From an optimization exercise on the open Yosys and OpenROAD flow, aimed at small area and a short achievable clock period; shortcuts taken in it are not production practice.
Where RTL was checked, it was by simulation tests only, not by an equivalence proof against the original.
The series may have gaps, and a smaller design here may also do less where the tests do not look.
For runs 2 to 6, only the layout was checked, not whether the RTL still works.

==> flow/design.v <==
module	pwm #(parameter DATA_WIDTH = 32,
                        ADDR_WIDTH = 8)(
	input   logic	     clk_i,	 
	input   logic	     rst_ni, 
	input   logic	     w_en,rd_en,										
	input   logic [ADDR_WIDTH -1:0]  addr_i, 
	input   logic [DATA_WIDTH -1:0] wdata_i,
	output  logic [DATA_WIDTH -1:0] rdata_o,  
  	output  logic        o_pwm_1,  
 	output  logic        o_pwm_2,  
	output  logic     	 oe_pwm1,  
	output  logic     	 oe_pwm2  
);
localparam  adr_ctrl_1	 =	0,   
		   adr_divisor_1 =	4,
		   adr_period_1	 =	8,
		   adr_DC_1		 =	12;
localparam  adr_ctrl_2	 =	16,
		   adr_divisor_2 =	20,
		   adr_period_2	 =	24,
		   adr_DC_2		 =	28;
	reg [2:0] ctrl_1;    
	reg [2:0] ctrl_2;
	reg [DATA_WIDTH -1:0] period_1;
	reg [DATA_WIDTH -1:0] period_2;
	reg [DATA_WIDTH -1:0] DC_1;
	reg [DATA_WIDTH -1:0] DC_2;
	reg [DATA_WIDTH -1:0] divisor_1;
	reg [DATA_WIDTH -1:0] divisor_2;
	always @(posedge clk_i or negedge rst_ni) begin
		if (!rst_ni) begin
			ctrl_1    <= 3'd0;
			ctrl_2    <= 3'd0;
			period_1  <=  'd0;
			period_2  <=  'd0;
			divisor_1 <=  'd0;
			divisor_2 <=  'd0;
			DC_1      <=  'd0;
			DC_2      <=  'd0;
		end
		else if (w_en) begin
			case (addr_i)
				adr_ctrl_1: ctrl_1       <= wdata_i[2:0];
				adr_ctrl_2: ctrl_2       <= wdata_i[2:0];
				adr_divisor_1: divisor_1 <= wdata_i[DATA_WIDTH -1:0];
				adr_divisor_2: divisor_2 <= wdata_i[DATA_WIDTH -1:0];
				adr_period_1: period_1   <= wdata_i[DATA_WIDTH -1:0];
				adr_period_2: period_2   <= wdata_i[DATA_WIDTH -1:0];
				adr_DC_1: DC_1           <= wdata_i[DATA_WIDTH -1:0];
				adr_DC_2: DC_2           <= wdata_i[DATA_WIDTH -1:0];				
			endcase
		end
	end
	wire pwm_1,pwm_2;
	assign pwm_1   = ctrl_1[1];
	assign pwm_2   = ctrl_2[1];
	reg clock_p1;
	reg clock_p2;
	reg [DATA_WIDTH -1:0] counter_p1;
	reg [DATA_WIDTH -1:0] counter_p2;
	reg [DATA_WIDTH -1:0] period_counter1;
	reg [DATA_WIDTH -1:0] period_counter2;
	reg pts_1;
	reg pts_2;
	always @(posedge clk_i or negedge rst_ni) begin
			if (~rst_ni) begin
				clock_p1   <= 1'd0;
				clock_p2   <= 1'd0;
				counter_p1 <=  'd0;
				counter_p2 <=  'd0;
			end
			else begin
				if (pwm_1) begin
					counter_p1 <= counter_p1 + 'd1;
					if (counter_p1 == (divisor_1 - 1)) begin
						counter_p1 <=  'd0;
						clock_p1 <= ~clock_p1;
					end
				end
				if (pwm_2) begin
					counter_p2 <= counter_p2 + 'd1;
					if (counter_p2 == (divisor_2 - 1)) begin
						counter_p2 <= 'd0;
						clock_p2 <= ~clock_p2;
					end
			    end
	        end
	end	
	wire tick_1, tick_2;
	assign tick_1 = pwm_1 && (counter_p1 == (divisor_1 - 1)) && !clock_p1;
	assign tick_2 = pwm_2 && (counter_p2 == (divisor_2 - 1)) && !clock_p2;
	always @(posedge clk_i or negedge rst_ni) begin
			if (!rst_ni) begin
				pts_1           <= 1'b0;
				oe_pwm1         <= 1'b0;
				period_counter1 <=  'd0;
			end
			else if (tick_1 && ctrl_1[0]) begin
					if (pwm_1) begin
						oe_pwm1             <= 1'b1;
						if (period_counter1 >= period_1)
							period_counter1 <= 'd0;
						else
							period_counter1 <= period_counter1 + 'd1;
						if (period_counter1 < DC_1)
							pts_1 <= 1'b1;
						else
							pts_1 <= 1'b0;
					end
			end
    end
	always @(posedge clk_i or negedge rst_ni)
			if (!rst_ni) begin
				pts_2 <= 1'b0;
				oe_pwm2 <= 1'b0;
				period_counter2 <= 'd0;
			end
			else if (tick_2 && ctrl_2[0]) begin
				if (pwm_2) begin
					oe_pwm2 <= 1'b1;
					if (period_counter2 >= period_2)
						period_counter2 <= 'd0;
					else
						period_counter2 <= period_counter2 + 'd1;
					if (period_counter2 < DC_2)
						pts_2 <= 1'b1;
					else
						pts_2 <= 1'b0;
				end
			end 
	assign o_pwm_1 = (ctrl_1[2] ? pts_1 : 1'b0);
	assign o_pwm_2 = (ctrl_2[2] ? pts_2 : 1'b0);
	logic [DATA_WIDTH -1:0] rdata_d;
	always_comb
	if(rd_en ==1'b1) 
	rdata_d = (addr_i == adr_ctrl_1 ? {13'h0, ctrl_1} : (addr_i == adr_divisor_1 ? divisor_1 : (addr_i == adr_period_1 ? period_1 : (addr_i == adr_DC_1 ? DC_1 : (addr_i == adr_DC_2 ? DC_2 : (addr_i == adr_period_2 ? period_2 : (addr_i == adr_divisor_2 ? divisor_2 : (addr_i == adr_ctrl_2 ? {13'h0, ctrl_2} :32'd0))))))));
	else
	rdata_d = 'd0;
	always @(posedge clk_i or negedge rst_ni) begin
		if (!rst_ni)
			rdata_o <= 'd0;
		else
			rdata_o <= rdata_d;
	end
endmodule
module	apb_pwm #(parameter DATA_WIDTH = 32,
                        ADDR_WIDTH = 8)(
	input   logic	     PCLK_i,	 
	input   logic	     PRST_ni, 
	input   logic	     PWRITE_i,	 
	input   logic [ADDR_WIDTH -1:0]  PADDR_i, 
	input   logic [DATA_WIDTH -1:0] PWDATA_i,
	input   logic        PSEL_i,PENABLE_i, 
	output  logic [DATA_WIDTH -1:0] PRDATA_o,  
  	output  logic        o_pwm_1,  
 	output  logic        o_pwm_2,  
	output  logic     	 oe_pwm1,  
	output  logic     	 oe_pwm2,  
	output  logic        PSLVERR_o,PREADY_o  
);
logic [DATA_WIDTH -1 :0] wdata,rdata;
logic [ADDR_WIDTH -1 :0] addr;
logic write;
logic read;
pwm #(
.DATA_WIDTH(DATA_WIDTH),
.ADDR_WIDTH(ADDR_WIDTH) ) 
PWM_peripheral (
.clk_i(PCLK_i),
.rst_ni(PRST_ni),
.w_en(write),
.rd_en(read),
.wdata_i(wdata),
.addr_i(addr),
.rdata_o(rdata),
.o_pwm_1(o_pwm_1),
.o_pwm_2(o_pwm_2),
.oe_pwm1(oe_pwm1),
.oe_pwm2(oe_pwm2)
);
assign wdata = (PSEL_i && PENABLE_i)? PWDATA_i :'d0;
assign addr  = PSEL_i ? PADDR_i  :'d0;
assign write  = (PSEL_i && PENABLE_i)? PWRITE_i  :'d0;
assign read   = (PSEL_i && !PENABLE_i)? ~PWRITE_i :'d0;
assign PRDATA_o = rdata;
	assign PSLVERR_o = 1'b0;
	assign PREADY_o = 1'b1;
endmodule
==> flow/run.sh <==
#!/bin/bash
# synth_recipe.tcl (not shown) runs the flow's synth.tcl, then flattens the netlist and writes it again
# the make line also repeats each setting of config.mk as NAME=value (left out here)
make -C /OpenROAD-flow-scripts/flow DESIGN_CONFIG=/design/flow/config.mk WORK_HOME=/design/flow/orfs CLKGATE_MAP_FILE= SYNTH_SCRIPT=/design/flow/synth_recipe.tcl finish
==> flow/config.mk <==
export PLATFORM = sky130hd
export DESIGN_NAME = apb_pwm
export DESIGN_NICKNAME = apb_pwm
export VERILOG_FILES = /design/flow/design.v
export SDC_FILE = /design/flow/constraint.sdc
export NUM_CORES = 4
export LEC_CHECK = 0
export CAP_MARGIN = 20
export CORE_MARGIN = 2
export CORE_UTILIZATION = 30
export SLEW_MARGIN = 20
==> flow/constraint.sdc <==
create_clock -name core_clock -period 5.0 [get_ports {PCLK_i}]
set_input_delay 1.0000 -clock core_clock [delete_from_list [all_inputs] [get_ports {PCLK_i}]]
set_output_delay 1.0000 -clock core_clock [all_outputs]
set_load 0.01 [all_outputs]
==> run_1/layers.png <==
(1.5 px per um)
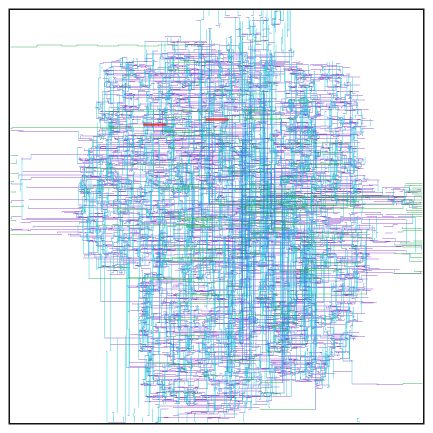
| color | layer | wire length |
|---|---|---|
| blue | M4 | 2,990 um |
| purple | M1 | 33.4 mm |
| green | M3 | 4,520 um |
| red | M5 | 27.6 um |
| cyan | M2 | 30.1 mm |
Tot GR Track Use: 0.188
Post-Route WL: 71.0 mm
Routed wire per std cell: 20.5 um
Vias: 18.4k

==> run_1/class_map.png <==
(1.5 px per um) Fill, decap, tap and diode cells in gray.
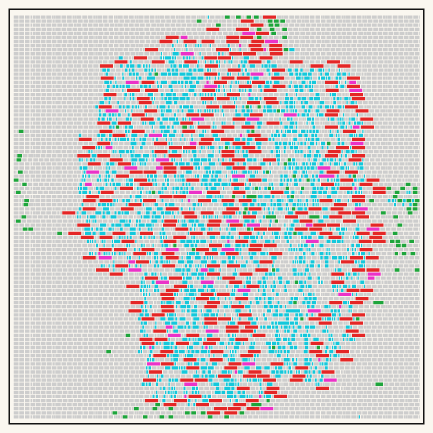
| color | class | cells |
|---|---|---|
| green | remaining buffers and delay cells | 122 |
| red | sequential cells | 364 |
| magenta | clock drivers and dummy loads | 70 |
| cyan | remaining logic cells | 1,944 |
number of cell rows: 99
Seq area share: 0.360
final instance area: 25,300 um2

==> reports/metrics.yaml, run 1 <==
outcome:
  status: "no timing/DRC/antenna violations"
yosys:
  synth.avg_cell_area_um2: 9.09
  synth_top_area_share: 0.412
  syn-cell-area_um2: 22100
  ys_ff_latch: 364
  synth_cell_types: 76
  synth_common_cells: "dfrtp_1 (364), nand2_1 (244), o21ai_0 (212), nor2_1 (179), inv_1 (155)"
  yosys-top-cells-area: "dfrtp_1 (41%), ha_1 (7.5%), mux2_2 (5.1%)"
die:
  ioPinCount: 83
  die_y_um: 275
  die-area_um2: 75800
  core_um2: 73000
worst_setup_path:
  path_common_cell: "or4_1"
  cpLargestDelayFamily: "simple AND/OR/NAND/NOR gates"
  cp.buffers_inverters: 1
  cp_data_required_time_ns: 5.49
  worst-path-stages: 10
  r2r-end: "PWM_peripheral.period_counter2[29]$_DFFE_PN0P_"
  rrSetupSlack_ns: 0.29
  slowest_delay_ns: 0.73
  path_max_fanout: 61
  crit_path_end_kind: "flip-flop"
  reg2reg_depth: 10
hold_path:
  hold_path.class: "primary input to asynchronous set/reset pin"
timing:
  setup_viol: 0
  drv_slew: 0
  period_minus_slack_ns: 4.71
detailed_routing:
  drt_pass1_iterations: 5
  wl_met3_mm: 4.52
  antenna_left: 0
  drc: 0
  met1_length_mm: 33.4
finish:
  layout.nets: 2650
  seq_area_um2: 9110
  multiInputGateArea_um2: 11900
  nFillCells: 7436
  drive_above_1_share: 0.0932
place:
  detailedPlace.worstSlack_ns: 0.426
clock_network:
  clock_latency_ns: 0.58
  tritoncts: "built"
  cts-hold-fix-buffers: 0
grt:
  grt_use_met1: 0.272
==> run_1/congestion_map.png <==
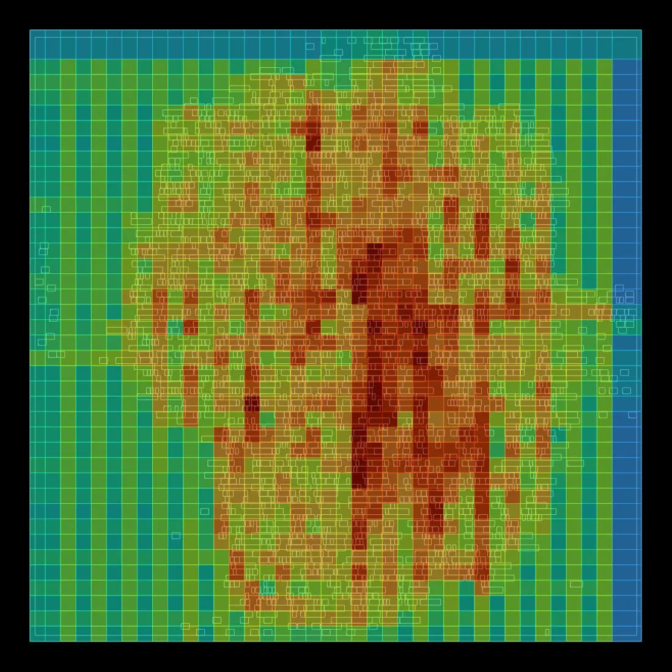
Top Usage Layer GRT: met2
met2 global-route usage: 0.275
Util after Layout: 0.347
GRT met3 Usage: 0.0318

==> run_1/sizing.png <==
(1.5 px per um)
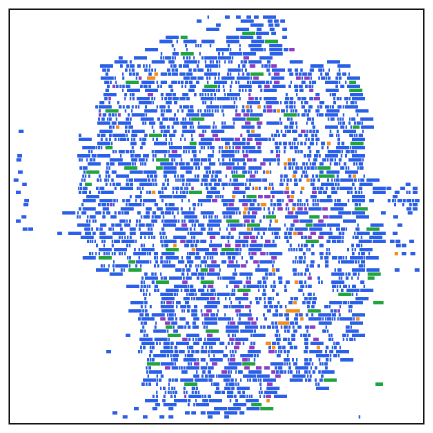
| color | size | cells |
|---|---|---|
| purple | x2 | 130 |
| orange | x3 and x4 | 43 |
| green | x6 and larger | 60 |
| blue | x1 and smaller | 2,267 |
number of signal-net buffers in the layout: 122
fin worst setup slack: 0.295 ns
Layout area overhead: 14.5%

run 1: area by class of cell:
| type | instances | share of cell area |
|---|---|---|
| tap | 959 | 0.0474 |
| clock buffer | 66 | 0.0490 |
| sequential | 364 | 0.360 |
| clock inverter | 4 | 0.00178 |
| multi-input combinational | 1789 | 0.472 |
| inverter | 155 | 0.0230 |
| antenna | 1 | 0.0000989 |
| timing repair buffer | 122 | 0.0467 |
run 1: layout by cell type (no fill, tap or decap), types with 13 or more instances in the layout:
cell type and n:
nand2b_1 19, a22oi_1 31, and3_1 58, nand2_1 244, or3_1 22, a221o_1 21
and2_1 14, mux2i_1 32, a21o_1 48, a211oi_1 15, ha_1 132, nand3_1 79
clkdlybuf4s50_1 78, nor4_1 31, nor2b_1 17, nor2_1 175, clkbuf_16 41, xnor2_1 57
inv_1 155, dfrtp_1 364, o21ai_0 212, a21oi_1 105, buf_4 38, nand4_1 50
mux2_2 100, xor2_1 66, o31ai_1 27, clkbuf_1 13, nor3_1 58
run 1: cell families (layout without fill, tap and decap cells):
group,after synthesis,count (layout),synth area share
other cells,2,3,0.000340
mux,132,132,0.0655
flops,364,364,0.412
fa+ha+maj,132,132,0.0748
compound gates,560,560,0.161
simple gates,840,840,0.188
buf+inv,277,347,0.0493
xor+xnor,123,123,0.0488
run 1: per-stage QoR:
stage	hold WS, ns	utilization	instance area (um2)	cells
2_1_floorplan	0.442	-	22100	2430
6_report	0.431	0.347	25300	3460
5_1_grt	0.502	0.347	25300	3459
3_5_place_dp	0.459	0.329	24000	3389
4_1_cts	0.471	0.347	25300	3459
3_3_place_gp	0.457	0.329	24000	3389
run 1: flip-flops by register name (all words and copies together) (netlist names), 32 cells and up:
signal,cells
PWM_peripheral.period_counter2,32
PWM_peripheral.divisor_1,32
PWM_peripheral.period_1,32
PWM_peripheral.rdata_o,32
PWM_peripheral.DC_2,32
PWM_peripheral.period_2,32
PWM_peripheral.period_counter1,32
PWM_peripheral.counter_p1,32
PWM_peripheral.DC_1,32
PWM_peripheral.divisor_2,32
PWM_peripheral.counter_p2,32
==> run_1/clock_wires.png <==
(1.5 px per um)
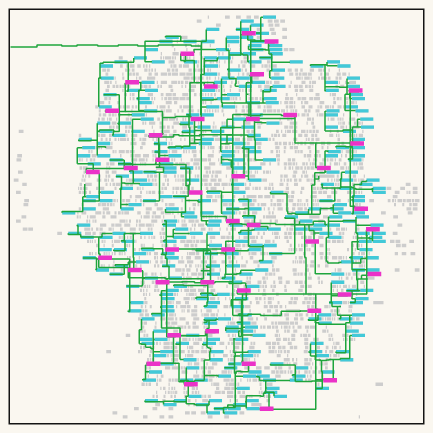

==> run 1 -> run 2 <==
==> flow/design.v (replaced) <==
module pwm_ch (
	input  logic        clk_i,
	input  logic        rst_ni,
	input  logic [1:0]  ctrl_i,    
	input  logic [31:0] div_i,
	input  logic        div_v_i,
	input  logic [31:0] per_i,
	input  logic        per_v_i,
	input  logic [31:0] dc_i,
	input  logic        dc_v_i,
	output logic        pts_o,
	output logic        oe_o
);
	logic [31:0] c1;
	logic        ph;
	logic [31:0] pc;
	wire match = div_v_i ? (c1 == div_i) : (c1 == 32'd0);
	wire tick  = ctrl_i[1] & match & ~ph;
	wire wrap  = ~per_v_i | (pc >= per_i);
	wire below = dc_v_i & (pc < dc_i);
	always_ff @(posedge clk_i or negedge rst_ni)
		if (!rst_ni) begin
			c1 <= 32'd1;
			ph <= 1'b0;
		end else if (ctrl_i[1]) begin
			if (match) begin
				c1 <= 32'd1;
				ph <= ~ph;
			end else
				c1 <= c1 + 32'd1;
		end
	always_ff @(posedge clk_i or negedge rst_ni)
		if (!rst_ni) begin
			pc    <= 32'd0;
			pts_o <= 1'b0;
			oe_o  <= 1'b0;
		end else if (tick & ctrl_i[0]) begin
			oe_o  <= 1'b1;
			pc    <= wrap ? 32'd0 : pc + 32'd1;
			pts_o <= below;
		end
endmodule
module	apb_pwm #(parameter DATA_WIDTH = 32,
                        ADDR_WIDTH = 8)(
	input   logic                   PCLK_i,
	input   logic                   PRST_ni,
	input   logic                   PWRITE_i,
	input   logic [ADDR_WIDTH -1:0] PADDR_i,
	input   logic [DATA_WIDTH -1:0] PWDATA_i,
	input   logic                   PSEL_i,PENABLE_i,
	output  logic [DATA_WIDTH -1:0] PRDATA_o,
	output  logic                   o_pwm_1,
	output  logic                   o_pwm_2,
	output  logic                   oe_pwm1,
	output  logic                   oe_pwm2,
	output  logic                   PSLVERR_o,PREADY_o
);
	wire       hit = (PADDR_i[7:5] == 3'd0) && (PADDR_i[1:0] == 2'd0);
	wire [2:0] idx = PADDR_i[4:2];
	wire       wr  = PSEL_i & PENABLE_i & PWRITE_i & hit;
	wire       rs  = PSEL_i & ~PENABLE_i & ~PWRITE_i & hit;
	logic [7:0] we;
	always_comb begin
		we = 8'd0;
		we[idx] = wr;
	end
	logic [2:0] ctrl_1, ctrl_2;
	always_ff @(posedge PCLK_i or negedge PRST_ni)
		if (!PRST_ni) begin
			ctrl_1 <= 3'd0;
			ctrl_2 <= 3'd0;
		end else begin
			if (we[0]) ctrl_1 <= PWDATA_i[2:0];
			if (we[4]) ctrl_2 <= PWDATA_i[2:0];
		end
	logic [31:0] div_1, per_1, dc_1, div_2, per_2, dc_2;
	logic [7:0]  v;    
	always_ff @(posedge PCLK_i)
		begin
			if (we[1]) div_1 <= PWDATA_i;
			if (we[2]) per_1 <= PWDATA_i;
			if (we[3]) dc_1  <= PWDATA_i;
			if (we[5]) div_2 <= PWDATA_i;
			if (we[6]) per_2 <= PWDATA_i;
			if (we[7]) dc_2  <= PWDATA_i;
		end
	always_ff @(posedge PCLK_i or negedge PRST_ni)
		if (!PRST_ni)
			v <= 8'd0;
		else
			v <= v | {we[7:5], 1'b0, we[3:1], 1'b0};
	logic [31:0] rdata_d;
	always_comb begin
		rdata_d = 32'd0;
		if (rs)
			case (idx)
				3'd0: rdata_d = {29'd0, ctrl_1};
				3'd1: rdata_d = v[1] ? div_1 : 32'd0;
				3'd2: rdata_d = v[2] ? per_1 : 32'd0;
				3'd3: rdata_d = v[3] ? dc_1  : 32'd0;
				3'd4: rdata_d = {29'd0, ctrl_2};
				3'd5: rdata_d = v[5] ? div_2 : 32'd0;
				3'd6: rdata_d = v[6] ? per_2 : 32'd0;
				3'd7: rdata_d = v[7] ? dc_2  : 32'd0;
			endcase
	end
	always_ff @(posedge PCLK_i or negedge PRST_ni)
		if (!PRST_ni)
			PRDATA_o <= 32'd0;
		else
			PRDATA_o <= rdata_d;
	logic pts_1, pts_2;
	pwm_ch ch1 (.clk_i(PCLK_i), .rst_ni(PRST_ni), .ctrl_i(ctrl_1[1:0]),
		.div_i(div_1), .div_v_i(v[1]), .per_i(per_1), .per_v_i(v[2]),
		.dc_i(dc_1), .dc_v_i(v[3]), .pts_o(pts_1), .oe_o(oe_pwm1));
	pwm_ch ch2 (.clk_i(PCLK_i), .rst_ni(PRST_ni), .ctrl_i(ctrl_2[1:0]),
		.div_i(div_2), .div_v_i(v[5]), .per_i(per_2), .per_v_i(v[6]),
		.dc_i(dc_2), .dc_v_i(v[7]), .pts_o(pts_2), .oe_o(oe_pwm2));
	assign o_pwm_1   = ctrl_1[2] & pts_1;
	assign o_pwm_2   = ctrl_2[2] & pts_2;
	assign PSLVERR_o = 1'b0;
	assign PREADY_o  = 1'b1;
endmodule
==> run_2/clock_wires.png <==
(1.5 px per um)
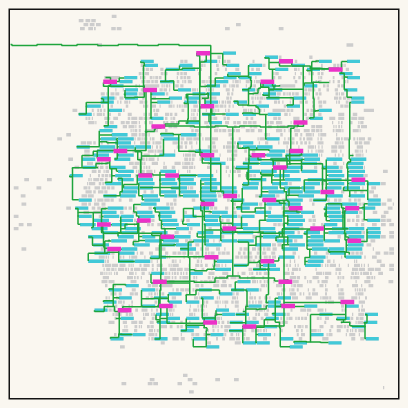
[cyan] flip-flops | count: 370
[magenta] clock-net drivers | count: 41
[green] clock wires | length: 4,980 um
routed clock nets: 42
Clock Latency Late Sink: 0.56 ns
clk_skew: 0.0159 ns

==> run_2/sizing.png <==
(2 px per um)
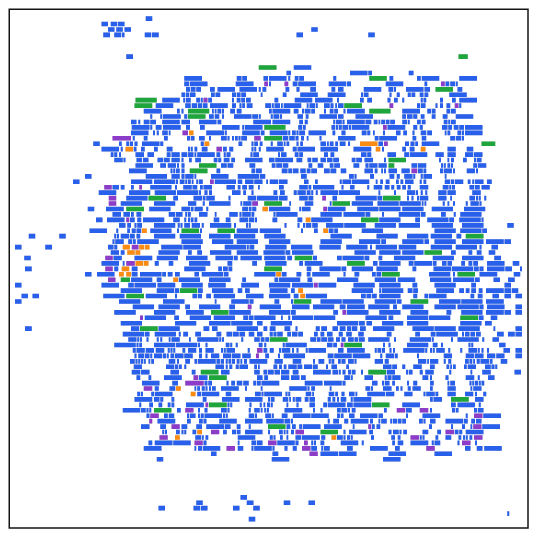
| color | size | cells |
|---|---|---|
| purple | x2 | 61 |
| blue | x1 and smaller | 1,731 |
| orange | x3 and x4 | 29 |
| green | x6 and larger | 51 |
final instance area: 22,600 um2
Layout area overhead: 16.1%
fin worst setup slack: 1.51 ns
number of signal-net buffers in the layout: 103

==> run 2 against run 1 <==
Highest routed layer is now met4. Non-clock buffer count decreased by 19. Cell area decreased by 11%. Clock skew decreased by 0.011 ns. Still clean. Via count decreased by 20%. Fmax increased by 35%. Sequential cell count increased by 6.
==> reports/metrics.yaml, run 2 <==
worst_setup_path:
  rrSetupSlack_ns: 1.59
  r2r-end: "ch2.pc[19]$_DFFE_PN0P_"
  path_max_fanout: 33
  cp_data_required_time_ns: 5.20
die:
  row_count: 93
  die-area_um2: 66900
  die_y_um: 259
  ioPinCount: 83
clock_network:
  clock_sinks: 370
  cts-hold-fix-buffers: 0
  tritoncts: "built"
place:
  place_area_um2: 21200
  dp.cells: 2651
timing:
  setup_viol: 0
  period_minus_slack_ns: 3.49
  drv_slew: 0
yosys:
  syn-cell-area_um2: 19400
  synth_top_area_share: 0.296
  synthAdderAreaFrac: 0.0881
  synth_top_family_by_area: "simple AND/OR/NAND/NOR gates"
  synth.avg_cell_area_um2: 11.0
  synth_xor_area_frac: 0.0554
  synthMuxAreaShare: 0.00347
  synth_common_cells: "edfxtp_1 (192), dfrtp_1 (176), inv_1 (145), ha_1 (137), nand2_1 (112)"
  synthSimpleGateAreaFrac: 0.147
  yosys-top-cells-area: "edfxtp_1 (30%), dfrtp_1 (23%), ha_1 (8.8%)"
  synth_cell_types: 63
finish:
  layout_commonest_cell: "edfxtp_1"
  instances_no_fill: 2728
  drive_above_1_share: 0.0753
detailed_routing:
  vias: 14600
  drt_wl_total_mm: 60.2
  avgRoutedWirePerCell_um: 22.1
  antenna_left: 0
grt:
  grt_use_total: 0.178
outcome:
  status: "no timing/DRC/antenna violations"
==> run 2: changes by cell type after synthesis, moves of 74 or more <==
cell	change
a22oi_1	+74
dfrtp_1	-188
edfxtp_1	+192
mux2_2	-94
nand2_1	-132
nor2_1	-78
o21ai_0	-153
==> run 2: area by class of cell <==
type,count,area (um2)
Timing Repair Buffer,103,990
Antenna cell,1,2.50
Tap cell,855,1070
Inverter,145,544
Clock buffer,55,1130
Multi-Input combinational cell,1178,8420
Fill cell,6360,41600
Clock inverter,21,204
Sequential cell,370,10200
==> run 2: through the flow <==
| stage | utilization | setup slack (ns) | hold slack [ns] |
|---|---|---|---|
| after floorplan | - | 0.143 | 0.433 |
| after global placement | 0.331 | 0.934 | 0.447 |
| after detailed placement | 0.331 | 0.971 | 0.457 |
| after CTS | 0.352 | 1.55 | 0.468 |
| after global routing | 0.352 | 1.36 | 0.476 |
| final | 0.352 | 1.51 | 0.466 |
==> run 2: cells by family after synthesis <==
kind of cell             Yosys count
multiplexers                       6
AO/OA/AOI/OAI                    369
flip-flops                       370
adder cells (fa/ha/maj)          137
XOR/XNOR                         123
other                              2
AND/OR/NAND/NOR                  541
buffers and inverters            219
==> run 2: worst max-delay path by stage <==
stage                       endpoint  slack (ns)  depth (start not counted)
6_report          dc_2[22]$_DFFE_PP_        1.51                          6
5_1_grt        ch2.pc[2]$_DFFE_PN0P_        1.36                         10
4_1_cts          per_2[15]$_DFFE_PP_        1.55                          8
3_5_place_dp     per_2[19]$_DFFE_PP_        0.97                          8
3_3_place_gp     per_2[16]$_DFFE_PP_        0.93                          8
2_1_floorplan      dc_2[0]$_DFFE_PP_        0.14                          4
==> run 2: critical path, cell delays in order <==
cell             delay, ns
clkdlybuf4s50_1       0.39
or4b_1                0.50
nor3_1                0.57
nand4_1               0.46
nor3b_2               0.29
buf_4                 0.43
==> run 2: metal layers <==
metal / share of wire / track usage / up-vias
li1: - / - / 6685
met1: 0.43 / 0.233 / 7326
met2: 0.47 / 0.288 / 523
met3: 0.073 / 0.0428 / 92
met4: 0.031 / 0.0612 / 0
met5: 0 / 0 / -
==> run_2/layers.png <==
(2 px per um)
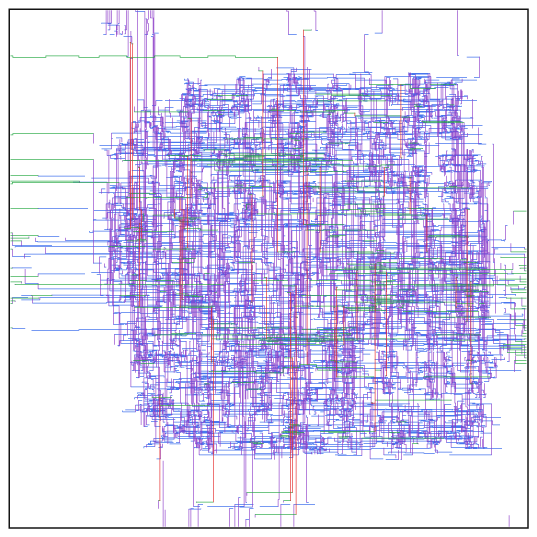

==> run 2 -> run 3 <==
--- a/flow/config.mk
+++ b/flow/config.mk
@@ -7,5 +7,7 @@
 export LEC_CHECK = 0
+export ABC_AREA = 1
 export CAP_MARGIN = 20
 export CORE_MARGIN = 2
-export CORE_UTILIZATION = 30
+export CORE_UTILIZATION = 50
+export SETUP_SLACK_MARGIN = 2.5
 export SLEW_MARGIN = 20
==> run_3/layers.png <==
(2 px per um)
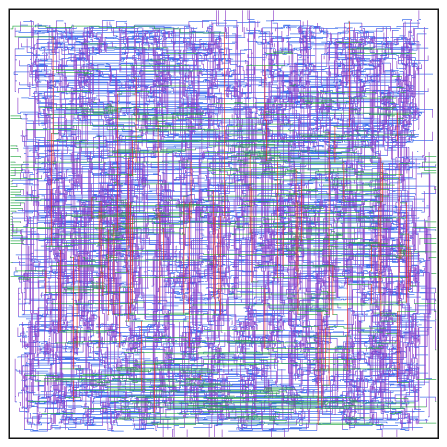
| color | layer | wire length |
|---|---|---|
| purple | M2 | 35.7 mm |
| blue | M1 | 34.8 mm |
| red | M4 | 2,670 um |
| green | M3 | 8,700 um |
Tot GR Track Use: 0.358
Post-Route WL: 81.8 mm
Vias: 19.5k
Routed wire per std cell: 24.2 um

==> run_3/congestion_map.png <==
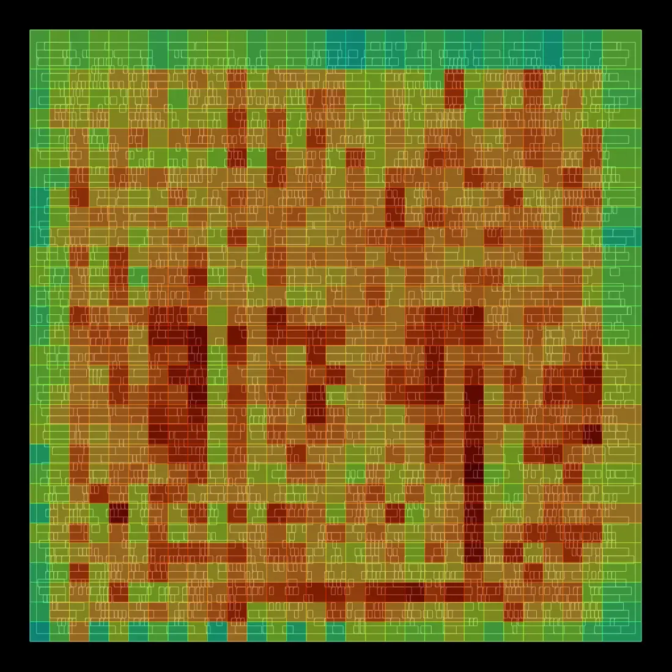
Util after Layout: 0.596
Global Route met1 Usage: 0.511
GRT met3 Usage: 0.0753
met2 global-route usage: 0.550

==> run 3 against run 2 <==
Area after synthesis increased by 13%. Worst setup slack improved by 1.0 ns. Fmax increased by 41%. Non-clock buffer count rose by 48. Routed wire length grew 36%.
==> reports/metrics.yaml, run 3 <==
clock_network:
  tritoncts: "built"
  cts-hold-fix-buffers: 0
  clock_latency_ns: 0.58
  clock_sinks: 370
  htree_levels: 2
worst_setup_path:
  path_max_fanout: 1
  cp.buffers_inverters: 1
  slowest_delay_ns: 0.55
  worst-path-stages: 1
  crit_path_end: "PRDATA_o[27]"
  cp_cell_sequence: "clkdlybuf4s50_1"
  crit_path_end_kind: "output pin"
  worst_ep_arrival_time_ns: 1.47
  cpMaxStageDelayCell: "clkdlybuf4s50_1"
  cpLargestDelayFamily: "buffers and inverters"
  cp_data_required_time_ns: 4.00
  r2r-end: "ch2.pc[16]$_DFFE_PN0P_"
  rrSetupSlack_ns: 2.65
  reg2reg_depth: 10
detailed_routing:
  drt_iter0_drc: 2169
  antenna_left: 0
  drc: 0
  drt_pass1_iterations: 5
yosys:
  synth_cell_types: 55
  yosys-top-cells-area: "edfxtp_1 (26%), dfrtp_1 (20%), nand2_1 (10%)"
  synthFlopType: "edfxtp_1"
  synth_common_cells: "nand2_1 (594), inv_1 (338), nor2_1 (283), edfxtp_1 (192), dfrtp_1 (176)"
  synth_top_area_share: 0.262
  ys_ff_latch: 370
  synthArstFlopShare: 0.481
  synth.avg_cell_area_um2: 8.42
  synth_edf_count: 192
  syn-cell-area_um2: 22000
timing:
  drv_slew: 0
  fin_skew_ns: 0.0183
  fin_crit_sh: 0.495
  max_freq_mhz: 404
  hold_violations: 0
  period_minus_slack_ns: 2.47
  slew_headroom: 0.465
  setup_viol: 0
finish:
  layout.nets: 2940
  layout_common_cells: "nand2_1 (587), inv_1 (329), nor2_1 (274)"
  instances_no_fill: 3378
  seq_area_um2: 10200
  areaGrowthSynthToFinish_pct: 17.3
  final_area_um2: 25800
  layout_commonest_cell: "nand2_1"
  multiInputGateArea_um2: 10500
  drive_above_1_share: 0.0942
  nFillCells: 3869
grt:
  grt.busiest_layer: "met2"
  first_global_vias: 18200
  antenna_found_initial: 3
die:
  die_y_um: 214
  start_util: 0.508
  ioPinCount: 83
  row_count: 76
  die-area_um2: 45700
  core_um2: 43300
hold_path:
  hold_path.class: "primary input to asynchronous set/reset pin"
place:
  io_buffers: 80
  place_area_um2: 23400
  dp.cells: 3227
  gp_routability_congestion: 0.963
outcome:
  status: "no timing/DRC/antenna violations"
==> run 3: changes by cell type in the layout (fill, tap and decap cells not counted), moves of 55 or more <==
| cell | before | now |
|---|---|---|
| nand2_1 | 112 | 587 |
| inv_1 | 145 | 329 |
| nor2_1 | 96 | 274 |
| a21oi_1 | 42 | 126 |
| a22oi_1 | 105 | 26 |
| nand3_1 | 64 | 138 |
| nor3_1 | 18 | 73 |
==> run 3: what timing repair did <==
item	CTS	global route
pin swaps	14	11
resized for setup	62	39
setup endpoints to repair	322	195
setup buffers	39	21
cloned	9	2
==> run 3: cell type report <==
cell class | count | share of cell area
diodes | 2 | 0.000194
repair buffers | 151 | 0.0613
inverters | 354 | 0.0527
multi-input cells | 1836 | 0.406
well taps | 585 | 0.0284
flip-flops and latches | 370 | 0.396
clock buffers | 52 | 0.0438
clock inverters | 26 | 0.0106
repair inverters | 2 | 0.000582
==> run 3: routing by layer <==
layer,up-vias,share of wire
met5,-,0
met4,0,0.033
met3,158,0.11
met2,987,0.44
met1,9287,0.43
li1,9022,-
==> run 3: how the worst min path moves through the flow <==
stage / from / to / slack, ns / depth (start not counted)
after floorplan: ch2.pts_o$_DFFE_PN0P_ / ch2.pts_o$_DFFE_PN0P_ / 0.44 / 2
after global placement: ch1.oe_o$_DFFE_PN0P_ / ch1.oe_o$_DFFE_PN0P_ / 0.45 / 2
after detailed placement: ch2.oe_o$_DFFE_PN0P_ / ch2.oe_o$_DFFE_PN0P_ / 0.46 / 2
after CTS: ch1.oe_o$_DFFE_PN0P_ / ch1.oe_o$_DFFE_PN0P_ / 0.47 / 2
after global routing: ch1.oe_o$_DFFE_PN0P_ / ch1.oe_o$_DFFE_PN0P_ / 0.51 / 2
final: PRST_ni / ch2.pc[20]$_DFFE_PN0P_ / 0.45 / 1
==> run 3: cells by family after synthesis <==
kind of cell | Yosys count | share of synthesized area
XOR/XNOR | 116 | 0.0462
other | 2 | 0.000341
AO/OA/AOI/OAI | 330 | 0.0858
flip-flops | 370 | 0.465
AND/OR/NAND/NOR | 1242 | 0.248
adder cells (fa/ha/maj) | 137 | 0.0779
buffers and inverters | 416 | 0.0766
==> run 3: stage by stage <==
step	hold WS [ns]	setup slack [ns]
4_1_cts	0.474	2.50
3_3_place_gp	0.446	1.30
6_report	0.455	2.53
5_1_grt	0.513	2.45
3_5_place_dp	0.459	1.18
2_1_floorplan	0.442	2.36
==> run_3/class_map.png <==
(2 px per um) Fill, decap, tap and diode cells in gray.
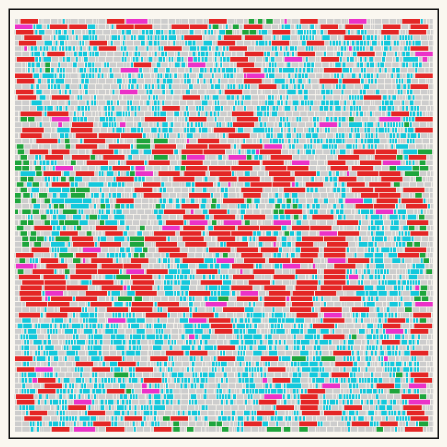

==> run 3 -> run 4 <==
--- a/flow/config.mk
+++ b/flow/config.mk
@@ -7,3 +7,3 @@
 export LEC_CHECK = 0
-export ABC_AREA = 1
+export ABC_CLOCK_PERIOD_IN_PS = 2500
 export CAP_MARGIN = 20
==> run_4/class_map.png <==
(2 px per um) Fill, decap, tap and diode cells in gray.
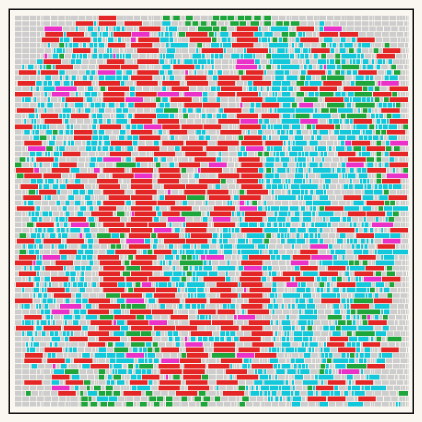
| color | class | cells |
|---|---|---|
| red | sequential cells | 370 |
| magenta | clock drivers and dummy loads | 77 |
| green | remaining buffers and delay cells | 234 |
| cyan | remaining logic cells | 1,326 |
Core ar.: 38,600 um2
final instance area: 25,000 um2
Util after Layout: 0.649
Seq area share: 0.410

==> run_4/congestion_map.png <==
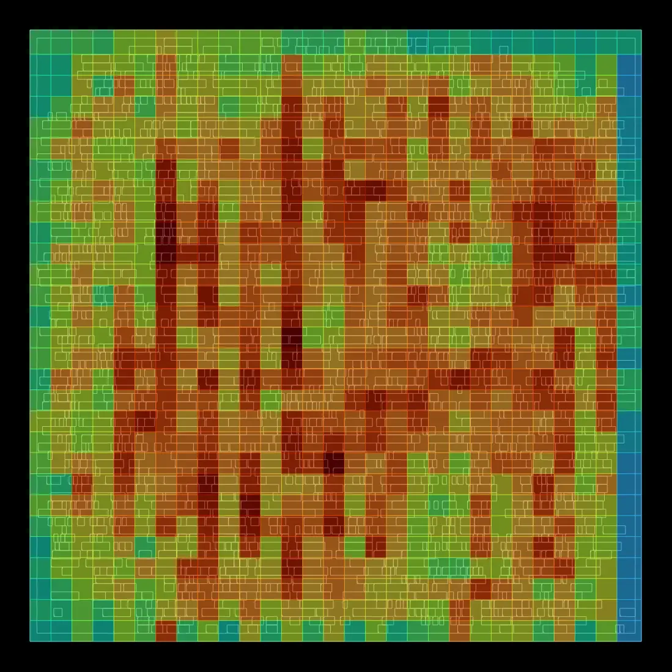
Tot GR Track Use: 0.321
GRT met3 Usage: 0.0682
met2 global-route usage: 0.503
Global Route met1 Usage: 0.437
Routed wire per std cell: 26.7 um

==> run 4 against run 3 <==
Highest routed layer unchanged. Clock skew is 0.0075 ns higher. Fmax is 11% lower. First-iteration DRC count fell by 30%.
==> reports/metrics.yaml, run 4 <==
timing:
  worst_slack_ns: 2.22
  slew_headroom: 0.386
  period_minus_slack_ns: 2.78
  max_freq_mhz: 360
  hold_violations: 0
  drv_slew: 0
  tns_ns: 0
  max_slew.worst_pin.slew_ns: 0.921
  rsz0062_at_grt: "yes"
  setup_viol: 0
  fin_crit_sh: 0.556
  fin_skew_ns: 0.0258
detailed_routing:
  top_layer_used: "met4"
  drt_pass1_iterations: 6
  via_per_inst: 6.23
  drt_wl_total_mm: 67.4
  antenna_left: 0
  met1_length_mm: 27.3
  wl_met3_mm: 6.14
  drc: 0
  drt_iter0_drc: 1529
  vias: 15700
  wl_met2_mm: 31.0
yosys:
  syn_inst: 1767
  synth_top_area_share: 0.296
  yosysMostFrequentCell: "edfxtp_1"
  syn-cell-area_um2: 19400
  synth_cell_types: 63
  synth_edf_count: 192
  yosysTopAreaCell: "edfxtp_1"
  synth_seq_area_share: 0.526
  ys_ff_latch: 370
  syn_nets: 1949
  synth_common_cells: "edfxtp_1 (192), dfrtp_1 (176), inv_1 (145), ha_1 (137), nand2_1 (112)"
  synth.avg_cell_area_um2: 11.0
  synthFlopType: "edfxtp_1"
  synthArstFlopShare: 0.481
  ys_warn_count: 2
  yosys-top-cells-area: "edfxtp_1 (30%), dfrtp_1 (23%), ha_1 (8.8%)"
die:
  row_count: 72
  start_util: 0.504
  ioPinCount: 83
  die_y_um: 201
  die-area_um2: 40500
  floorplan.die.width_um: 201
finish:
  drive_above_1_share: 0.234
  layout_common_cells: "edfxtp_1 (192), dfrtp_1 (136), inv_1 (135)"
  areaGrowthSynthToFinish_pct: 28.7
  layout_commonest_cell: "edfxtp_1"
  layout.nets: 2156
grt:
  grt_start_max_net_pins: 95
  grt_pass1_wl_mm: 96.0
  grt.busiest_layer: "met2"
  first_global_vias: 15100
  antenna_found_initial: 2
  grt_overflow: 0
outcome:
  status: "no timing/DRC/antenna violations"
clock_network:
  htree_levels: 2
  cts-hold-fix-buffers: 0
  ctsRootBufferMaster: "clkbuf_16"
  post_cts_resized: 184
  cts_inserted_buffers: 42
  cts.clk_slew.worst_paths_ns: 0.06
  cts_buffer_depth: 3
  cts_setup_buffers: 55
  tritoncts: "built"
  clock_latency_ns: 0.58
  clock_sinks: 370
worst_setup_path:
  slowest_delay_ns: 0.47
  cp_cell_sequence: "ha_1, a21oi_1, o21ai_0, a221oi_2, a31oi_4, or2_4, buf_12, or2_4, buf_12, o31ai_4"
  worst_ep_arrival_time_ns: 3.24
  worst_setup_path_start_kind: "flip-flop"
  cp.buffers_inverters: 2
  cpMaxStageDelayCell: "dfrtp_2"
  crit_type: "flip-flop to flip-flop"
  crit_path_end_kind: "flip-flop"
  path_max_fanout: 8
  cpLargestDelayFamily: "compound AO/OA/AOI/OAI gates"
  cp_data_required_time_ns: 5.46
job:
  cap_violations: 0
place:
  gp_routability_congestion: 0.897
  place_hpwl_mm: 44.1
  detailedPlace.worstSlack_ns: 1.15
  io_buffers: 80
hold_path:
  hold_path.class: "flip-flop to flip-flop"
[run 4: cell count changes in the layout (fill, tap and decap cells not counted), moves of 37 or more]
cell / delta
a22oi_1: +65
o21ai_0: -44
nand3_1: -77
nor3_1: -58
nor2_1: -182
o22ai_1: -37
buf_4: +63
inv_1: -194
a21oi_1: -91
nand2_1: -478
[run 4: worst paths after layout]
path,startpoint,cells after the start,slack (ns),to
max,ch2.pc[11]$_DFFE_PN0P_,10,2.22,ch2.pc[31]$_DFFE_PN0P_
min,ch2.oe_o$_DFFE_PN0P_,1,0.47,ch2.oe_o$_DFFE_PN0P_
max reg2reg,ch2.pc[11]$_DFFE_PN0P_,10,2.22,ch2.pc[31]$_DFFE_PN0P_
min reg2reg,ch2.oe_o$_DFFE_PN0P_,1,0.47,ch2.oe_o$_DFFE_PN0P_
max in group asynchronous,PRST_ni,2,3.43,ch2.c1[0]$_DFFE_PN1P_
min in group asynchronous,PRST_ni,1,0.49,ch2.pc[5]$_DFFE_PN0P_
[run 4: cell type report]
class,count,area (um2)
Fill cell,3005,13500
Sequential cell,370,10300
Multi-Input combinational cell,1181,9610
Timing Repair Buffer,234,2510
Clock buffer,44,1070
Tap cell,518,648
Inverter,145,544
Clock inverter,33,372
Antenna cell,1,2.50
[run 4: cell families (layout without fill, tap and decap cells)]
group,after synthesis,count (layout),synth area share
AO/OA/AOI/OAI,369,369,0.135
XOR/XNOR,123,123,0.0554
adder cells (fa/ha/maj),137,137,0.0881
buffers and inverters,219,456,0.0449
flip-flops,370,370,0.526
multiplexers,6,6,0.00347
other,2,3,0.000386
AND/OR/NAND/NOR,541,544,0.147
[run 4: stage by stage]
stage,utilization,cell area (um2),cells,hold slack (ns)
floorplan,-,19600,1767,0.433
global placement,0.544,21000,2318,0.451
detailed placement,0.544,21000,2318,0.467
CTS,0.617,23800,2464,0.482
global route,0.649,25000,2525,0.502
finish,0.649,25000,2526,0.470
==> run_4/layers.png <==
(2 px per um)
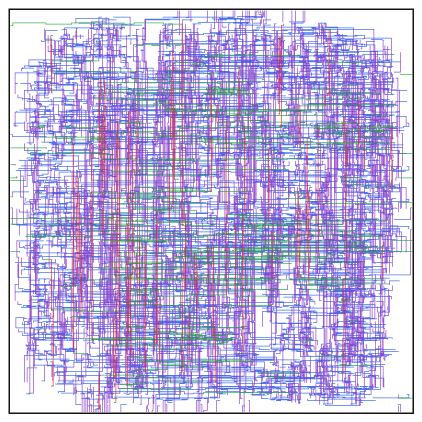

==> run 4 -> run 5 <==
--- a/flow/design.v
+++ b/flow/design.v
@@ -11,2 +11,3 @@
 	output logic        pts_o,
+	output logic        pts_d_o,   
 	output logic        oe_o
@@ -16,6 +17,30 @@
 	logic [31:0] pc;
+	function automatic lt32;
+		input [31:0] a;
+		input [31:0] b;
+		integer i;
+		begin
+			lt32 = 1'b0;
+			for (i = 0; i < 32; i = i + 1)
+				lt32 = (~a[i] & b[i]) | (~(a[i] ^ b[i]) & lt32);
+		end
+	endfunction
+	function automatic [31:0] inc32;
+		input [31:0] a;
+		integer i;
+		reg c;
+		begin
+			c = 1'b1;
+			for (i = 0; i < 32; i = i + 1) begin
+				inc32[i] = a[i] ^ c;
+				c = c & a[i];
+			end
+		end
+	endfunction
 	wire match = div_v_i ? (c1 == div_i) : (c1 == 32'd0);
 	wire tick  = ctrl_i[1] & match & ~ph;
-	wire wrap  = ~per_v_i | (pc >= per_i);
-	wire below = dc_v_i & (pc < dc_i);
+	wire wrap  = ~per_v_i | ~lt32(pc, per_i);
+	wire below = dc_v_i & lt32(pc, dc_i);
+	wire load  = tick & ctrl_i[0];
+	assign pts_d_o = load ? below : pts_o;
 	always_ff @(posedge clk_i or negedge rst_ni)
@@ -29,3 +54,3 @@
 			end else
-				c1 <= c1 + 32'd1;
+				c1 <= inc32(c1);
 		end
@@ -36,5 +61,5 @@
 			oe_o  <= 1'b0;
-		end else if (tick & ctrl_i[0]) begin
+		end else if (load) begin
 			oe_o  <= 1'b1;
-			pc    <= wrap ? 32'd0 : pc + 32'd1;
+			pc    <= wrap ? 32'd0 : inc32(pc);
 			pts_o <= below;
@@ -61,7 +86,3 @@
 	wire       rs  = PSEL_i & ~PENABLE_i & ~PWRITE_i & hit;
-	logic [7:0] we;
-	always_comb begin
-		we = 8'd0;
-		we[idx] = wr;
-	end
+	wire [7:0] we = {8{wr}} & (8'd1 << idx);
 	logic [2:0] ctrl_1, ctrl_2;
@@ -111,11 +132,19 @@
 			PRDATA_o <= rdata_d;
-	logic pts_1, pts_2;
+	logic pts_1, pts_2, pts_d_1, pts_d_2;
 	pwm_ch ch1 (.clk_i(PCLK_i), .rst_ni(PRST_ni), .ctrl_i(ctrl_1[1:0]),
 		.div_i(div_1), .div_v_i(v[1]), .per_i(per_1), .per_v_i(v[2]),
-		.dc_i(dc_1), .dc_v_i(v[3]), .pts_o(pts_1), .oe_o(oe_pwm1));
+		.dc_i(dc_1), .dc_v_i(v[3]), .pts_o(pts_1), .pts_d_o(pts_d_1), .oe_o(oe_pwm1));
 	pwm_ch ch2 (.clk_i(PCLK_i), .rst_ni(PRST_ni), .ctrl_i(ctrl_2[1:0]),
 		.div_i(div_2), .div_v_i(v[5]), .per_i(per_2), .per_v_i(v[6]),
-		.dc_i(dc_2), .dc_v_i(v[7]), .pts_o(pts_2), .oe_o(oe_pwm2));
-	assign o_pwm_1   = ctrl_1[2] & pts_1;
-	assign o_pwm_2   = ctrl_2[2] & pts_2;
+		.dc_i(dc_2), .dc_v_i(v[7]), .pts_o(pts_2), .pts_d_o(pts_d_2), .oe_o(oe_pwm2));
+	wire gate_d_1 = we[0] ? PWDATA_i[2] : ctrl_1[2];
+	wire gate_d_2 = we[4] ? PWDATA_i[2] : ctrl_2[2];
+	always_ff @(posedge PCLK_i or negedge PRST_ni)
+		if (!PRST_ni) begin
+			o_pwm_1 <= 1'b0;
+			o_pwm_2 <= 1'b0;
+		end else begin
+			o_pwm_1 <= gate_d_1 & pts_d_1;
+			o_pwm_2 <= gate_d_2 & pts_d_2;
+		end
 	assign PSLVERR_o = 1'b0;
--- a/flow/config.mk
+++ b/flow/config.mk
@@ -7,3 +7,3 @@
 export LEC_CHECK = 0
-export ABC_CLOCK_PERIOD_IN_PS = 2500
+export ABC_AREA = 1
 export CAP_MARGIN = 20
==> run_5/layers.png <==
(2 px per um)
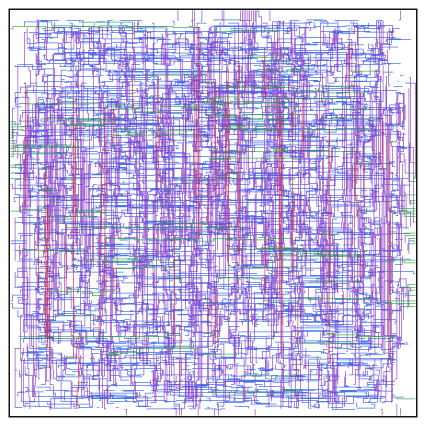
| color | layer | wire length |
|---|---|---|
| red | M4 | 2,240 um |
| purple | M2 | 29.2 mm |
| blue | M1 | 24.7 mm |
| green | M3 | 2,840 um |
Tot GR Track Use: 0.283
Vias: 14.6k
Post-Route WL: 59.0 mm
Routed wire per std cell: 22.0 um

==> run 5 against run 4 <==
The layout now fails its checks (setup timing). Highest routed layer unchanged. Non-clock buffer count down 35. Area after synthesis rose by 1.8%. Register-to-register slack worse by 2.8 ns. Critical path type unchanged.
==> reports/metrics.yaml, run 5 <==
outcome:
  status: "finished with violations"
  failed_layout_checks: "setup timing"
finish:
  layout.nets: 2415
  areaGrowthSynthToFinish_pct: 32.2
  postLayoutCoreUtil: 0.674
  layout_common_cells: "nand2_1 (442), inv_1 (278), edfxtp_1 (192)"
  antennaDiodeCount: 0
  layout_commonest_cell: "nand2_1"
  drive_above_1_share: 0.262
hold_path:
  hold_path.class: "primary input to asynchronous set/reset pin"
yosys:
  synth_cell_types: 43
  synth_edf_count: 192
  synthFlopType: "edfxtp_1"
  yosysTopAreaCell: "edfxtp_1"
  synth.avg_cell_area_um2: 10.2
  synth_seq_area_share: 0.519
  ys_warn_count: 2
  syn_nets: 2231
  yosys-top-cells-area: "edfxtp_1 (29%), dfrtp_1 (23%), ha_1 (16%)"
  synth_common_cells: "nand2_1 (512), inv_1 (287), ha_1 (246), edfxtp_1 (192), dfrtp_1 (178)"
  syn_inst: 1940
  ys_ff_latch: 372
  syn-cell-area_um2: 19800
  synth_top_area_share: 0.291
  yosysMostFrequentCell: "nand2_1"
  synthArstFlopShare: 0.484
clock_network:
  clock_latency_ns: 0.58
  cts-hold-fix-buffers: 0
  cts_inserted_buffers: 43
  tritoncts: "built"
  htree_levels: 2
  clock_sinks: 372
  cts.clk_slew.worst_paths_ns: 0.06
  ctsRootBufferMaster: "clkbuf_16"
  cts_buffer_depth: 3
worst_setup_path:
  path_max_fanout: 2
  worst_ep_arrival_time_ns: 5.95
  crit_type: "flip-flop to flip-flop"
  cpMaxStageDelayCell: "dfrtp_1"
  worst_setup_path_start_kind: "flip-flop"
  slowest_delay_ns: 0.38
  reg2reg_from: "ch1.c1[1]$_DFFE_PN0P_"
  path_common_cell: "ha_4"
  crit_start: "ch1.c1[1]$_DFFE_PN0P_"
  crit_path_end_kind: "flip-flop"
  cp_data_required_time_ns: 5.42
die:
  die-area_um2: 41200
  die_y_um: 203
  row_count: 72
  start_util: 0.510
  ioPinCount: 83
  floorplan.die.width_um: 203
  core_um2: 38800
timing:
  setup_viol: 46
  period_minus_slack_ns: 5.53
  whs_ns: 0.452
  max_freq_mhz: 181
  slew_headroom: 0.462
  worst_slack_ns: -0.532
  fin_crit_sh: 1.11
  drv_slew: 0
  hold_violations: 0
  max_slew.worst_pin.slew_ns: 0.807
  fin_skew_ns: 0.0205
  rsz0062_at_grt: "yes"
detailed_routing:
  antenna_left: 0
  wl_met2_mm: 29.2
  top_layer_used: "met4"
  drt_iter0_drc: 920
  met1_length_mm: 24.7
  drc: 0
  drt_pass1_iterations: 5
  wl_met3_mm: 2.84
  via_per_inst: 5.47
grt:
  grt_start_max_net_pins: 78
  use_met2: 0.499
  antenna_found_initial: 0
  grt_use_met1: 0.362
  first_global_vias: 14800
  use_met3: 0.0315
  grt_pass1_wl_mm: 87.2
  grt_overflow: 0
  grt.busiest_layer: "met2"
place:
  place_hpwl_mm: 38.6
  io_buffers: 80
  gp_routability_congestion: 0.850
  detailedPlace.worstSlack_ns: -0.496
job:
  cap_violations: 0
==> run_5/clock_wires.png <==
(2 px per um)
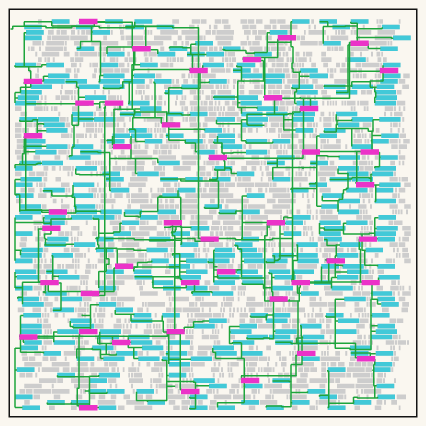
[green] clock wires | length: 5,200 um
[magenta] clock-net drivers | count: 43
[cyan] flip-flops | count: 372
routed clock nets: 44

-- run 5: cell type report --
| type | count | area [um2] |
|---|---|---|
| multi-input cells | 1219 | 10400 |
| clock inverters | 24 | 178 |
| well taps | 518 | 648 |
| inverters | 289 | 1100 |
| repair buffers | 199 | 2410 |
| flip-flops and latches | 372 | 10300 |
| fillers | 2913 | 12700 |
| clock buffers | 56 | 1130 |
-- run 5: kinds of logic after synthesis --
family	count (synthesis)	synth area share
compound gates	242	0.0892
xor+xnor	25	0.0111
fa+ha+maj	246	0.156
buf+inv	351	0.0692
flops	372	0.519
mux	32	0.0162
other cells	2	0.000379
simple gates	670	0.139
-- run 5: worst max-delay path, delay by kind of cell, from the launching register on --
family | cells | cell delay [ns]
DFF | 1 | 0.38
adders and majority gates | 30 | 4.71
AOI/OAI and AO/OA | 1 | 0.06
xor gates and xnor gates | 1 | 0.16
and+or+nand+nor | 1 | 0.05
-- run 5: metrics by stage --
stage,cell area [um2],setup TNS [ns],std cells
floorplan,21400,-3.03,1940
global placement,23000,-4.53,2529
detailed placement,23000,-6.04,2529
CTS,25400,-9.69,2648
global route,26200,-41.68,2677
finish,26200,-9.39,2677
-- run 5: path summary, 6_finish.rpt --
kind | end | slack (ns) | cells after the start
max reg2reg | ch1.c1[31]$_DFFE_PN0P_ | -0.53 | 33
min | ch2.pc[9]$_DFFE_PN0P_ | 0.45 | 1
max in group asynchronous | PRDATA_o[28]$_DFF_PN0_ | 3.41 | 2
min reg2reg | ch2.oe_o$_DFFE_PN0P_ | 0.48 | 1
max | ch1.c1[31]$_DFFE_PN0P_ | -0.53 | 33
min in group core_clock | ch2.oe_o$_DFFE_PN0P_ | 0.48 | 1
-- run 5: what timing repair did --
action / 4_1_cts / 5_1_grt
pin swaps: 48 / 59
setup endpoints to repair: 282 / 265
setup buffers: 26 / 23
gates resized for setup: 113 / 111
gates cloned: 13 / 6
==> run_5/class_map.png <==
(2 px per um) Fill, decap, tap and diode cells in gray.
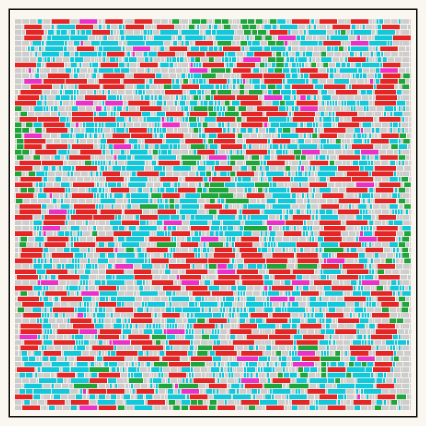

==> run 5 -> run 6 <==
==> flow/flow/run.sh (new file) <==
#!/bin/bash
# Standard ORFS layout with two changes: Yosys keeps adders as plain logic
# for ABC (no half/full-adder cell extraction), and the ports get buf_1
# buffers (sized later by repair) instead of the default delay buffers.
set -euo pipefail
bash standard.sh ADDER_MAP_FILE= "BUFFER_PORTS_ARGS=-buffer_cell sky130_fd_sc_hd__buf_1" finish > standard.log 2>&1
==> flow/standard.sh (new file) <==
#!/bin/bash
# synth_recipe.tcl (not shown) runs the flow's synth.tcl, then flattens the netlist and writes it again
# the make line also repeats each setting of config.mk as NAME=value (left out here)
make -C /OpenROAD-flow-scripts/flow DESIGN_CONFIG=/design/flow/config.mk WORK_HOME=/design/flow/orfs CLKGATE_MAP_FILE= SYNTH_SCRIPT=/design/flow/synth_recipe.tcl "${@:-finish}"
--- a/flow/config.mk
+++ b/flow/config.mk
@@ -7,3 +7,2 @@
 export LEC_CHECK = 0
-export ABC_AREA = 1
 export CAP_MARGIN = 20
removed: flow/run.sh
==> run_6/class_map.png <==
(2 px per um) Fill, decap, tap and diode cells in gray.
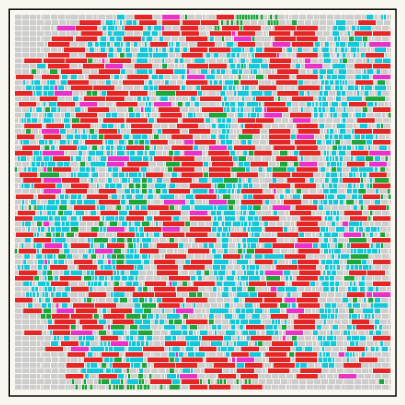
| color | class | cells |
|---|---|---|
| cyan | remaining logic cells | 1,169 |
| green | remaining buffers and delay cells | 232 |
| magenta | clock drivers and dummy loads | 75 |
| red | sequential cells | 372 |
Core ar.: 35,300 um2
Seq area share: 0.451
number of cell rows: 69
final instance area: 22,800 um2

==> run_6/layers.png <==
(2 px per um)
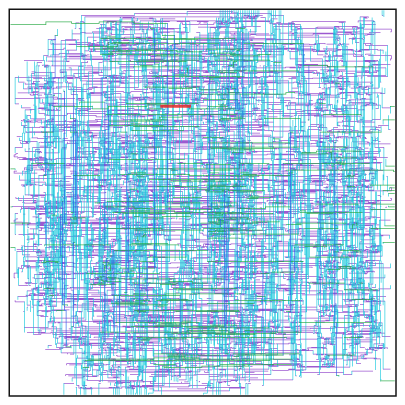
| color | layer | wire length |
|---|---|---|
| red | M5 | 13.8 um |
| blue | M4 | 2,090 um |
| green | M3 | 5,000 um |
| cyan | M2 | 27.4 mm |
| purple | M1 | 25.0 mm |
Post-Route WL: 59.5 mm
Routed wire per std cell: 25.8 um

==> run 6 against run 5 <==
The run now finishes clean. Sequential cell count stayed put. Cell area shrank 13%. Area after synthesis is 10% lower. Sequential share of layout area rose by 5.8 points. Fmax increased by 83%. Register-to-register slack improved by 2.5 ns. Non-clock buffer count is 33 higher. Count of clock-buffer cells in the layout fell by 9. Utilization decreased by 2.8 points. Cell count shrank 14%. Largest cell class is now flip-flops and latches. Highest routed layer is now met5.
==> reports/metrics.yaml, run 6 <==
timing:
  period_minus_slack_ns: 3.02
  drv_slew: 0
  setup_viol: 0
  slew_headroom: 0.448
  worst_slack_ns: 1.98
  hold_violations: 0
  max_freq_mhz: 331
  max_slew.worst_pin.slew_ns: 0.820
  fin_crit_sh: 0.605
  tns_ns: 0
  fin_skew_ns: 0.0256
  rsz0062_at_grt: "yes"
die:
  nWellTaps: 461
  die_y_um: 193
  floorplan.die.width_um: 193
  ioPinCount: 83
  die-area_um2: 37100
  start_util: 0.504
place:
  gp_routability_congestion: 0.939
  place_hpwl_mm: 39.9
  dp.cells: 2099
finish:
  multiInputGateArea_um2: 8280
  drive_above_1_share: 0.254
  buf_share: 0.0838
  nFillCells: 2740
  clkbuf_count: 47
  nNonClkInverters: 96
  dominant_cells: "flip-flops and latches"
  layout_commonest_cell: "edfxtp_1"
  layout.nets: 1861
  multi_input_comb_cells: 1073
  clk_share: 0.0612
  signal_buffers: 232
  antennaDiodeCount: 0
  seq_area_um2: 10300
  multi_input_area_share: 0.363
  seq_cell_count: 372
  areaGrowthSynthToFinish_pct: 28.3
  instances_no_fill: 2309
  layout_common_cells: "edfxtp_1 (192), dfrtp_1 (157), nor2_1 (96)"
grt:
  grt_start_max_net_pins: 75
  first_global_vias: 13500
  grt_pass1_wl_mm: 85.9
  grt_use_total: 0.319
  antenna_found_initial: 1
  grt_overflow: 0
worst_setup_path:
  cp_data_required_time_ns: 5.46
  cpMaxStageDelayCell: "or4_4"
  path_max_fanout: 7
  reg2reg_depth: 12
  cp_cell_sequence: "xor2_1, nor4_2, nand3_1, or4_4, a211oi_4, buf_12, and3_4, and4_4, buf_4, nand2_4, xnor2_2, nor2_2"
  worst_setup_path_start_kind: "flip-flop"
  slowest_delay_ns: 0.52
  crit_path_end_kind: "flip-flop"
  worst_ep_arrival_time_ns: 3.48
  crit_type: "flip-flop to flip-flop"
yosys:
  ys_warn_count: 2
  syn_nets: 1645
  synthSimpleGateAreaFrac: 0.147
  synth_compound_gate_area_share: 0.132
  syn_inst: 1600
  synth_seq_area_share: 0.577
  synth_common_cells: "edfxtp_1 (192), dfrtp_1 (178), nor2_1 (141)"
  synth_xor_area_frac: 0.0778
  synth_edf_count: 192
  synth_cell_types: 69
  yosysMostFrequentCell: "edfxtp_1"
  ys_ff_latch: 372
  synth_top_area_share: 0.324
  syn-cell-area_um2: 17800
  synthFlopType: "edfxtp_1"
  synthAdderAreaFrac: 0.0259
  synth_top_family_by_area: "simple AND/OR/NAND/NOR gates"
  synthArstFlopShare: 0.484
  yosysTopAreaCell: "edfxtp_1"
  yosys-top-cells-area: "edfxtp_1 (32%), dfrtp_1 (25%), xor2_1 (4.4%)"
clock_network:
  cts.clk_slew.worst_paths_ns: 0.06
  clock_sinks: 372
  cts_inserted_buffers: 41
  ctsRootBufferMaster: "clkbuf_16"
  cts_buffer_depth: 3
  htree_levels: 2
  clock_latency_ns: 0.58
job:
  cap_violations: 0
hold_path:
  hold_depth: 1
  hold_path.class: "flip-flop to flip-flop"
detailed_routing:
  drt_pass1_iterations: 8
  via_per_inst: 6.13
  drc: 0
  drt_iter0_drc: 1454
  antenna_left: 0
  vias: 14100
outcome:
  status: "no timing/DRC/antenna violations"
run 6: cell types whose count changed after synthesis, sizes merged, moves of 38 or more:
cell    change
a22oi      +59
nand2b     +38
xor2       +85
maj3       +46
xnor2      +48
nand2     -419
inv       -193
ha        -246
nor2       +92
run 6: per-stage QoR:
step | utilization | area (um2) | hold WS [ns]
2_1_floorplan | - | 18200 | 0.442
3_3_place_gp | 0.535 | 18900 | 0.457
3_5_place_dp | 0.535 | 18900 | 0.461
4_1_cts | 0.619 | 21900 | 0.473
5_1_grt | 0.646 | 22800 | 0.491
6_report | 0.646 | 22800 | 0.469
run 6: logic make-up after synthesis:
kind of cell | count (synthesis)
DFF | 372
buffers and inverters | 160
xor gates and xnor gates | 158
and+or+nand+nor | 517
other | 2
AOI/OAI and AO/OA | 339
muxes | 6
adders and majority gates | 46
run 6: worst max-delay path: cells and delay by family, from the launching register on:
kind,cells,cell delay [ns]
AND/OR/NAND/NOR,7,1.47
flip-flops,1,0.48
buffers and inverters,2,0.29
XOR/XNOR,2,0.39
AO/OA/AOI/OAI,1,0.27
run 6: repair_timing:
item	in CTS	in global routing
pin swaps	87	78
gates resized for setup	180	132
cloned	9	3
endpoints found under the setup margin	288	215
buffers inserted	83	40
hold buffers	0	0
run 6: layer usage:
layer  up-vias  wire length, um  GRT usage
met5         -               13    0.00962
met4         2             2090      0.124
met3       121             5000     0.0538
met2       661            27400      0.490
met1      7070            25000      0.454
li1       6290                -          -
run 6: worst paths after layout:
path | from | endpoint | slack, ns
max reg2reg | div_2[7]$_DFFE_PP_ | ch2.pc[26]$_DFFE_PN0P_ | 1.98
max in group asynchronous | PRST_ni | ch2.pc[25]$_DFFE_PN0P_ | 3.52
min in group asynchronous | PRST_ni | ch2.pc[4]$_DFFE_PN0P_ | 0.52
min | ch2.oe_o$_DFFE_PN0P_ | ch2.oe_o$_DFFE_PN0P_ | 0.47
min reg2reg | ch2.oe_o$_DFFE_PN0P_ | ch2.oe_o$_DFFE_PN0P_ | 0.47
max | div_2[7]$_DFFE_PP_ | ch2.pc[26]$_DFFE_PN0P_ | 1.98
==> run_6/clock_wires.png <==
(2 px per um)
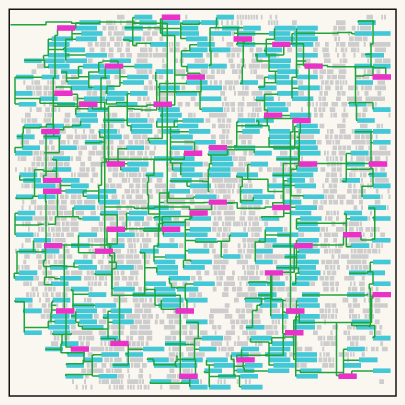

==> run 6 -> run 7 <==
--- a/flow/design.v
+++ b/flow/design.v
@@ -20,23 +20,31 @@
 		input [31:0] b;
-		integer i;
+		reg [31:0] l, e;
+		integer i, s;
 		begin
-			lt32 = 1'b0;
-			for (i = 0; i < 32; i = i + 1)
-				lt32 = (~a[i] & b[i]) | (~(a[i] ^ b[i]) & lt32);
+			l = ~a & b;
+			e = ~(a ^ b);
+			for (s = 1; s < 32; s = s * 2)
+				for (i = 0; i < 32; i = i + 2 * s) begin
+					l[i] = l[i + s] | (e[i + s] & l[i]);
+					e[i] = e[i + s] & e[i];
+				end
+			lt32 = l[0];
 		end
 	endfunction
-	function automatic [31:0] inc32;
+	function automatic [31:0] pre32;
 		input [31:0] a;
-		integer i;
-		reg c;
+		reg [31:0] p;
+		integer i, s;
 		begin
-			c = 1'b1;
-			for (i = 0; i < 32; i = i + 1) begin
-				inc32[i] = a[i] ^ c;
-				c = c & a[i];
-			end
+			p = {a[30:0], 1'b1};
+			for (s = 1; s < 32; s = s * 2)
+				for (i = 0; i < 32; i = i + 1)
+					if ((i / s) % 2 == 1)
+						p[i] = p[i] & p[(i / s) * s - 1];
+			pre32 = p;
 		end
 	endfunction
+	wire en    = ctrl_i[1];
 	wire match = div_v_i ? (c1 == div_i) : (c1 == 32'd0);
-	wire tick  = ctrl_i[1] & match & ~ph;
+	wire tick  = en & match & ~ph;
 	wire wrap  = ~per_v_i | ~lt32(pc, per_i);
@@ -44,2 +52,4 @@
 	wire load  = tick & ctrl_i[0];
+	wire [31:0] c1_inc = c1 ^ pre32(c1);
+	wire [31:0] pc_inc = pc ^ pre32(pc);
 	assign pts_d_o = load ? below : pts_o;
@@ -47,13 +57,4 @@
 		if (!rst_ni) begin
-			c1 <= 32'd1;
-			ph <= 1'b0;
-		end else if (ctrl_i[1]) begin
-			if (match) begin
-				c1 <= 32'd1;
-				ph <= ~ph;
-			end else
-				c1 <= inc32(c1);
-		end
-	always_ff @(posedge clk_i or negedge rst_ni)
-		if (!rst_ni) begin
+			c1    <= 32'd1;
+			ph    <= 1'b0;
 			pc    <= 32'd0;
@@ -61,6 +62,10 @@
 			oe_o  <= 1'b0;
-		end else if (load) begin
-			oe_o  <= 1'b1;
-			pc    <= wrap ? 32'd0 : inc32(pc);
-			pts_o <= below;
+		end else begin
+			if (en)
+				c1 <= match ? 32'd1 : c1_inc;
+			ph    <= ph ^ (en & match);
+			if (load)
+				pc <= wrap ? 32'd0 : pc_inc;
+			pts_o <= pts_d_o;
+			oe_o  <= oe_o | load;
 		end
==> flow/flow/run.sh (replaced) <==
#!/bin/bash
# The standard layout (standard.sh) with these changes:
#  - synthesis keeps adders as plain logic for ABC (no adder-cell extraction)
#    and, when flow/abc.script exists, maps with that ABC script instead of
#    ORFS's; registers and their names are those of the standard synthesis
#  - ports get buf_1 buffers (sized later by repair) instead of delay cells
# make's full output goes to standard.log; ORFS's own logs are in orfs/logs.
set -euo pipefail
W=$PWD
args=(ADDER_MAP_FILE= "BUFFER_PORTS_ARGS=-buffer_cell sky130_fd_sc_hd__buf_1" "SYNTH_SCRIPT=$W/flow/my_synth.tcl")
if [[ -f flow/abc.script ]]; then args+=("MY_ABC_SCRIPT=$W/flow/abc.script"); fi
if [[ -f flow/extra.vars ]]; then while read -r l; do [[ -n "$l" ]] && args+=("$l"); done < flow/extra.vars; fi
bash standard.sh "${args[@]}" finish > standard.log 2>&1
==> flow/flow/abc.script (new file) <==
strash
&get -n
&st
&syn2
&dch
&nf
&put
==> flow/flow/my_synth.tcl (new file) <==
proc synth {args} { yosys synth -nofsm -noshare {*}$args }
proc abc {args} {
  set i [lsearch -exact $args -script]
  if {$i >= 0 && [info exists ::env(MY_ABC_SCRIPT)] && $::env(MY_ABC_SCRIPT) ne ""} {
    lset args [expr {$i + 1}] $::env(MY_ABC_SCRIPT)
  }
  yosys abc {*}$args
}
source $::env(SCRIPTS_DIR)/synth.tcl
# left out here: clear keep_hierarchy, flatten, clean up, hide names made inside functions, write 1_2_yosys.v
--- a/flow/config.mk
+++ b/flow/config.mk
@@ -10,3 +10,3 @@
 export CORE_UTILIZATION = 50
-export SETUP_SLACK_MARGIN = 2.5
+export SETUP_SLACK_MARGIN = 2.6
 export SLEW_MARGIN = 20
==> run_7/clock_wires.png <==
(2 px per um)
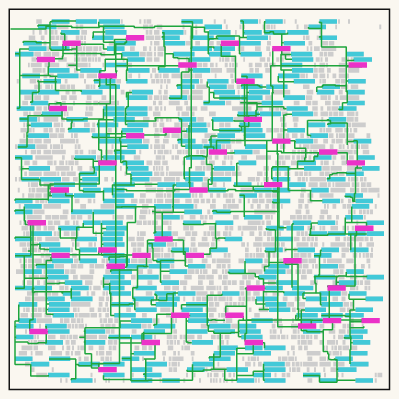
[magenta] clock-net drivers | count: 41
[green] clock wires | length: 4,910 um
[cyan] flip-flops | count: 372
flops lie: widely spread
clk_skew: 0.0206 ns

==> run_7/sizing.png <==
(2 px per um)
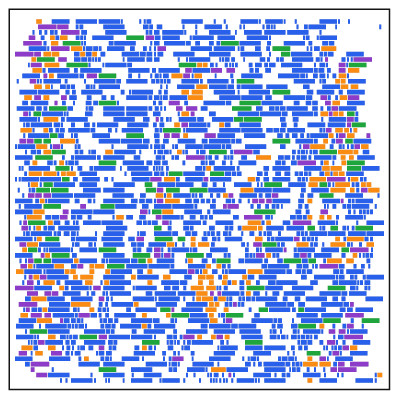
| color | size | cells |
|---|---|---|
| purple | x2 | 146 |
| blue | x1 and smaller | 1,362 |
| green | x6 and larger | 91 |
| orange | x3 and x4 | 202 |
fin worst setup slack: 2.12 ns
final instance area: 22,300 um2

==> run 7 against run 6 <==
Fmax grew 5.0%. Clock skew shrank 0.0050 ns. Hold slack gained 0.0052 ns. Sequential share of layout area grew 1.1 points. Cell count shrank 2.6%. Worst setup slack gained 0.14 ns. Global-route usage shrank 0.78 points. Highest routed layer is now met4.
==> reports/metrics.yaml, run 7 <==
outcome:
  status: "no timing/DRC/antenna violations"
finish:
  areaGrowthSynthToFinish_pct: 29.7
  drive_above_1_share: 0.244
  nFillCells: 2581
  antennaDiodeCount: 0
yosys:
  synth_cell_types: 58
  syn_nets: 1555
  syn_inst: 1510
  synthFlopType: "edfxtp_1"
  synth_seq_area_share: 0.598
  yosysTopAreaCell: "edfxtp_1"
  synth.avg_cell_area_um2: 11.4
  yosysMostFrequentCell: "edfxtp_1"
  ys_ff_latch: 372
  synth_common_cells: "edfxtp_1 (192), dfrtp_1 (178), nor2_1 (113), nor3_1 (105), xnor2_1 (89)"
  syn-cell-area_um2: 17200
worst_setup_path:
  reg2reg_from: "ch2.c1[23]$_DFFE_PN0P_"
  path_max_fanout: 8
  crit_path_end_kind: "flip-flop"
  rrSetupSlack_ns: 2.12
  cp_data_required_time_ns: 5.44
  crit_type: "flip-flop to flip-flop"
  worst_ep_arrival_time_ns: 3.32
place:
  place_area_um2: 18500
  io_buffers: 80
detailed_routing:
  avgRoutedWirePerCell_um: 24.9
  antenna_left: 0
  vias: 14200
  drt_pass1_iterations: 8
  drt_wl_total_mm: 56.1
grt:
  grt_use_total: 0.312
  first_global_vias: 13700
  antenna_found_initial: 0
  grt_pass1_wl_mm: 83.3
  grt_overflow: 0
hold_path:
  hold_path.class: "flip-flop to flip-flop"
  hp-start: "ch2.oe_o$_DFF_PN0_"
  hold_depth: 1
clock_network:
  clock_latency_ns: 0.56
  htree_levels: 2
  cts_buffer_depth: 3
  cts-hold-fix-buffers: 0
  tritoncts: "built"
  clock_sinks: 372
  cts.clk_slew.worst_paths_ns: 0.06
  cts_setup_buffers: 77
die:
  floorplan.die.width_um: 189
  core_um2: 33700
  row_count: 67
job:
  cap_violations: 0
timing:
  rsz0062_at_grt: "yes"
  drv_slew: 0
  fin_crit_sh: 0.576
  max_slew.worst_pin.slew_ns: 0.928
==> run 7: cells by family (layout without fill, tap and decap cells) <==
kind of cell	count (synthesis)	after routing	synth area share
muxes	5	5	0.00328
AOI/OAI and AO/OA	321	323	0.130
DFF	372	372	0.598
buffers and inverters	83	370	0.0186
xor gates and xnor gates	109	109	0.0556
other	2	2	0.000437
and+or+nand+nor	598	600	0.182
adders and majority gates	20	20	0.0117
==> run 7: metrics by stage <==
stage               cells  hold slack [ns]  setup slack (ns)  utilization
floorplan            1510            0.429              2.01            -
global placement     2058            0.443              1.40        0.549
detailed placement   2058            0.453              1.30        0.549
CTS                  2218            0.467              2.19        0.635
global route         2249            0.506              2.01        0.661
finish               2249            0.474              2.12        0.661
==> run 7: how the worst max path moves through the flow <==
stage | startpoint | endpoint | slack, ns
floorplan | PADDR_i[5] | div_2[0]$_DFFE_PP_ | 2.01
finish | ch2.c1[23]$_DFFE_PN0P_ | ch2.pc[17]$_DFFE_PN0P_ | 2.12
detailed placement | ch2.c1[8]$_DFFE_PN0P_ | ch2.pc[28]$_DFFE_PN0P_ | 1.30
CTS | div_2[10]$_DFFE_PP_ | ch2.pc[28]$_DFFE_PN0P_ | 2.19
global route | ch2.c1[23]$_DFFE_PN0P_ | ch2.pc[10]$_DFFE_PN0P_ | 2.01
global placement | div_2[11]$_DFFE_PP_ | ch2.pc[23]$_DFFE_PN0P_ | 1.40
==> run 7: routing by layer <==
layer	vias up	GRT usage	routed length, um
li1	6320	-	-
met1	7154	0.446	24100
met2	589	0.474	25400
met3	93	0.0736	5000
met4	0	0.0939	1560
met5	-	0	0
==> run 7: worst max-delay path, cell delays in order (launching register included) <==
cell and delay [ns]:
dfrtp_1 0.50, nor4_1 0.38, nand4_1 0.16, nor3_1 0.37, a31oi_4 0.06, or4b_4 0.53, buf_12 0.18, nor3_4 0.16
and3_4 0.25, xnor2_2 0.10, nor2_1 0.07
==> run 7: layout make-up <==
class,count,area (um2),area share
flip-flops and latches,372,10300,0.462
multi-input cells,1059,8120,0.365
repair buffers,213,1620,0.0726
clock buffers,59,1220,0.0547
well taps,448,561,0.0252
inverters,81,310,0.0139
clock inverters,17,153,0.00685
==> run_7/class_map.png <==
(2 px per um) Fill, decap, tap and diode cells in gray.
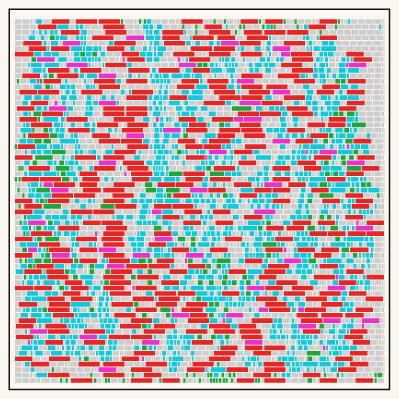

==> run 7 -> run 8 <==
removed: flow/flow/abc.script
==> run_8/class_map.png <==
(2 px per um) Fill, decap, tap and diode cells in gray.
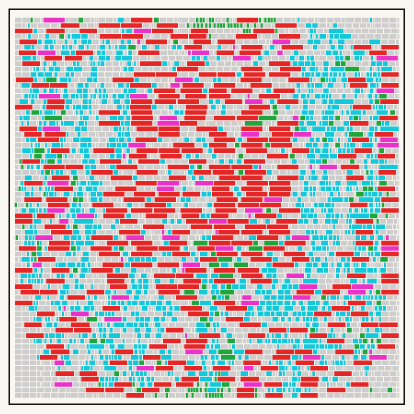
| color | class | cells |
|---|---|---|
| cyan | remaining logic cells | 1,259 |
| green | remaining buffers and delay cells | 184 |
| magenta | clock drivers and dummy loads | 76 |
| red | sequential cells | 372 |
final instance area: 22,500 um2
Core ar.: 36,600 um2
Util after Layout: 0.614
number of cell rows: 70
Seq area share: 0.458

==> run_8/layers.png <==
(2 px per um)
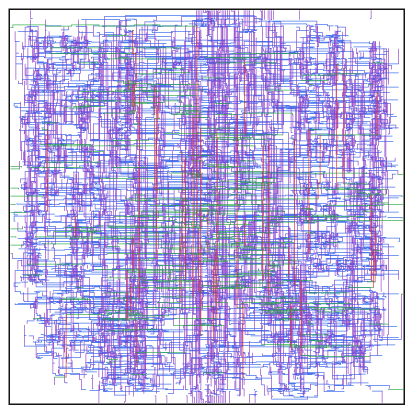
| color | layer | wire length |
|---|---|---|
| green | M3 | 4,570 um |
| purple | M2 | 27.6 mm |
| blue | M1 | 26.0 mm |
| red | M4 | 1,890 um |
Post-Route WL: 60.0 mm
Tot GR Track Use: 0.305
Routed wire per std cell: 25.5 um
Vias: 14.9k

==> run 8 against run 7 <==
Utilization fell by 4.7 points. Fmax rose by 13%. Via count increased by 5.2%. Global-route usage down 0.66 points. Critical path depth did not move. Hold slack lost 0.0040 ns. Count of clock-buffer cells in the layout stayed put. Non-clock buffer count down 29. Critical path type unchanged. Critical endpoint is now ch2.pc[14]$_DFFE_PN0P_. Largest cell class unchanged. Highest routed layer unchanged.
==> reports/metrics.yaml, run 8 <==
outcome:
  status: "no timing/DRC/antenna violations"
timing:
  fin_crit_sh: 0.511
  rsz0062_at_grt: "yes"
  max_freq_mhz: 391
  hold_violations: 0
  setup_viol: 0
  max_slew.worst_pin.slew_ns: 0.800
  period_minus_slack_ns: 2.55
  fin_skew_ns: 0.0231
  tns_ns: 0
grt:
  antenna_found_initial: 0
  first_global_vias: 13700
  grt_pass1_wl_mm: 87.6
  grt_start_max_net_pins: 60
yosys:
  syn_nets: 1766
  synthFlopType: "edfxtp_1"
  synthArstFlopShare: 0.484
  synth_seq_area_share: 0.553
  yosysTopAreaCell: "edfxtp_1"
  yosys-top-cells-area: "edfxtp_1 (31%), dfrtp_1 (24%), xor2_1 (3.8%)"
  ys_ff_latch: 372
  yosysMostFrequentCell: "edfxtp_1"
  synth_common_cells: "edfxtp_1 (192), dfrtp_1 (178), nand2_1 (114), nor2_1 (104), a22oi_1 (92)"
  syn-cell-area_um2: 18600
  ys_warn_count: 2
  syn_inst: 1721
  synth_edf_count: 192
die:
  nWellTaps: 468
  ioPinCount: 83
  start_util: 0.508
  die-area_um2: 38700
  floorplan.die.width_um: 197
  die_y_um: 197
clock_network:
  cts.clk_slew.worst_paths_ns: 0.06
  cts_inserted_buffers: 41
  cts_setup_buffers: 44
  ctsRootBufferMaster: "clkbuf_16"
  tritoncts: "built"
  htree_levels: 2
  clock_sinks: 372
  cts-hold-fix-buffers: 0
  post_cts_resized: 92
  cts_buffer_depth: 3
finish:
  drive_above_1_share: 0.187
  nFillCells: 2966
  multiInputGateArea_um2: 8430
  nNonClkInverters: 77
  layout.nets: 1903
  clk_share: 0.0671
  multi_input_comb_cells: 1182
  seq_area_um2: 10300
  dominant_cells: "flip-flops and latches"
  antennaDiodeCount: 0
  clkbuf_count: 59
  layout_commonest_cell: "edfxtp_1"
  signal_buffers: 184
  layout_common_cells: "edfxtp_1 (192), dfrtp_1 (151), nand2_1 (111)"
place:
  gp_routability_congestion: 0.919
  place_area_um2: 19300
worst_setup_path:
  crit_type: "flip-flop to flip-flop"
  cp_cell_sequence: "nor2b_4, maj3_2, and2_4, a2111oi_4, nor2_4, a211oi_4, buf_12, nor2_4, buf_6, a221o_1"
  path_max_fanout: 7
detailed_routing:
  antenna_left: 0
job:
  cap_violations: 0
## run 8: cell count changes after synthesis, moves of 21 or more
cell,delta
nor3_1,-52
clkinv_1,-81
a22oi_1,+52
inv_1,+75
o21ai_0,+46
and3_1,-30
xor2_1,+60
nand2_1,+29
clkbuf_1,+73
and2_0,-21
a222oi_1,-27
## run 8: routing by layer
layer	share of wire	GRT usage	vias to the layer above
li1	-	-	6646
met1	0.43	0.444	7491
met2	0.46	0.478	642
met3	0.076	0.0412	111
met4	0.031	0.0891	0
met5	0	0	-
## run 8: worst max-delay path, delay by kind of cell (launching register included)
kind / cells / cell delay (ns)
compound gates: 3 / 0.89
fa+ha+maj: 1 / 0.31
buf+inv: 2 / 0.30
flops: 1 / 0.44
simple gates: 4 / 0.49
## run 8: logic make-up (layout without fill, tap and decap cells)
logic type | count (synthesis) | after routing | share of synthesized area
other | 2 | 2 | 0.000404
AND/OR/NAND/NOR | 564 | 569 | 0.159
buffers and inverters | 175 | 337 | 0.0381
adder cells (fa/ha/maj) | 34 | 34 | 0.0184
multiplexers | 10 | 10 | 0.00579
AO/OA/AOI/OAI | 405 | 408 | 0.151
XOR/XNOR | 159 | 159 | 0.0749
flip-flops | 372 | 372 | 0.553
## run 8: per-stage QoR
stage / std cells / hold WS (ns) / setup WS, ns / utilization
after floorplan: 1721 / 0.442 / 1.82 / -
after detailed placement: 2187 / 0.457 / 1.45 / 0.527
after CTS: 2314 / 0.472 / 2.35 / 0.590
after global placement: 2187 / 0.452 / 1.45 / 0.527
final: 2359 / 0.470 / 2.45 / 0.614
after global routing: 2359 / 0.499 / 2.36 / 0.614
## run 8: path summary, 6_finish.rpt
path,start,end,slack (ns),cells after the start
worst max register to register,per_2[30]$_DFFE_PP_,ch2.pc[14]$_DFFE_PN0P_,2.45,10
worst max-delay path,per_2[30]$_DFFE_PP_,ch2.pc[14]$_DFFE_PN0P_,2.45,10
max in group asynchronous,PRST_ni,ch1.pc[1]$_DFFE_PN0P_,3.35,2
worst min register to register,ch1.oe_o$_DFF_PN0_,ch1.oe_o$_DFF_PN0_,0.47,1
worst min-delay path,ch1.oe_o$_DFF_PN0_,ch1.oe_o$_DFF_PN0_,0.47,1
min in group asynchronous,PRST_ni,ch2.oe_o$_DFF_PN0_,0.55,1
==> run_8/congestion_map.png <==
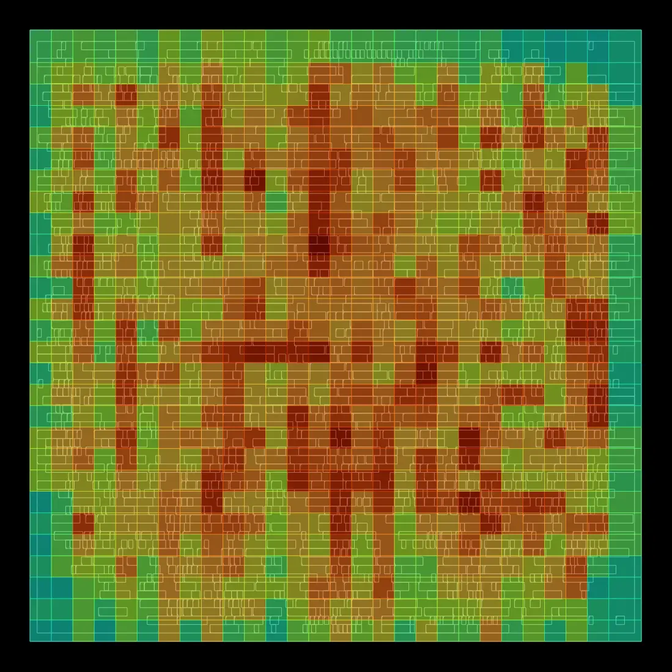

==> run 8 -> run 9 <==
--- a/flow/config.mk
+++ b/flow/config.mk
@@ -10,2 +10,5 @@
 export CORE_UTILIZATION = 50
+export CTS_BUF_LIST = sky130_fd_sc_hd__clkbuf_8
+export CTS_CLUSTER_DIAMETER = 60
+export CTS_CLUSTER_SIZE = 20
 export SETUP_SLACK_MARGIN = 2.6
==> run_9/congestion_map.png <==
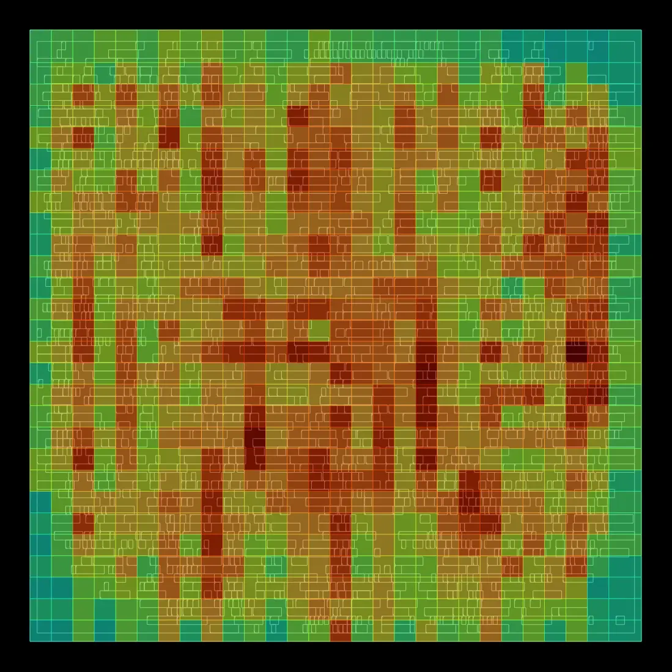
Routed wire per std cell: 25.7 um
Tot GR Track Use: 0.304
GRT met3 Usage: 0.0390
Util after Layout: 0.589
met2 global-route usage: 0.483

==> run_9/class_map.png <==
(2 px per um) Fill, decap, tap and diode cells in gray.
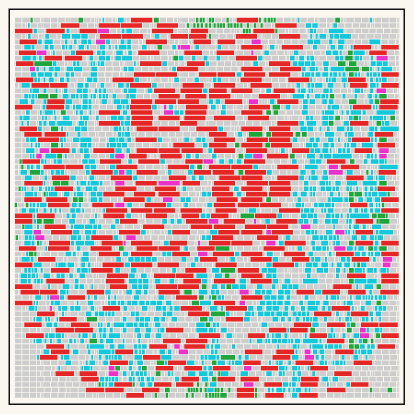
| color | class | cells |
|---|---|---|
| cyan | remaining logic cells | 1,258 |
| red | sequential cells | 372 |
| magenta | clock drivers and dummy loads | 56 |
| green | remaining buffers and delay cells | 179 |
Seq area share: 0.478
final instance area: 21,600 um2

==> run 9 against run 8 <==
Still clean on timing, DRC and antenna. Non-clock buffer count decreased by 5. Register-to-register slack got worse by 0.097 ns. Die area unchanged. Via count shrank 1.3%. Global-route usage is 0.11 points lower. Cell area decreased by 4.1%.
==> reports/metrics.yaml, run 9 <==
worst_setup_path:
  path_max_fanout: 7
  reg2reg_from: "per_2[29]$_DFFE_PP_"
  worst_setup_path_start_kind: "flip-flop"
  cp_data_required_time_ns: 5.55
  crit_start: "per_2[29]$_DFFE_PP_"
  crit_type: "flip-flop to flip-flop"
  reg2reg_depth: 9
  worst_ep_arrival_time_ns: 3.21
  crit_path_end: "ch2.pc[26]$_DFFE_PN0P_"
  crit_path_end_kind: "flip-flop"
  rrSetupSlack_ns: 2.35
  r2r-end: "ch2.pc[26]$_DFFE_PN0P_"
place:
  io_buffers: 80
  place_hpwl_mm: 41.9
  place_area_um2: 19300
  gp_routability_congestion: 0.919
detailed_routing:
  drc: 0
  drt_pass1_iterations: 6
  antenna_left: 0
  drt_wl_total_mm: 59.9
  via_per_inst: 6.30
yosys:
  yosys-top-cells-area: "edfxtp_1 (31%), dfrtp_1 (24%), xor2_1 (3.8%)"
  synth_top_family_by_area: "simple AND/OR/NAND/NOR gates"
  synth_top_area_share: 0.310
  yosysTopAreaCell: "edfxtp_1"
  syn_inst: 1721
  synthAdderAreaFrac: 0.0184
  syn_nets: 1766
  synthArstFlopShare: 0.484
  synthSimpleGateAreaFrac: 0.159
  synthFlopType: "edfxtp_1"
  synth_seq_area_share: 0.553
  synthMuxAreaShare: 0.00579
  synth_common_cells: "edfxtp_1 (192), dfrtp_1 (178), nand2_1 (114), nor2_1 (104), a22oi_1 (92)"
  ys_ff_latch: 372
  synth_edf_count: 192
  synth_xor_area_frac: 0.0749
  yosysMostFrequentCell: "edfxtp_1"
  syn-cell-area_um2: 18600
  synth_compound_gate_area_share: 0.151
  synth.avg_cell_area_um2: 10.8
  ys_warn_count: 2
job:
  cap_violations: 0
clock_network:
  cts_inserted_buffers: 30
  htree_levels: 1
  ctsRootBufferMaster: "clkbuf_8"
  cts.clk_slew.worst_paths_ns: 0.11
  tritoncts: "built"
  clock_latency_ns: 0.68
  cts_buffer_depth: 3
  clock_sinks: 372
finish:
  areaGrowthSynthToFinish_pct: 16.1
  layout_common_cells: "edfxtp_1 (192), dfrtp_1 (142), nand2_1 (112)"
  layout_commonest_cell: "edfxtp_1"
  layout.nets: 1886
  nFillCells: 3088
  antennaDiodeCount: 0
timing:
  max_freq_mhz: 377
  setup_viol: 0
  whs_ns: 0.441
  max_slew.worst_pin.slew_ns: 0.808
  drv_slew: 0
  rsz0062_at_grt: "yes"
  tns_ns: 0
  fin_crit_sh: 0.530
  hold_violations: 0
  slew_headroom: 0.461
  fin_skew_ns: 0.0418
  period_minus_slack_ns: 2.65
grt:
  grt_start_max_net_pins: 60
  antenna_found_initial: 0
  grt_overflow: 0
  grt_pass1_wl_mm: 87.7
  first_global_vias: 13600
die:
  die_y_um: 197
  core_um2: 36600
  row_count: 70
  start_util: 0.508
  die-area_um2: 38700
  ioPinCount: 83
  floorplan.die.width_um: 197
outcome:
  status: "no timing/DRC/antenna violations"
hold_path:
  hold_path.class: "primary input to asynchronous set/reset pin"
-- run 9: changes by cell type in the layout (fill, tap and decap cells not counted), moves of 5 or more --
cell       delta
clkinv_2      -6
dfrtp_2       +9
bufinv_16     -7
buf_6         +8
clkbuf_8     +25
dfrtp_1       -9
buf_4         -8
clkbuf_16    -46
clkbuf_1      -9
inv_1         +7
inv_6         +5
-- run 9: cell families (layout without fill, tap and decap cells) --
group / after synthesis / in the layout
DFF: 372 / 372
muxes: 10 / 10
buffers and inverters: 175 / 312
adders and majority gates: 34 / 34
and+or+nand+nor: 564 / 569
AOI/OAI and AO/OA: 405 / 407
xor gates and xnor gates: 159 / 159
other: 2 / 2
-- run 9: repair_timing --
item / CTS / global route
buffers inserted: 38 / 40
pin swaps: 32 / 51
setup endpoints to repair: 227 / 308
gates resized for setup: 109 / 118
cloned: 9 / 3
hold buffers: 0 / 0
-- run 9: through the flow --
stage	worst slack, ns	cells
CTS	2.28	2290
detailed placement	1.45	2187
finish	2.35	2333
global placement	1.45	2187
global route	2.26	2333
floorplan	1.82	1721
-- run 9: final cells by class --
cell class              count  area [um2]  area share
clock buffers              31         427      0.0198
repair buffers            179        1280      0.0592
flip-flops and latches    372       10300       0.478
well taps                 468         586      0.0271
inverters                  77         289      0.0134
clock inverters            25         248      0.0115
multi-input cells        1181        8430       0.391
-- run 9: routing by layer --
layer	part of all wire	wire, um	vias up	global-route usage
li1	-	-	6605	-
met1	0.43	26000	7366	0.441
met2	0.46	27600	619	0.483
met3	0.070	4210	111	0.0390
met4	0.035	2090	0	0.0810
met5	0	0	-	0
-- run 9: worst max-delay path: stages, from the launching register on --
cell and delay (ns):
edfxtp_1 0.43, nor2b_4 0.15, or4_1 0.51, or3_4 0.37
buf_4 0.16, a21oi_4 0.17, a211oi_4 0.08, buf_12 0.16
nand2b_4 0.23, o311ai_4 0.28
==> run_9/sizing.png <==
(2 px per um)
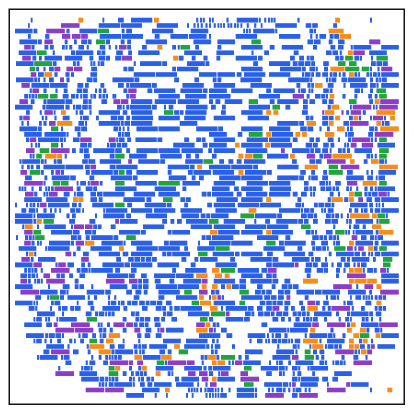

==> run 9 -> run 10 <==
--- a/flow/config.mk
+++ b/flow/config.mk
@@ -10,5 +10,5 @@
 export CORE_UTILIZATION = 50
-export CTS_BUF_LIST = sky130_fd_sc_hd__clkbuf_8
-export CTS_CLUSTER_DIAMETER = 60
-export CTS_CLUSTER_SIZE = 20
+export CTS_BUF_LIST = sky130_fd_sc_hd__clkbuf_16
+export CTS_CLUSTER_DIAMETER = 100
+export CTS_CLUSTER_SIZE = 30
 export SETUP_SLACK_MARGIN = 2.6
==> run_10/sizing.png <==
(2 px per um)
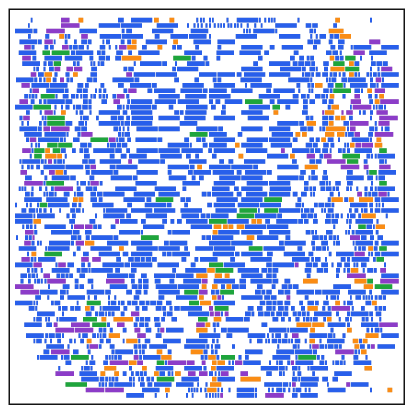
| color | size | cells |
|---|---|---|
| green | x6 and larger | 59 |
| blue | x1 and smaller | 1,525 |
| purple | x2 | 135 |
| orange | x3 and x4 | 128 |
Layout area overhead: 16.3%
fin worst setup slack: 2.43 ns
final instance area: 21,600 um2
number of signal-net buffers in the layout: 183

==> run_10/class_map.png <==
(2 px per um) Fill, decap, tap and diode cells in gray.
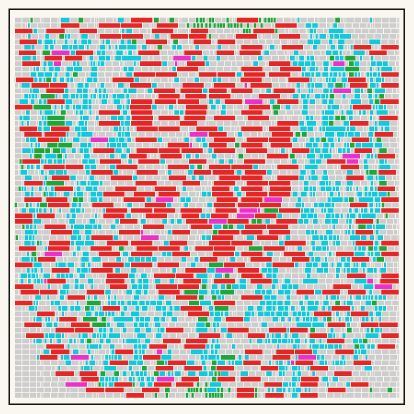
| color | class | cells |
|---|---|---|
| red | sequential cells | 372 |
| cyan | remaining logic cells | 1,260 |
| green | remaining buffers and delay cells | 183 |
| magenta | clock drivers and dummy loads | 32 |
Util after Layout: 0.591
Seq area share: 0.477

==> run 10 against run 9 <==
Critical path type unchanged. Critical path depth stayed put. Sequential share of layout area fell by 0.13 points. Non-clock buffer count is 4 higher. Cell area grew 0.23%. Sequential cell count unchanged. Routed wire length up 1.4%. First-iteration DRC count grew 11%. Critical endpoint is now ch2.pc[27]$_DFFE_PN0P_. Utilization up 0.13 points. Still clean. Fmax up 3.4%.
==> reports/metrics.yaml, run 10 <==
outcome:
  status: "no timing/DRC/antenna violations"
yosys:
  syn-cell-area_um2: 18600
  synth_top_area_share: 0.310
  synth_top_family_by_area: "simple AND/OR/NAND/NOR gates"
  synthMuxAreaShare: 0.00579
  synth_xor_area_frac: 0.0749
  synth_edf_count: 192
  yosysTopAreaCell: "edfxtp_1"
  synthFlopType: "edfxtp_1"
  ys_ff_latch: 372
  synth_common_cells: "edfxtp_1 (192), dfrtp_1 (178), nand2_1 (114), nor2_1 (104), a22oi_1 (92)"
  syn_nets: 1766
  synth_compound_gate_area_share: 0.151
  yosys-top-cells-area: "edfxtp_1 (31%), dfrtp_1 (24%), xor2_1 (3.8%)"
  synth_cell_types: 78
  synth.avg_cell_area_um2: 10.8
worst_setup_path:
  crit_path_end_kind: "flip-flop"
  cp_cell_sequence: "nor2b_4, or4_1, or3_4, nor4_4, buf_4, buf_6, a211oi_4, nor4b_2, a21o_1"
  cpLargestDelayFamily: "simple AND/OR/NAND/NOR gates"
  worst_ep_arrival_time_ns: 3.04
  cp.buffers_inverters: 2
  cpMaxStageDelayCell: "or4_1"
  worst_setup_path_start_kind: "flip-flop"
  cp_data_required_time_ns: 5.48
  crit_type: "flip-flop to flip-flop"
finish:
  layout_commonest_cell: "edfxtp_1"
  nFillCells: 3045
  layout_common_cells: "edfxtp_1 (192), dfrtp_1 (148), nand2_1 (110)"
  drive_above_1_share: 0.174
  layout.nets: 1880
  antennaDiodeCount: 0
die:
  row_count: 70
  core_um2: 36600
  die_y_um: 197
  ioPinCount: 83
  start_util: 0.508
  floorplan.die.width_um: 197
job:
  cap_violations: 0
grt:
  first_global_vias: 13500
  grt_overflow: 0
  grt_pass1_wl_mm: 86.8
  grt_use_total: 0.300
detailed_routing:
  drt_pass1_iterations: 6
  drt_iter0_drc: 1758
  drc: 0
  via_per_inst: 6.38
  avgRoutedWirePerCell_um: 26.3
  vias: 14800
  drt_wl_total_mm: 60.8
  antenna_left: 0
timing:
  fin_skew_ns: 0.0413
  slew_headroom: 0.476
  drv_slew: 0
  hold_violations: 0
  fin_crit_sh: 0.513
  whs_ns: 0.481
  rsz0062_at_grt: "yes"
  tns_ns: 0
  max_freq_mhz: 390
  period_minus_slack_ns: 2.57
  setup_viol: 0
clock_network:
  clock_sinks: 372
  cts.clk_slew.worst_paths_ns: 0.11
  htree_levels: 1
  cts_inserted_buffers: 18
place:
  dp.cells: 2187
  place_hpwl_mm: 41.9
  io_buffers: 80
-- run 10: worst paths after layout --
check / slack, ns / startpoint / cells after the start / to
min reg2reg: 0.48 / ch1.oe_o$_DFF_PN0_ / 1 / ch1.oe_o$_DFF_PN0_
max reg2reg: 2.43 / per_2[25]$_DFFE_PP_ / 9 / ch2.pc[27]$_DFFE_PN0P_
min: 0.48 / ch1.oe_o$_DFF_PN0_ / 1 / ch1.oe_o$_DFF_PN0_
max in group asynchronous: 3.34 / PRST_ni / 2 / ch1.c1[8]$_DFFE_PN0P_
min in group asynchronous: 0.56 / PRST_ni / 1 / ch2.oe_o$_DFF_PN0_
max: 2.43 / per_2[25]$_DFFE_PP_ / 9 / ch2.pc[27]$_DFFE_PN0P_
-- run 10: repair_timing --
action / 4_1_cts / 5_1_grt
cloned: 8 / 10
resized for setup: 108 / 131
pin swaps: 38 / 40
setup endpoints to repair: 324 / 239
setup buffers: 49 / 29
-- run 10: stage by stage --
step | setup slack [ns] | cell area, um2 | util
after CTS | 2.33 | 20800 | 0.568
final | 2.43 | 21600 | 0.591
after global routing | 2.32 | 21600 | 0.591
after detailed placement | 1.45 | 19300 | 0.527
after floorplan | 1.82 | 18700 | -
after global placement | 1.45 | 19300 | 0.527
-- run 10: area by class of cell --
| cell class | count | area (um2) | area share |
|---|---|---|---|
| Tap cell | 468 | 586 | 0.0271 |
| Clock buffer | 19 | 475 | 0.0220 |
| Sequential cell | 372 | 10300 | 0.477 |
| Inverter | 77 | 289 | 0.0134 |
| Clock inverter | 13 | 119 | 0.00550 |
| Multi-Input combinational cell | 1183 | 8440 | 0.391 |
| Timing Repair Buffer | 183 | 1400 | 0.0646 |
-- run 10: per-layer routing --
layer	wire length, um	global-route usage
met1	25900	0.443
met4	2210	0.0713
met2	28400	0.479
met3	4310	0.0306
met5	0	0
==> run_10/clock_wires.png <==
(2 px per um)
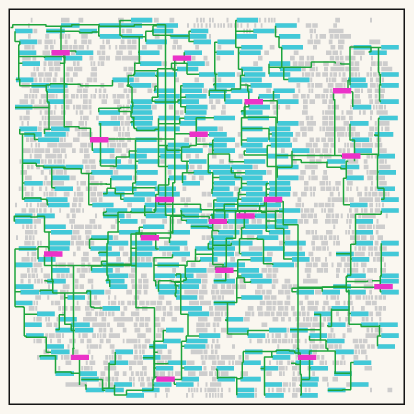

==> run 10 -> run 11 <==
==> flow/flow/abc.script (new file) <==
&get -n
&st
&dch
&nf
&put
--- a/flow/config.mk
+++ b/flow/config.mk
@@ -11,4 +11,4 @@
 export CTS_BUF_LIST = sky130_fd_sc_hd__clkbuf_16
-export CTS_CLUSTER_DIAMETER = 100
-export CTS_CLUSTER_SIZE = 30
+export CTS_CLUSTER_DIAMETER = 80
+export CTS_CLUSTER_SIZE = 24
 export SETUP_SLACK_MARGIN = 2.6
==> run_11/clock_wires.png <==
(2 px per um)
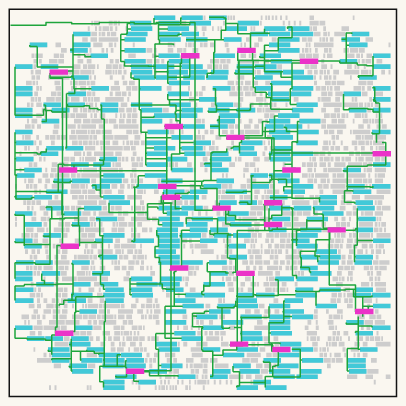
[magenta] clock-net drivers | count: 23
[green] clock wires | length: 4,430 um
[cyan] flip-flops | count: 372
flops lie: widely spread
routed clock nets: 24
clk_skew: 0.0195 ns

==> run 11 against run 10 <==
Still clean on timing, DRC and antenna. Critical path depth up 3. Cell area up 4.9%.
==> reports/metrics.yaml, run 11 <==
timing:
  setup_viol: 0
  fin_crit_sh: 0.558
  tns_ns: 0
  whs_ns: 0.468
  period_minus_slack_ns: 2.79
  max_slew.worst_pin.slew_ns: 0.893
  rsz0062_at_grt: "yes"
  drv_slew: 0
  slew_headroom: 0.404
  max_freq_mhz: 359
worst_setup_path:
  crit_type: "flip-flop to flip-flop"
  slowest_delay_ns: 0.49
  rrSetupSlack_ns: 2.21
  cpLargestDelayFamily: "simple AND/OR/NAND/NOR gates"
  path_max_fanout: 6
  worst_setup_path_start_kind: "flip-flop"
  cp_data_required_time_ns: 5.47
  crit_path_end_kind: "flip-flop"
  cpMaxStageDelayCell: "edfxtp_1"
  path_common_cell: "buf_6"
  cp.buffers_inverters: 4
  cp_cell_sequence: "xnor2_1, nand4_1, nor4_4, a31oi_4, buf_6, nor4b_4, buf_6, buf_12, buf_16, and2_4, nor2_1, a211oi_1"
yosys:
  syn-cell-area_um2: 17800
  synth_cell_types: 63
  synth_seq_area_share: 0.576
  ys_warn_count: 2
  synthFlopType: "edfxtp_1"
  synthArstFlopShare: 0.484
  synth_top_area_share: 0.323
  synth_common_cells: "edfxtp_1 (192), dfrtp_1 (178), xnor2_1 (127), a21oi_1 (113), nor2_1 (96)"
  ys_ff_latch: 372
  synth_edf_count: 192
  syn_inst: 1582
  yosysMostFrequentCell: "edfxtp_1"
  synth.avg_cell_area_um2: 11.3
detailed_routing:
  drc: 0
  drt_iter0_drc: 1058
  antenna_left: 0
  avgRoutedWirePerCell_um: 24.8
  vias: 14500
  drt_pass1_iterations: 5
  drt_wl_total_mm: 57.5
grt:
  use_met2: 0.469
  antenna_found_initial: 2
  use_met3: 0.0307
  grt_start_max_net_pins: 88
  grt_pass1_wl_mm: 82.9
  first_global_vias: 13700
  grt_use_total: 0.300
  grt.busiest_layer: "met2"
  grt_overflow: 0
  grt_use_met1: 0.437
place:
  detailedPlace.worstSlack_ns: 1.74
  io_buffers: 80
die:
  die-area_um2: 37200
  ioPinCount: 83
  core_um2: 35300
  row_count: 69
  die_y_um: 193
  floorplan.die.width_um: 193
  start_util: 0.505
clock_network:
  cts_buffer_depth: 3
  tritoncts: "built"
  cts_inserted_buffers: 23
  htree_levels: 1
  ctsRootBufferMaster: "clkbuf_16"
  clock_latency_ns: 0.56
  cts.clk_slew.worst_paths_ns: 0.10
  clock_sinks: 372
finish:
  nFillCells: 2758
  layout.nets: 1889
  layout_commonest_cell: "edfxtp_1"
  postLayoutCoreUtil: 0.643
  drive_above_1_share: 0.219
  layout_common_cells: "edfxtp_1 (192), dfrtp_1 (156), xnor2_1 (121)"
job:
  cap_violations: 0
outcome:
  status: "no timing/DRC/antenna violations"
==> run_11/sizing.png <==
(2 px per um)
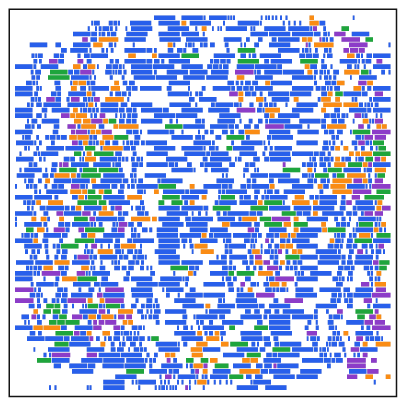
| color | size | cells |
|---|---|---|
| blue | x1 and smaller | 1,453 |
| purple | x2 | 124 |
| orange | x3 and x4 | 190 |
| green | x6 and larger | 94 |
Layout area overhead: 27.2%
fin worst setup slack: 2.21 ns
final instance area: 22,700 um2
number of signal-net buffers in the layout: 231

## run 11: cell type report
type | count | area, um2 | share of cell area
timing repair buffer | 231 | 2040 | 0.0899
multi-input combinational | 1145 | 8710 | 0.384
sequential | 372 | 10300 | 0.454
clock buffer | 23 | 576 | 0.0254
inverter | 71 | 278 | 0.0122
clock inverter | 19 | 205 | 0.00904
tap | 461 | 577 | 0.0254
antenna | 1 | 2.50 | 0.000110
## run 11: metrics by stage
stage	cells	area, um2
detailed placement	2141	19200
finish	2323	22700
floorplan	1582	18100
global route	2323	22700
global placement	2141	19200
CTS	2255	21500
## run 11: path summary, 6_finish.rpt
kind                                     start                      to  cells past startpoint
min in group asynchronous              PRST_ni   ch2.pc[1]$_DFFE_PN0P_                      1
setup / recovery           div_1[14]$_DFFE_PP_  ch1.pc[26]$_DFFE_PN0P_                     12
hold / removal              ch2.oe_o$_DFF_PN0_      ch2.oe_o$_DFF_PN0_                      1
hold reg to reg             ch2.oe_o$_DFF_PN0_      ch2.oe_o$_DFF_PN0_                      1
max in group asynchronous              PRST_ni  ch2.c1[28]$_DFFE_PN0P_                      2
setup reg to reg           div_1[14]$_DFFE_PP_  ch1.pc[26]$_DFFE_PN0P_                     12
## run 11: logic make-up after synthesis
family	share of synthesized area
AND/OR/NAND/NOR	0.165
AO/OA/AOI/OAI	0.143
flip-flops	0.576
XOR/XNOR	0.0830
buffers and inverters	0.0158
adder cells (fa/ha/maj)	0.0123
multiplexers	0.00498
other	0.000421
## run 11: layer usage
layer / vias to the layer above / part of all wire
met5: - / 0
met4: 0 / 0.041
met3: 107 / 0.065
met2: 537 / 0.46
met1: 7255 / 0.43
li1: 6554 / -
## run 11: what timing repair did
action	4_1_cts	5_1_grt
gates cloned	16	3
setup endpoints to repair	346	241
setup buffers	56	64
pin swaps	77	68
gates resized for setup	169	124
endpoints found under the hold margin	0	0
hold buffers	0	0
==> run_11/congestion_map.png <==
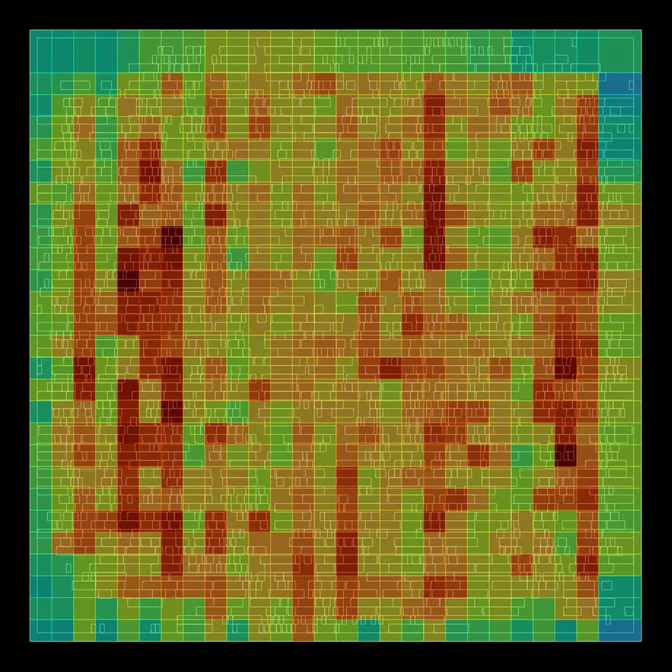

==> run 11 -> run 12 <==
--- a/flow/config.mk
+++ b/flow/config.mk
@@ -9,3 +9,3 @@
 export CORE_MARGIN = 2
-export CORE_UTILIZATION = 50
+export CORE_UTILIZATION = 65
 export CTS_BUF_LIST = sky130_fd_sc_hd__clkbuf_16
removed: flow/flow/abc.script
==> run_12/congestion_map.png <==
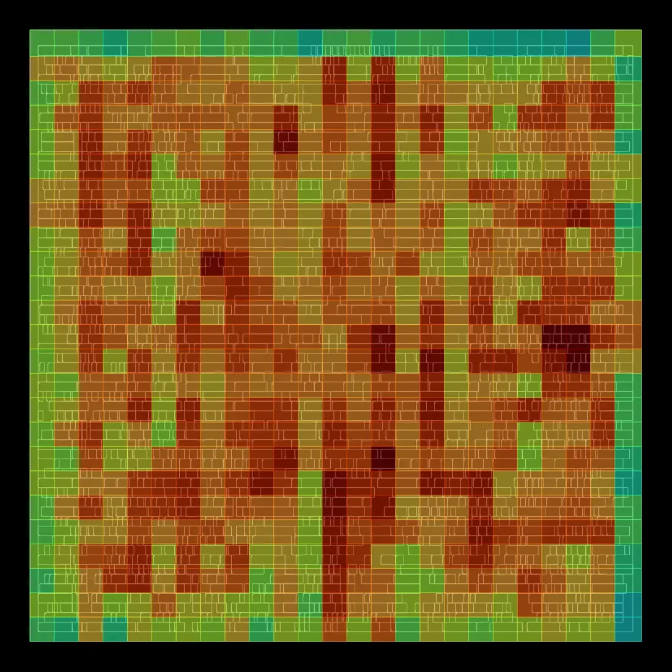
Tot GR Track Use: 0.370
Util after Layout: 0.784
Global Route met1 Usage: 0.536

==> run_12/sizing.png <==
(3 px per um)
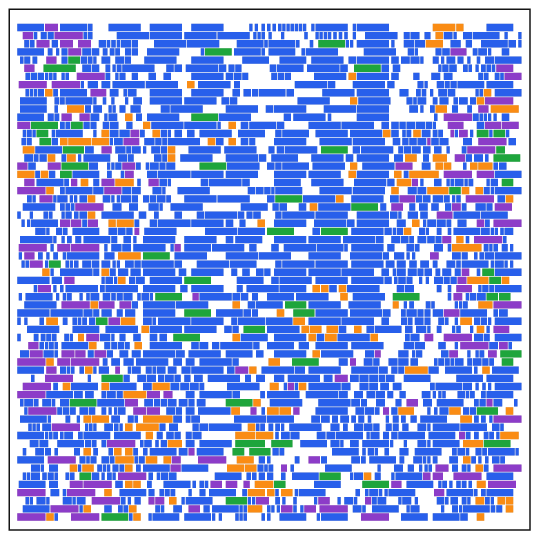
| color | size | cells |
|---|---|---|
| orange | x3 and x4 | 161 |
| purple | x2 | 162 |
| green | x6 and larger | 58 |
| blue | x1 and smaller | 1,500 |
number of signal-net buffers in the layout: 213
Layout area overhead: 17.8%

==> run 12 against run 11 <==
Area after synthesis increased by 4.2%. Hold slack better by 0.0050 ns. First-iteration DRC count is 100% higher. Utilization is 14 points higher. Critical path type unchanged.
==> reports/metrics.yaml, run 12 <==
yosys:
  yosysTopAreaCell: "edfxtp_1"
  synth_top_area_share: 0.310
  ys_ff_latch: 372
  synthFlopType: "edfxtp_1"
  synth_seq_area_share: 0.553
  yosysMostFrequentCell: "edfxtp_1"
  synth_common_cells: "edfxtp_1 (192), dfrtp_1 (178), nand2_1 (114), nor2_1 (104), a22oi_1 (92)"
  yosys-top-cells-area: "edfxtp_1 (31%), dfrtp_1 (24%), xor2_1 (3.8%)"
  synthArstFlopShare: 0.484
  synth.avg_cell_area_um2: 10.8
  syn-cell-area_um2: 18600
  ys_warn_count: 2
  synth_cell_types: 78
  syn_nets: 1766
  syn_inst: 1721
  synth_edf_count: 192
timing:
  whs_ns: 0.473
  slew_headroom: 0.419
  max_freq_mhz: 371
  worst_slack_ns: 2.31
  period_minus_slack_ns: 2.69
  drv_slew: 0
  fin_skew_ns: 0.0163
  hold_violations: 0
  rsz0062_at_grt: "yes"
  tns_ns: 0
  setup_viol: 0
  max_slew.worst_pin.slew_ns: 0.872
  fin_crit_sh: 0.538
finish:
  drive_above_1_share: 0.203
  multiInputGateArea_um2: 8570
  antennaDiodeCount: 0
  nFillCells: 1829
  final_area_um2: 21900
  seq_area_um2: 10300
  layout_commonest_cell: "edfxtp_1"
  layout.nets: 1912
  instances_no_fill: 2259
  layout_common_cells: "edfxtp_1 (192), dfrtp_1 (136), nand2_1 (111)"
detailed_routing:
  drc: 0
  drt_iter0_drc: 2164
  antenna_left: 0
  vias: 15500
  drt_wl_total_mm: 58.5
  drt_pass1_iterations: 8
  avgRoutedWirePerCell_um: 25.9
  via_per_inst: 6.87
die:
  core_um2: 27900
  ioPinCount: 83
  floorplan.die.width_um: 173
  die_y_um: 173
  row_count: 61
  die-area_um2: 30000
  start_util: 0.665
grt:
  grt_start_max_net_pins: 67
  grt_overflow: 0
  first_global_vias: 14000
  grt_pass1_wl_mm: 84.7
  antenna_found_initial: 0
place:
  place_area_um2: 19200
  dp.cells: 2095
  detailedPlace.worstSlack_ns: 1.45
  place_hpwl_mm: 39.0
  io_buffers: 80
  gp_routability_congestion: 1.00
clock_network:
  cts_buffer_depth: 3
  clock_sinks: 372
  ctsRootBufferMaster: "clkbuf_16"
  cts_inserted_buffers: 20
  clock_latency_ns: 0.55
  tritoncts: "built"
  cts.clk_slew.worst_paths_ns: 0.10
  htree_levels: 1
worst_setup_path:
  cp_data_required_time_ns: 5.49
  crit_path_end_kind: "flip-flop"
  path_max_fanout: 13
  crit_start: "ch2.pc[28]$_DFFE_PN0P_"
  reg2reg_from: "ch2.pc[28]$_DFFE_PN0P_"
  crit_type: "flip-flop to flip-flop"
  worst_setup_path_start_kind: "flip-flop"
  worst_ep_arrival_time_ns: 3.18
outcome:
  status: "no timing/DRC/antenna violations"
hold_path:
  hp-start: "ch2.oe_o$_DFF_PN0_"
  hold_path.class: "flip-flop to flip-flop"
job:
  cap_violations: 0
-- run 12: changes by cell type after synthesis, moves of 20 or more --
cell	delta
o21ai_0	+50
inv_1	+75
a21oi_1	-58
nand2_1	+21
and2_0	-20
and3_1	-27
clkbuf_1	+73
xnor2_1	-48
clkinv_1	-71
nor3_1	-22
a211oi_1	-27
xor2_1	+38
a22oi_1	+62
-- run 12: logic make-up (layout without fill, tap and decap cells) --
| logic type | count (synthesis) | after routing | synth area share |
|---|---|---|---|
| other cells | 2 | 2 | 0.000404 |
| flops | 372 | 372 | 0.553 |
| xor+xnor | 159 | 159 | 0.0749 |
| compound gates | 405 | 406 | 0.151 |
| fa+ha+maj | 34 | 34 | 0.0184 |
| mux | 10 | 10 | 0.00579 |
| buf+inv | 175 | 326 | 0.0381 |
| simple gates | 564 | 572 | 0.159 |
-- run 12: worst max-delay path: stages, from the launching register on --
cell and delay, ns:
dfrtp_2 0.45, xor2_1 0.17, or4_1 0.49, or3_4 0.38
buf_4 0.16, a21oi_4 0.24, a211oi_4 0.12, buf_6 0.16
nor2_4 0.15, buf_12 0.17, a22o_1 0.16
-- run 12: worst paths after layout --
kind	cells after the start	slack, ns	end
worst max-delay path	10	2.31	ch2.pc[7]$_DFFE_PN0P_
worst max register to register	10	2.31	ch2.pc[7]$_DFFE_PN0P_
worst min-delay path	1	0.47	ch2.oe_o$_DFF_PN0_
min in group asynchronous	1	0.57	ch2.c1[10]$_DFFE_PN0P_
worst min register to register	1	0.47	ch2.oe_o$_DFF_PN0_
max in group asynchronous	2	3.34	ch2.pc[26]$_DFFE_PN0P_
-- run 12: layout make-up --
class,count,share of cell area
inverter,77,0.0133
clock inverter,14,0.00440
multi-input combinational,1183,0.391
timing repair buffer,213,0.0724
clock buffer,22,0.0252
sequential,372,0.472
tap,378,0.0216
-- run 12: metal layers --
layer / wire [um] / global-route usage
met5: 0 / 0
met4: 2980 / 0.141
met3: 6060 / 0.0471
met2: 27100 / 0.577
met1: 22400 / 0.536
-- run 12: repair_timing --
| action | 4_1_cts | 5_1_grt |
|---|---|---|
| resized for setup | 117 | 134 |
| setup buffers | 54 | 60 |
| pin swaps | 35 | 47 |
| gates cloned | 9 | 5 |
| endpoints found under the setup margin | 290 | 220 |
| hold buffers | 0 | 0 |

==> notes/layouts.md <==
Pictures saved along the way, in no particular order.

Cells by drive strength.
(2 px per um)
panel A
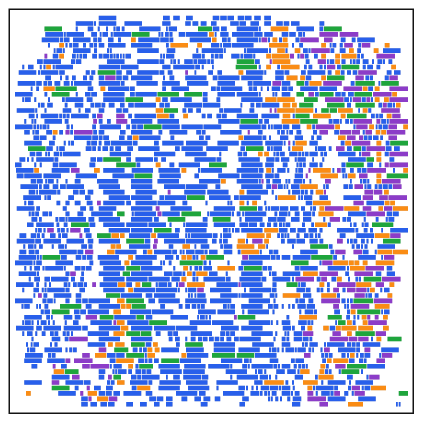
panel B
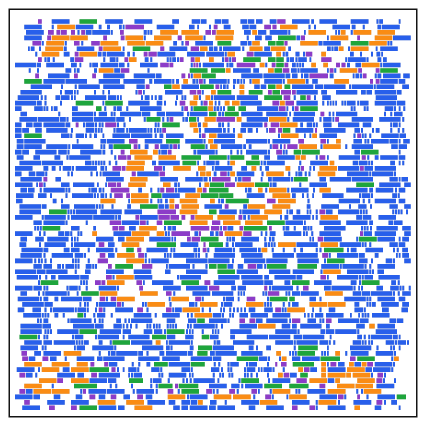
panel C
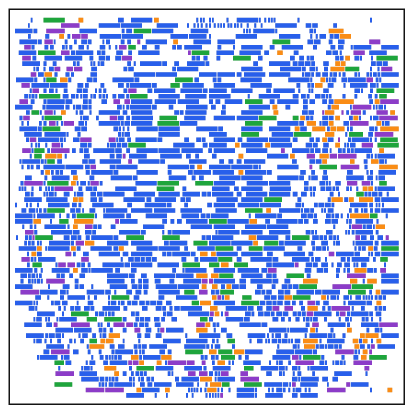
panel D
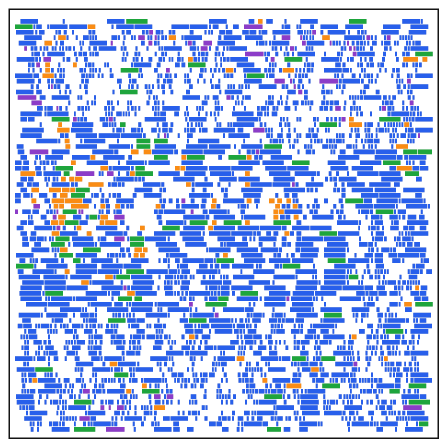
panel E
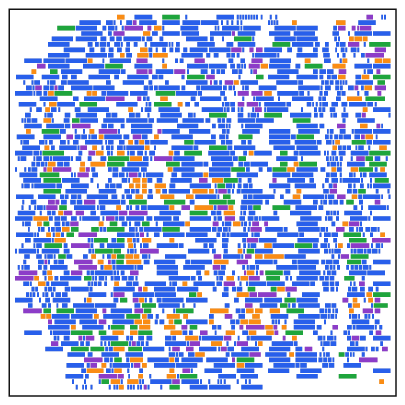
For run 5, see panel B.
For run 6, see panel E.
For run 3, see panel D.
For run 4, see panel A.
For run 8, see panel C.
Of these, most cells: panel D


==> screenshots <==
Placement by cell class.
Plate I
(2 px per um) Fill, decap, tap and diode cells in gray.
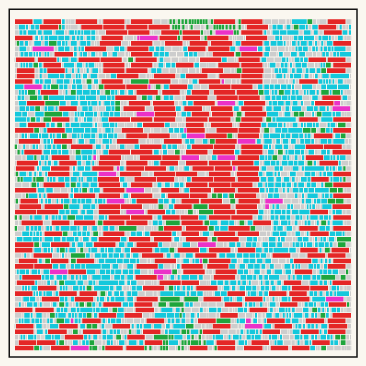
Plate II
(1.5 px per um) Fill, decap, tap and diode cells in gray.
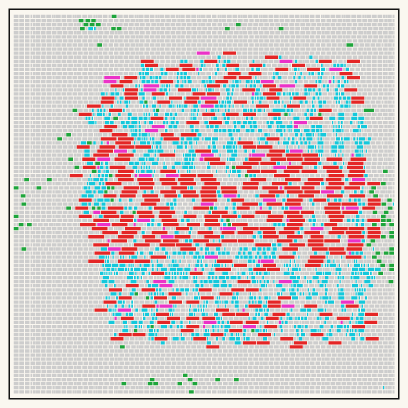
Plate III
(2 px per um) Fill, decap, tap and diode cells in gray.
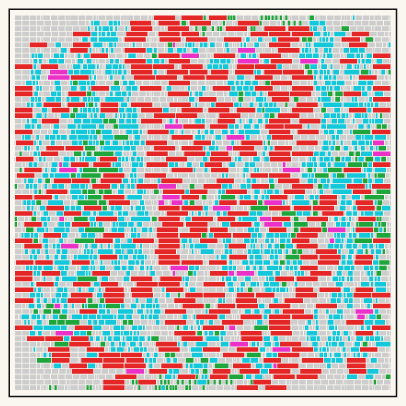
run 12: Plate I
run 2: Plate II
run 11: Plate III

-- what the ideal ports hide --
How much do the figures lean on ideal ports? The routed layouts below were timed once more, with nothing changed but the port constraints. Step 1 assumes that a clkbuf_16 drives the clock port and a buf_2 every other input. Step 2 adds t to the input delays and takes it off the output delays; t is the mean of the earliest and latest rising clock arrival at the registers after step 1. Input paths then give back, and output paths get back, about the clock's delay inside the block. Slacks: no drivers / after step 1 / after step 2; pairs: no drivers / after step 1.
run	shift t [ns]	setup WS [ns]	hold slack, ns	latest minus earliest clock arrival (ns)	pins driven straight from the clock port
run 1	0.629	0.295 / 0.295 / 0.295	0.431 / 0.428 / 0.470	0.027 / 0.028	1
run 2	0.617	1.505 / 1.540 / 0.923	0.466 / 0.466 / 0.466	0.018 / 0.019	1
run 3	0.633	2.526 / 2.468 / 1.941	0.455 / 0.433 / 0.464	0.019 / 0.019	1
run 4	0.625	2.221 / 2.221 / 1.952	0.470 / 0.465 / 0.470	0.026 / 0.026	1
run 5	0.627	-0.532 / -0.532 / -0.532	0.452 / 0.431 / 0.482	0.020 / 0.021	1
run 6	0.623	1.975 / 1.975 / 1.597	0.469 / 0.469 / 0.469	0.026 / 0.025	1
run 7	0.601	2.118 / 2.118 / 2.118	0.474 / 0.474 / 0.474	0.021 / 0.021	1
run 8	0.615	2.446 / 2.446 / 1.969	0.470 / 0.470 / 0.470	0.026 / 0.027	1
run 9	0.711	2.348 / 2.348 / 1.884	0.441 / 0.412 / 0.480	0.044 / 0.044	1
run 10	0.597	2.435 / 2.435 / 1.938	0.481 / 0.481 / 0.481	0.042 / 0.041	1
run 11	0.605	2.212 / 2.212 / 2.116	0.468 / 0.468 / 0.468	0.019 / 0.019	1
run 12	0.595	2.308 / 2.308 / 1.974	0.473 / 0.473 / 0.473	0.020 / 0.020	1
The setup slack of run 3, which loses most, moves by -0.058 ns with the drivers and by -0.585 ns with both steps.
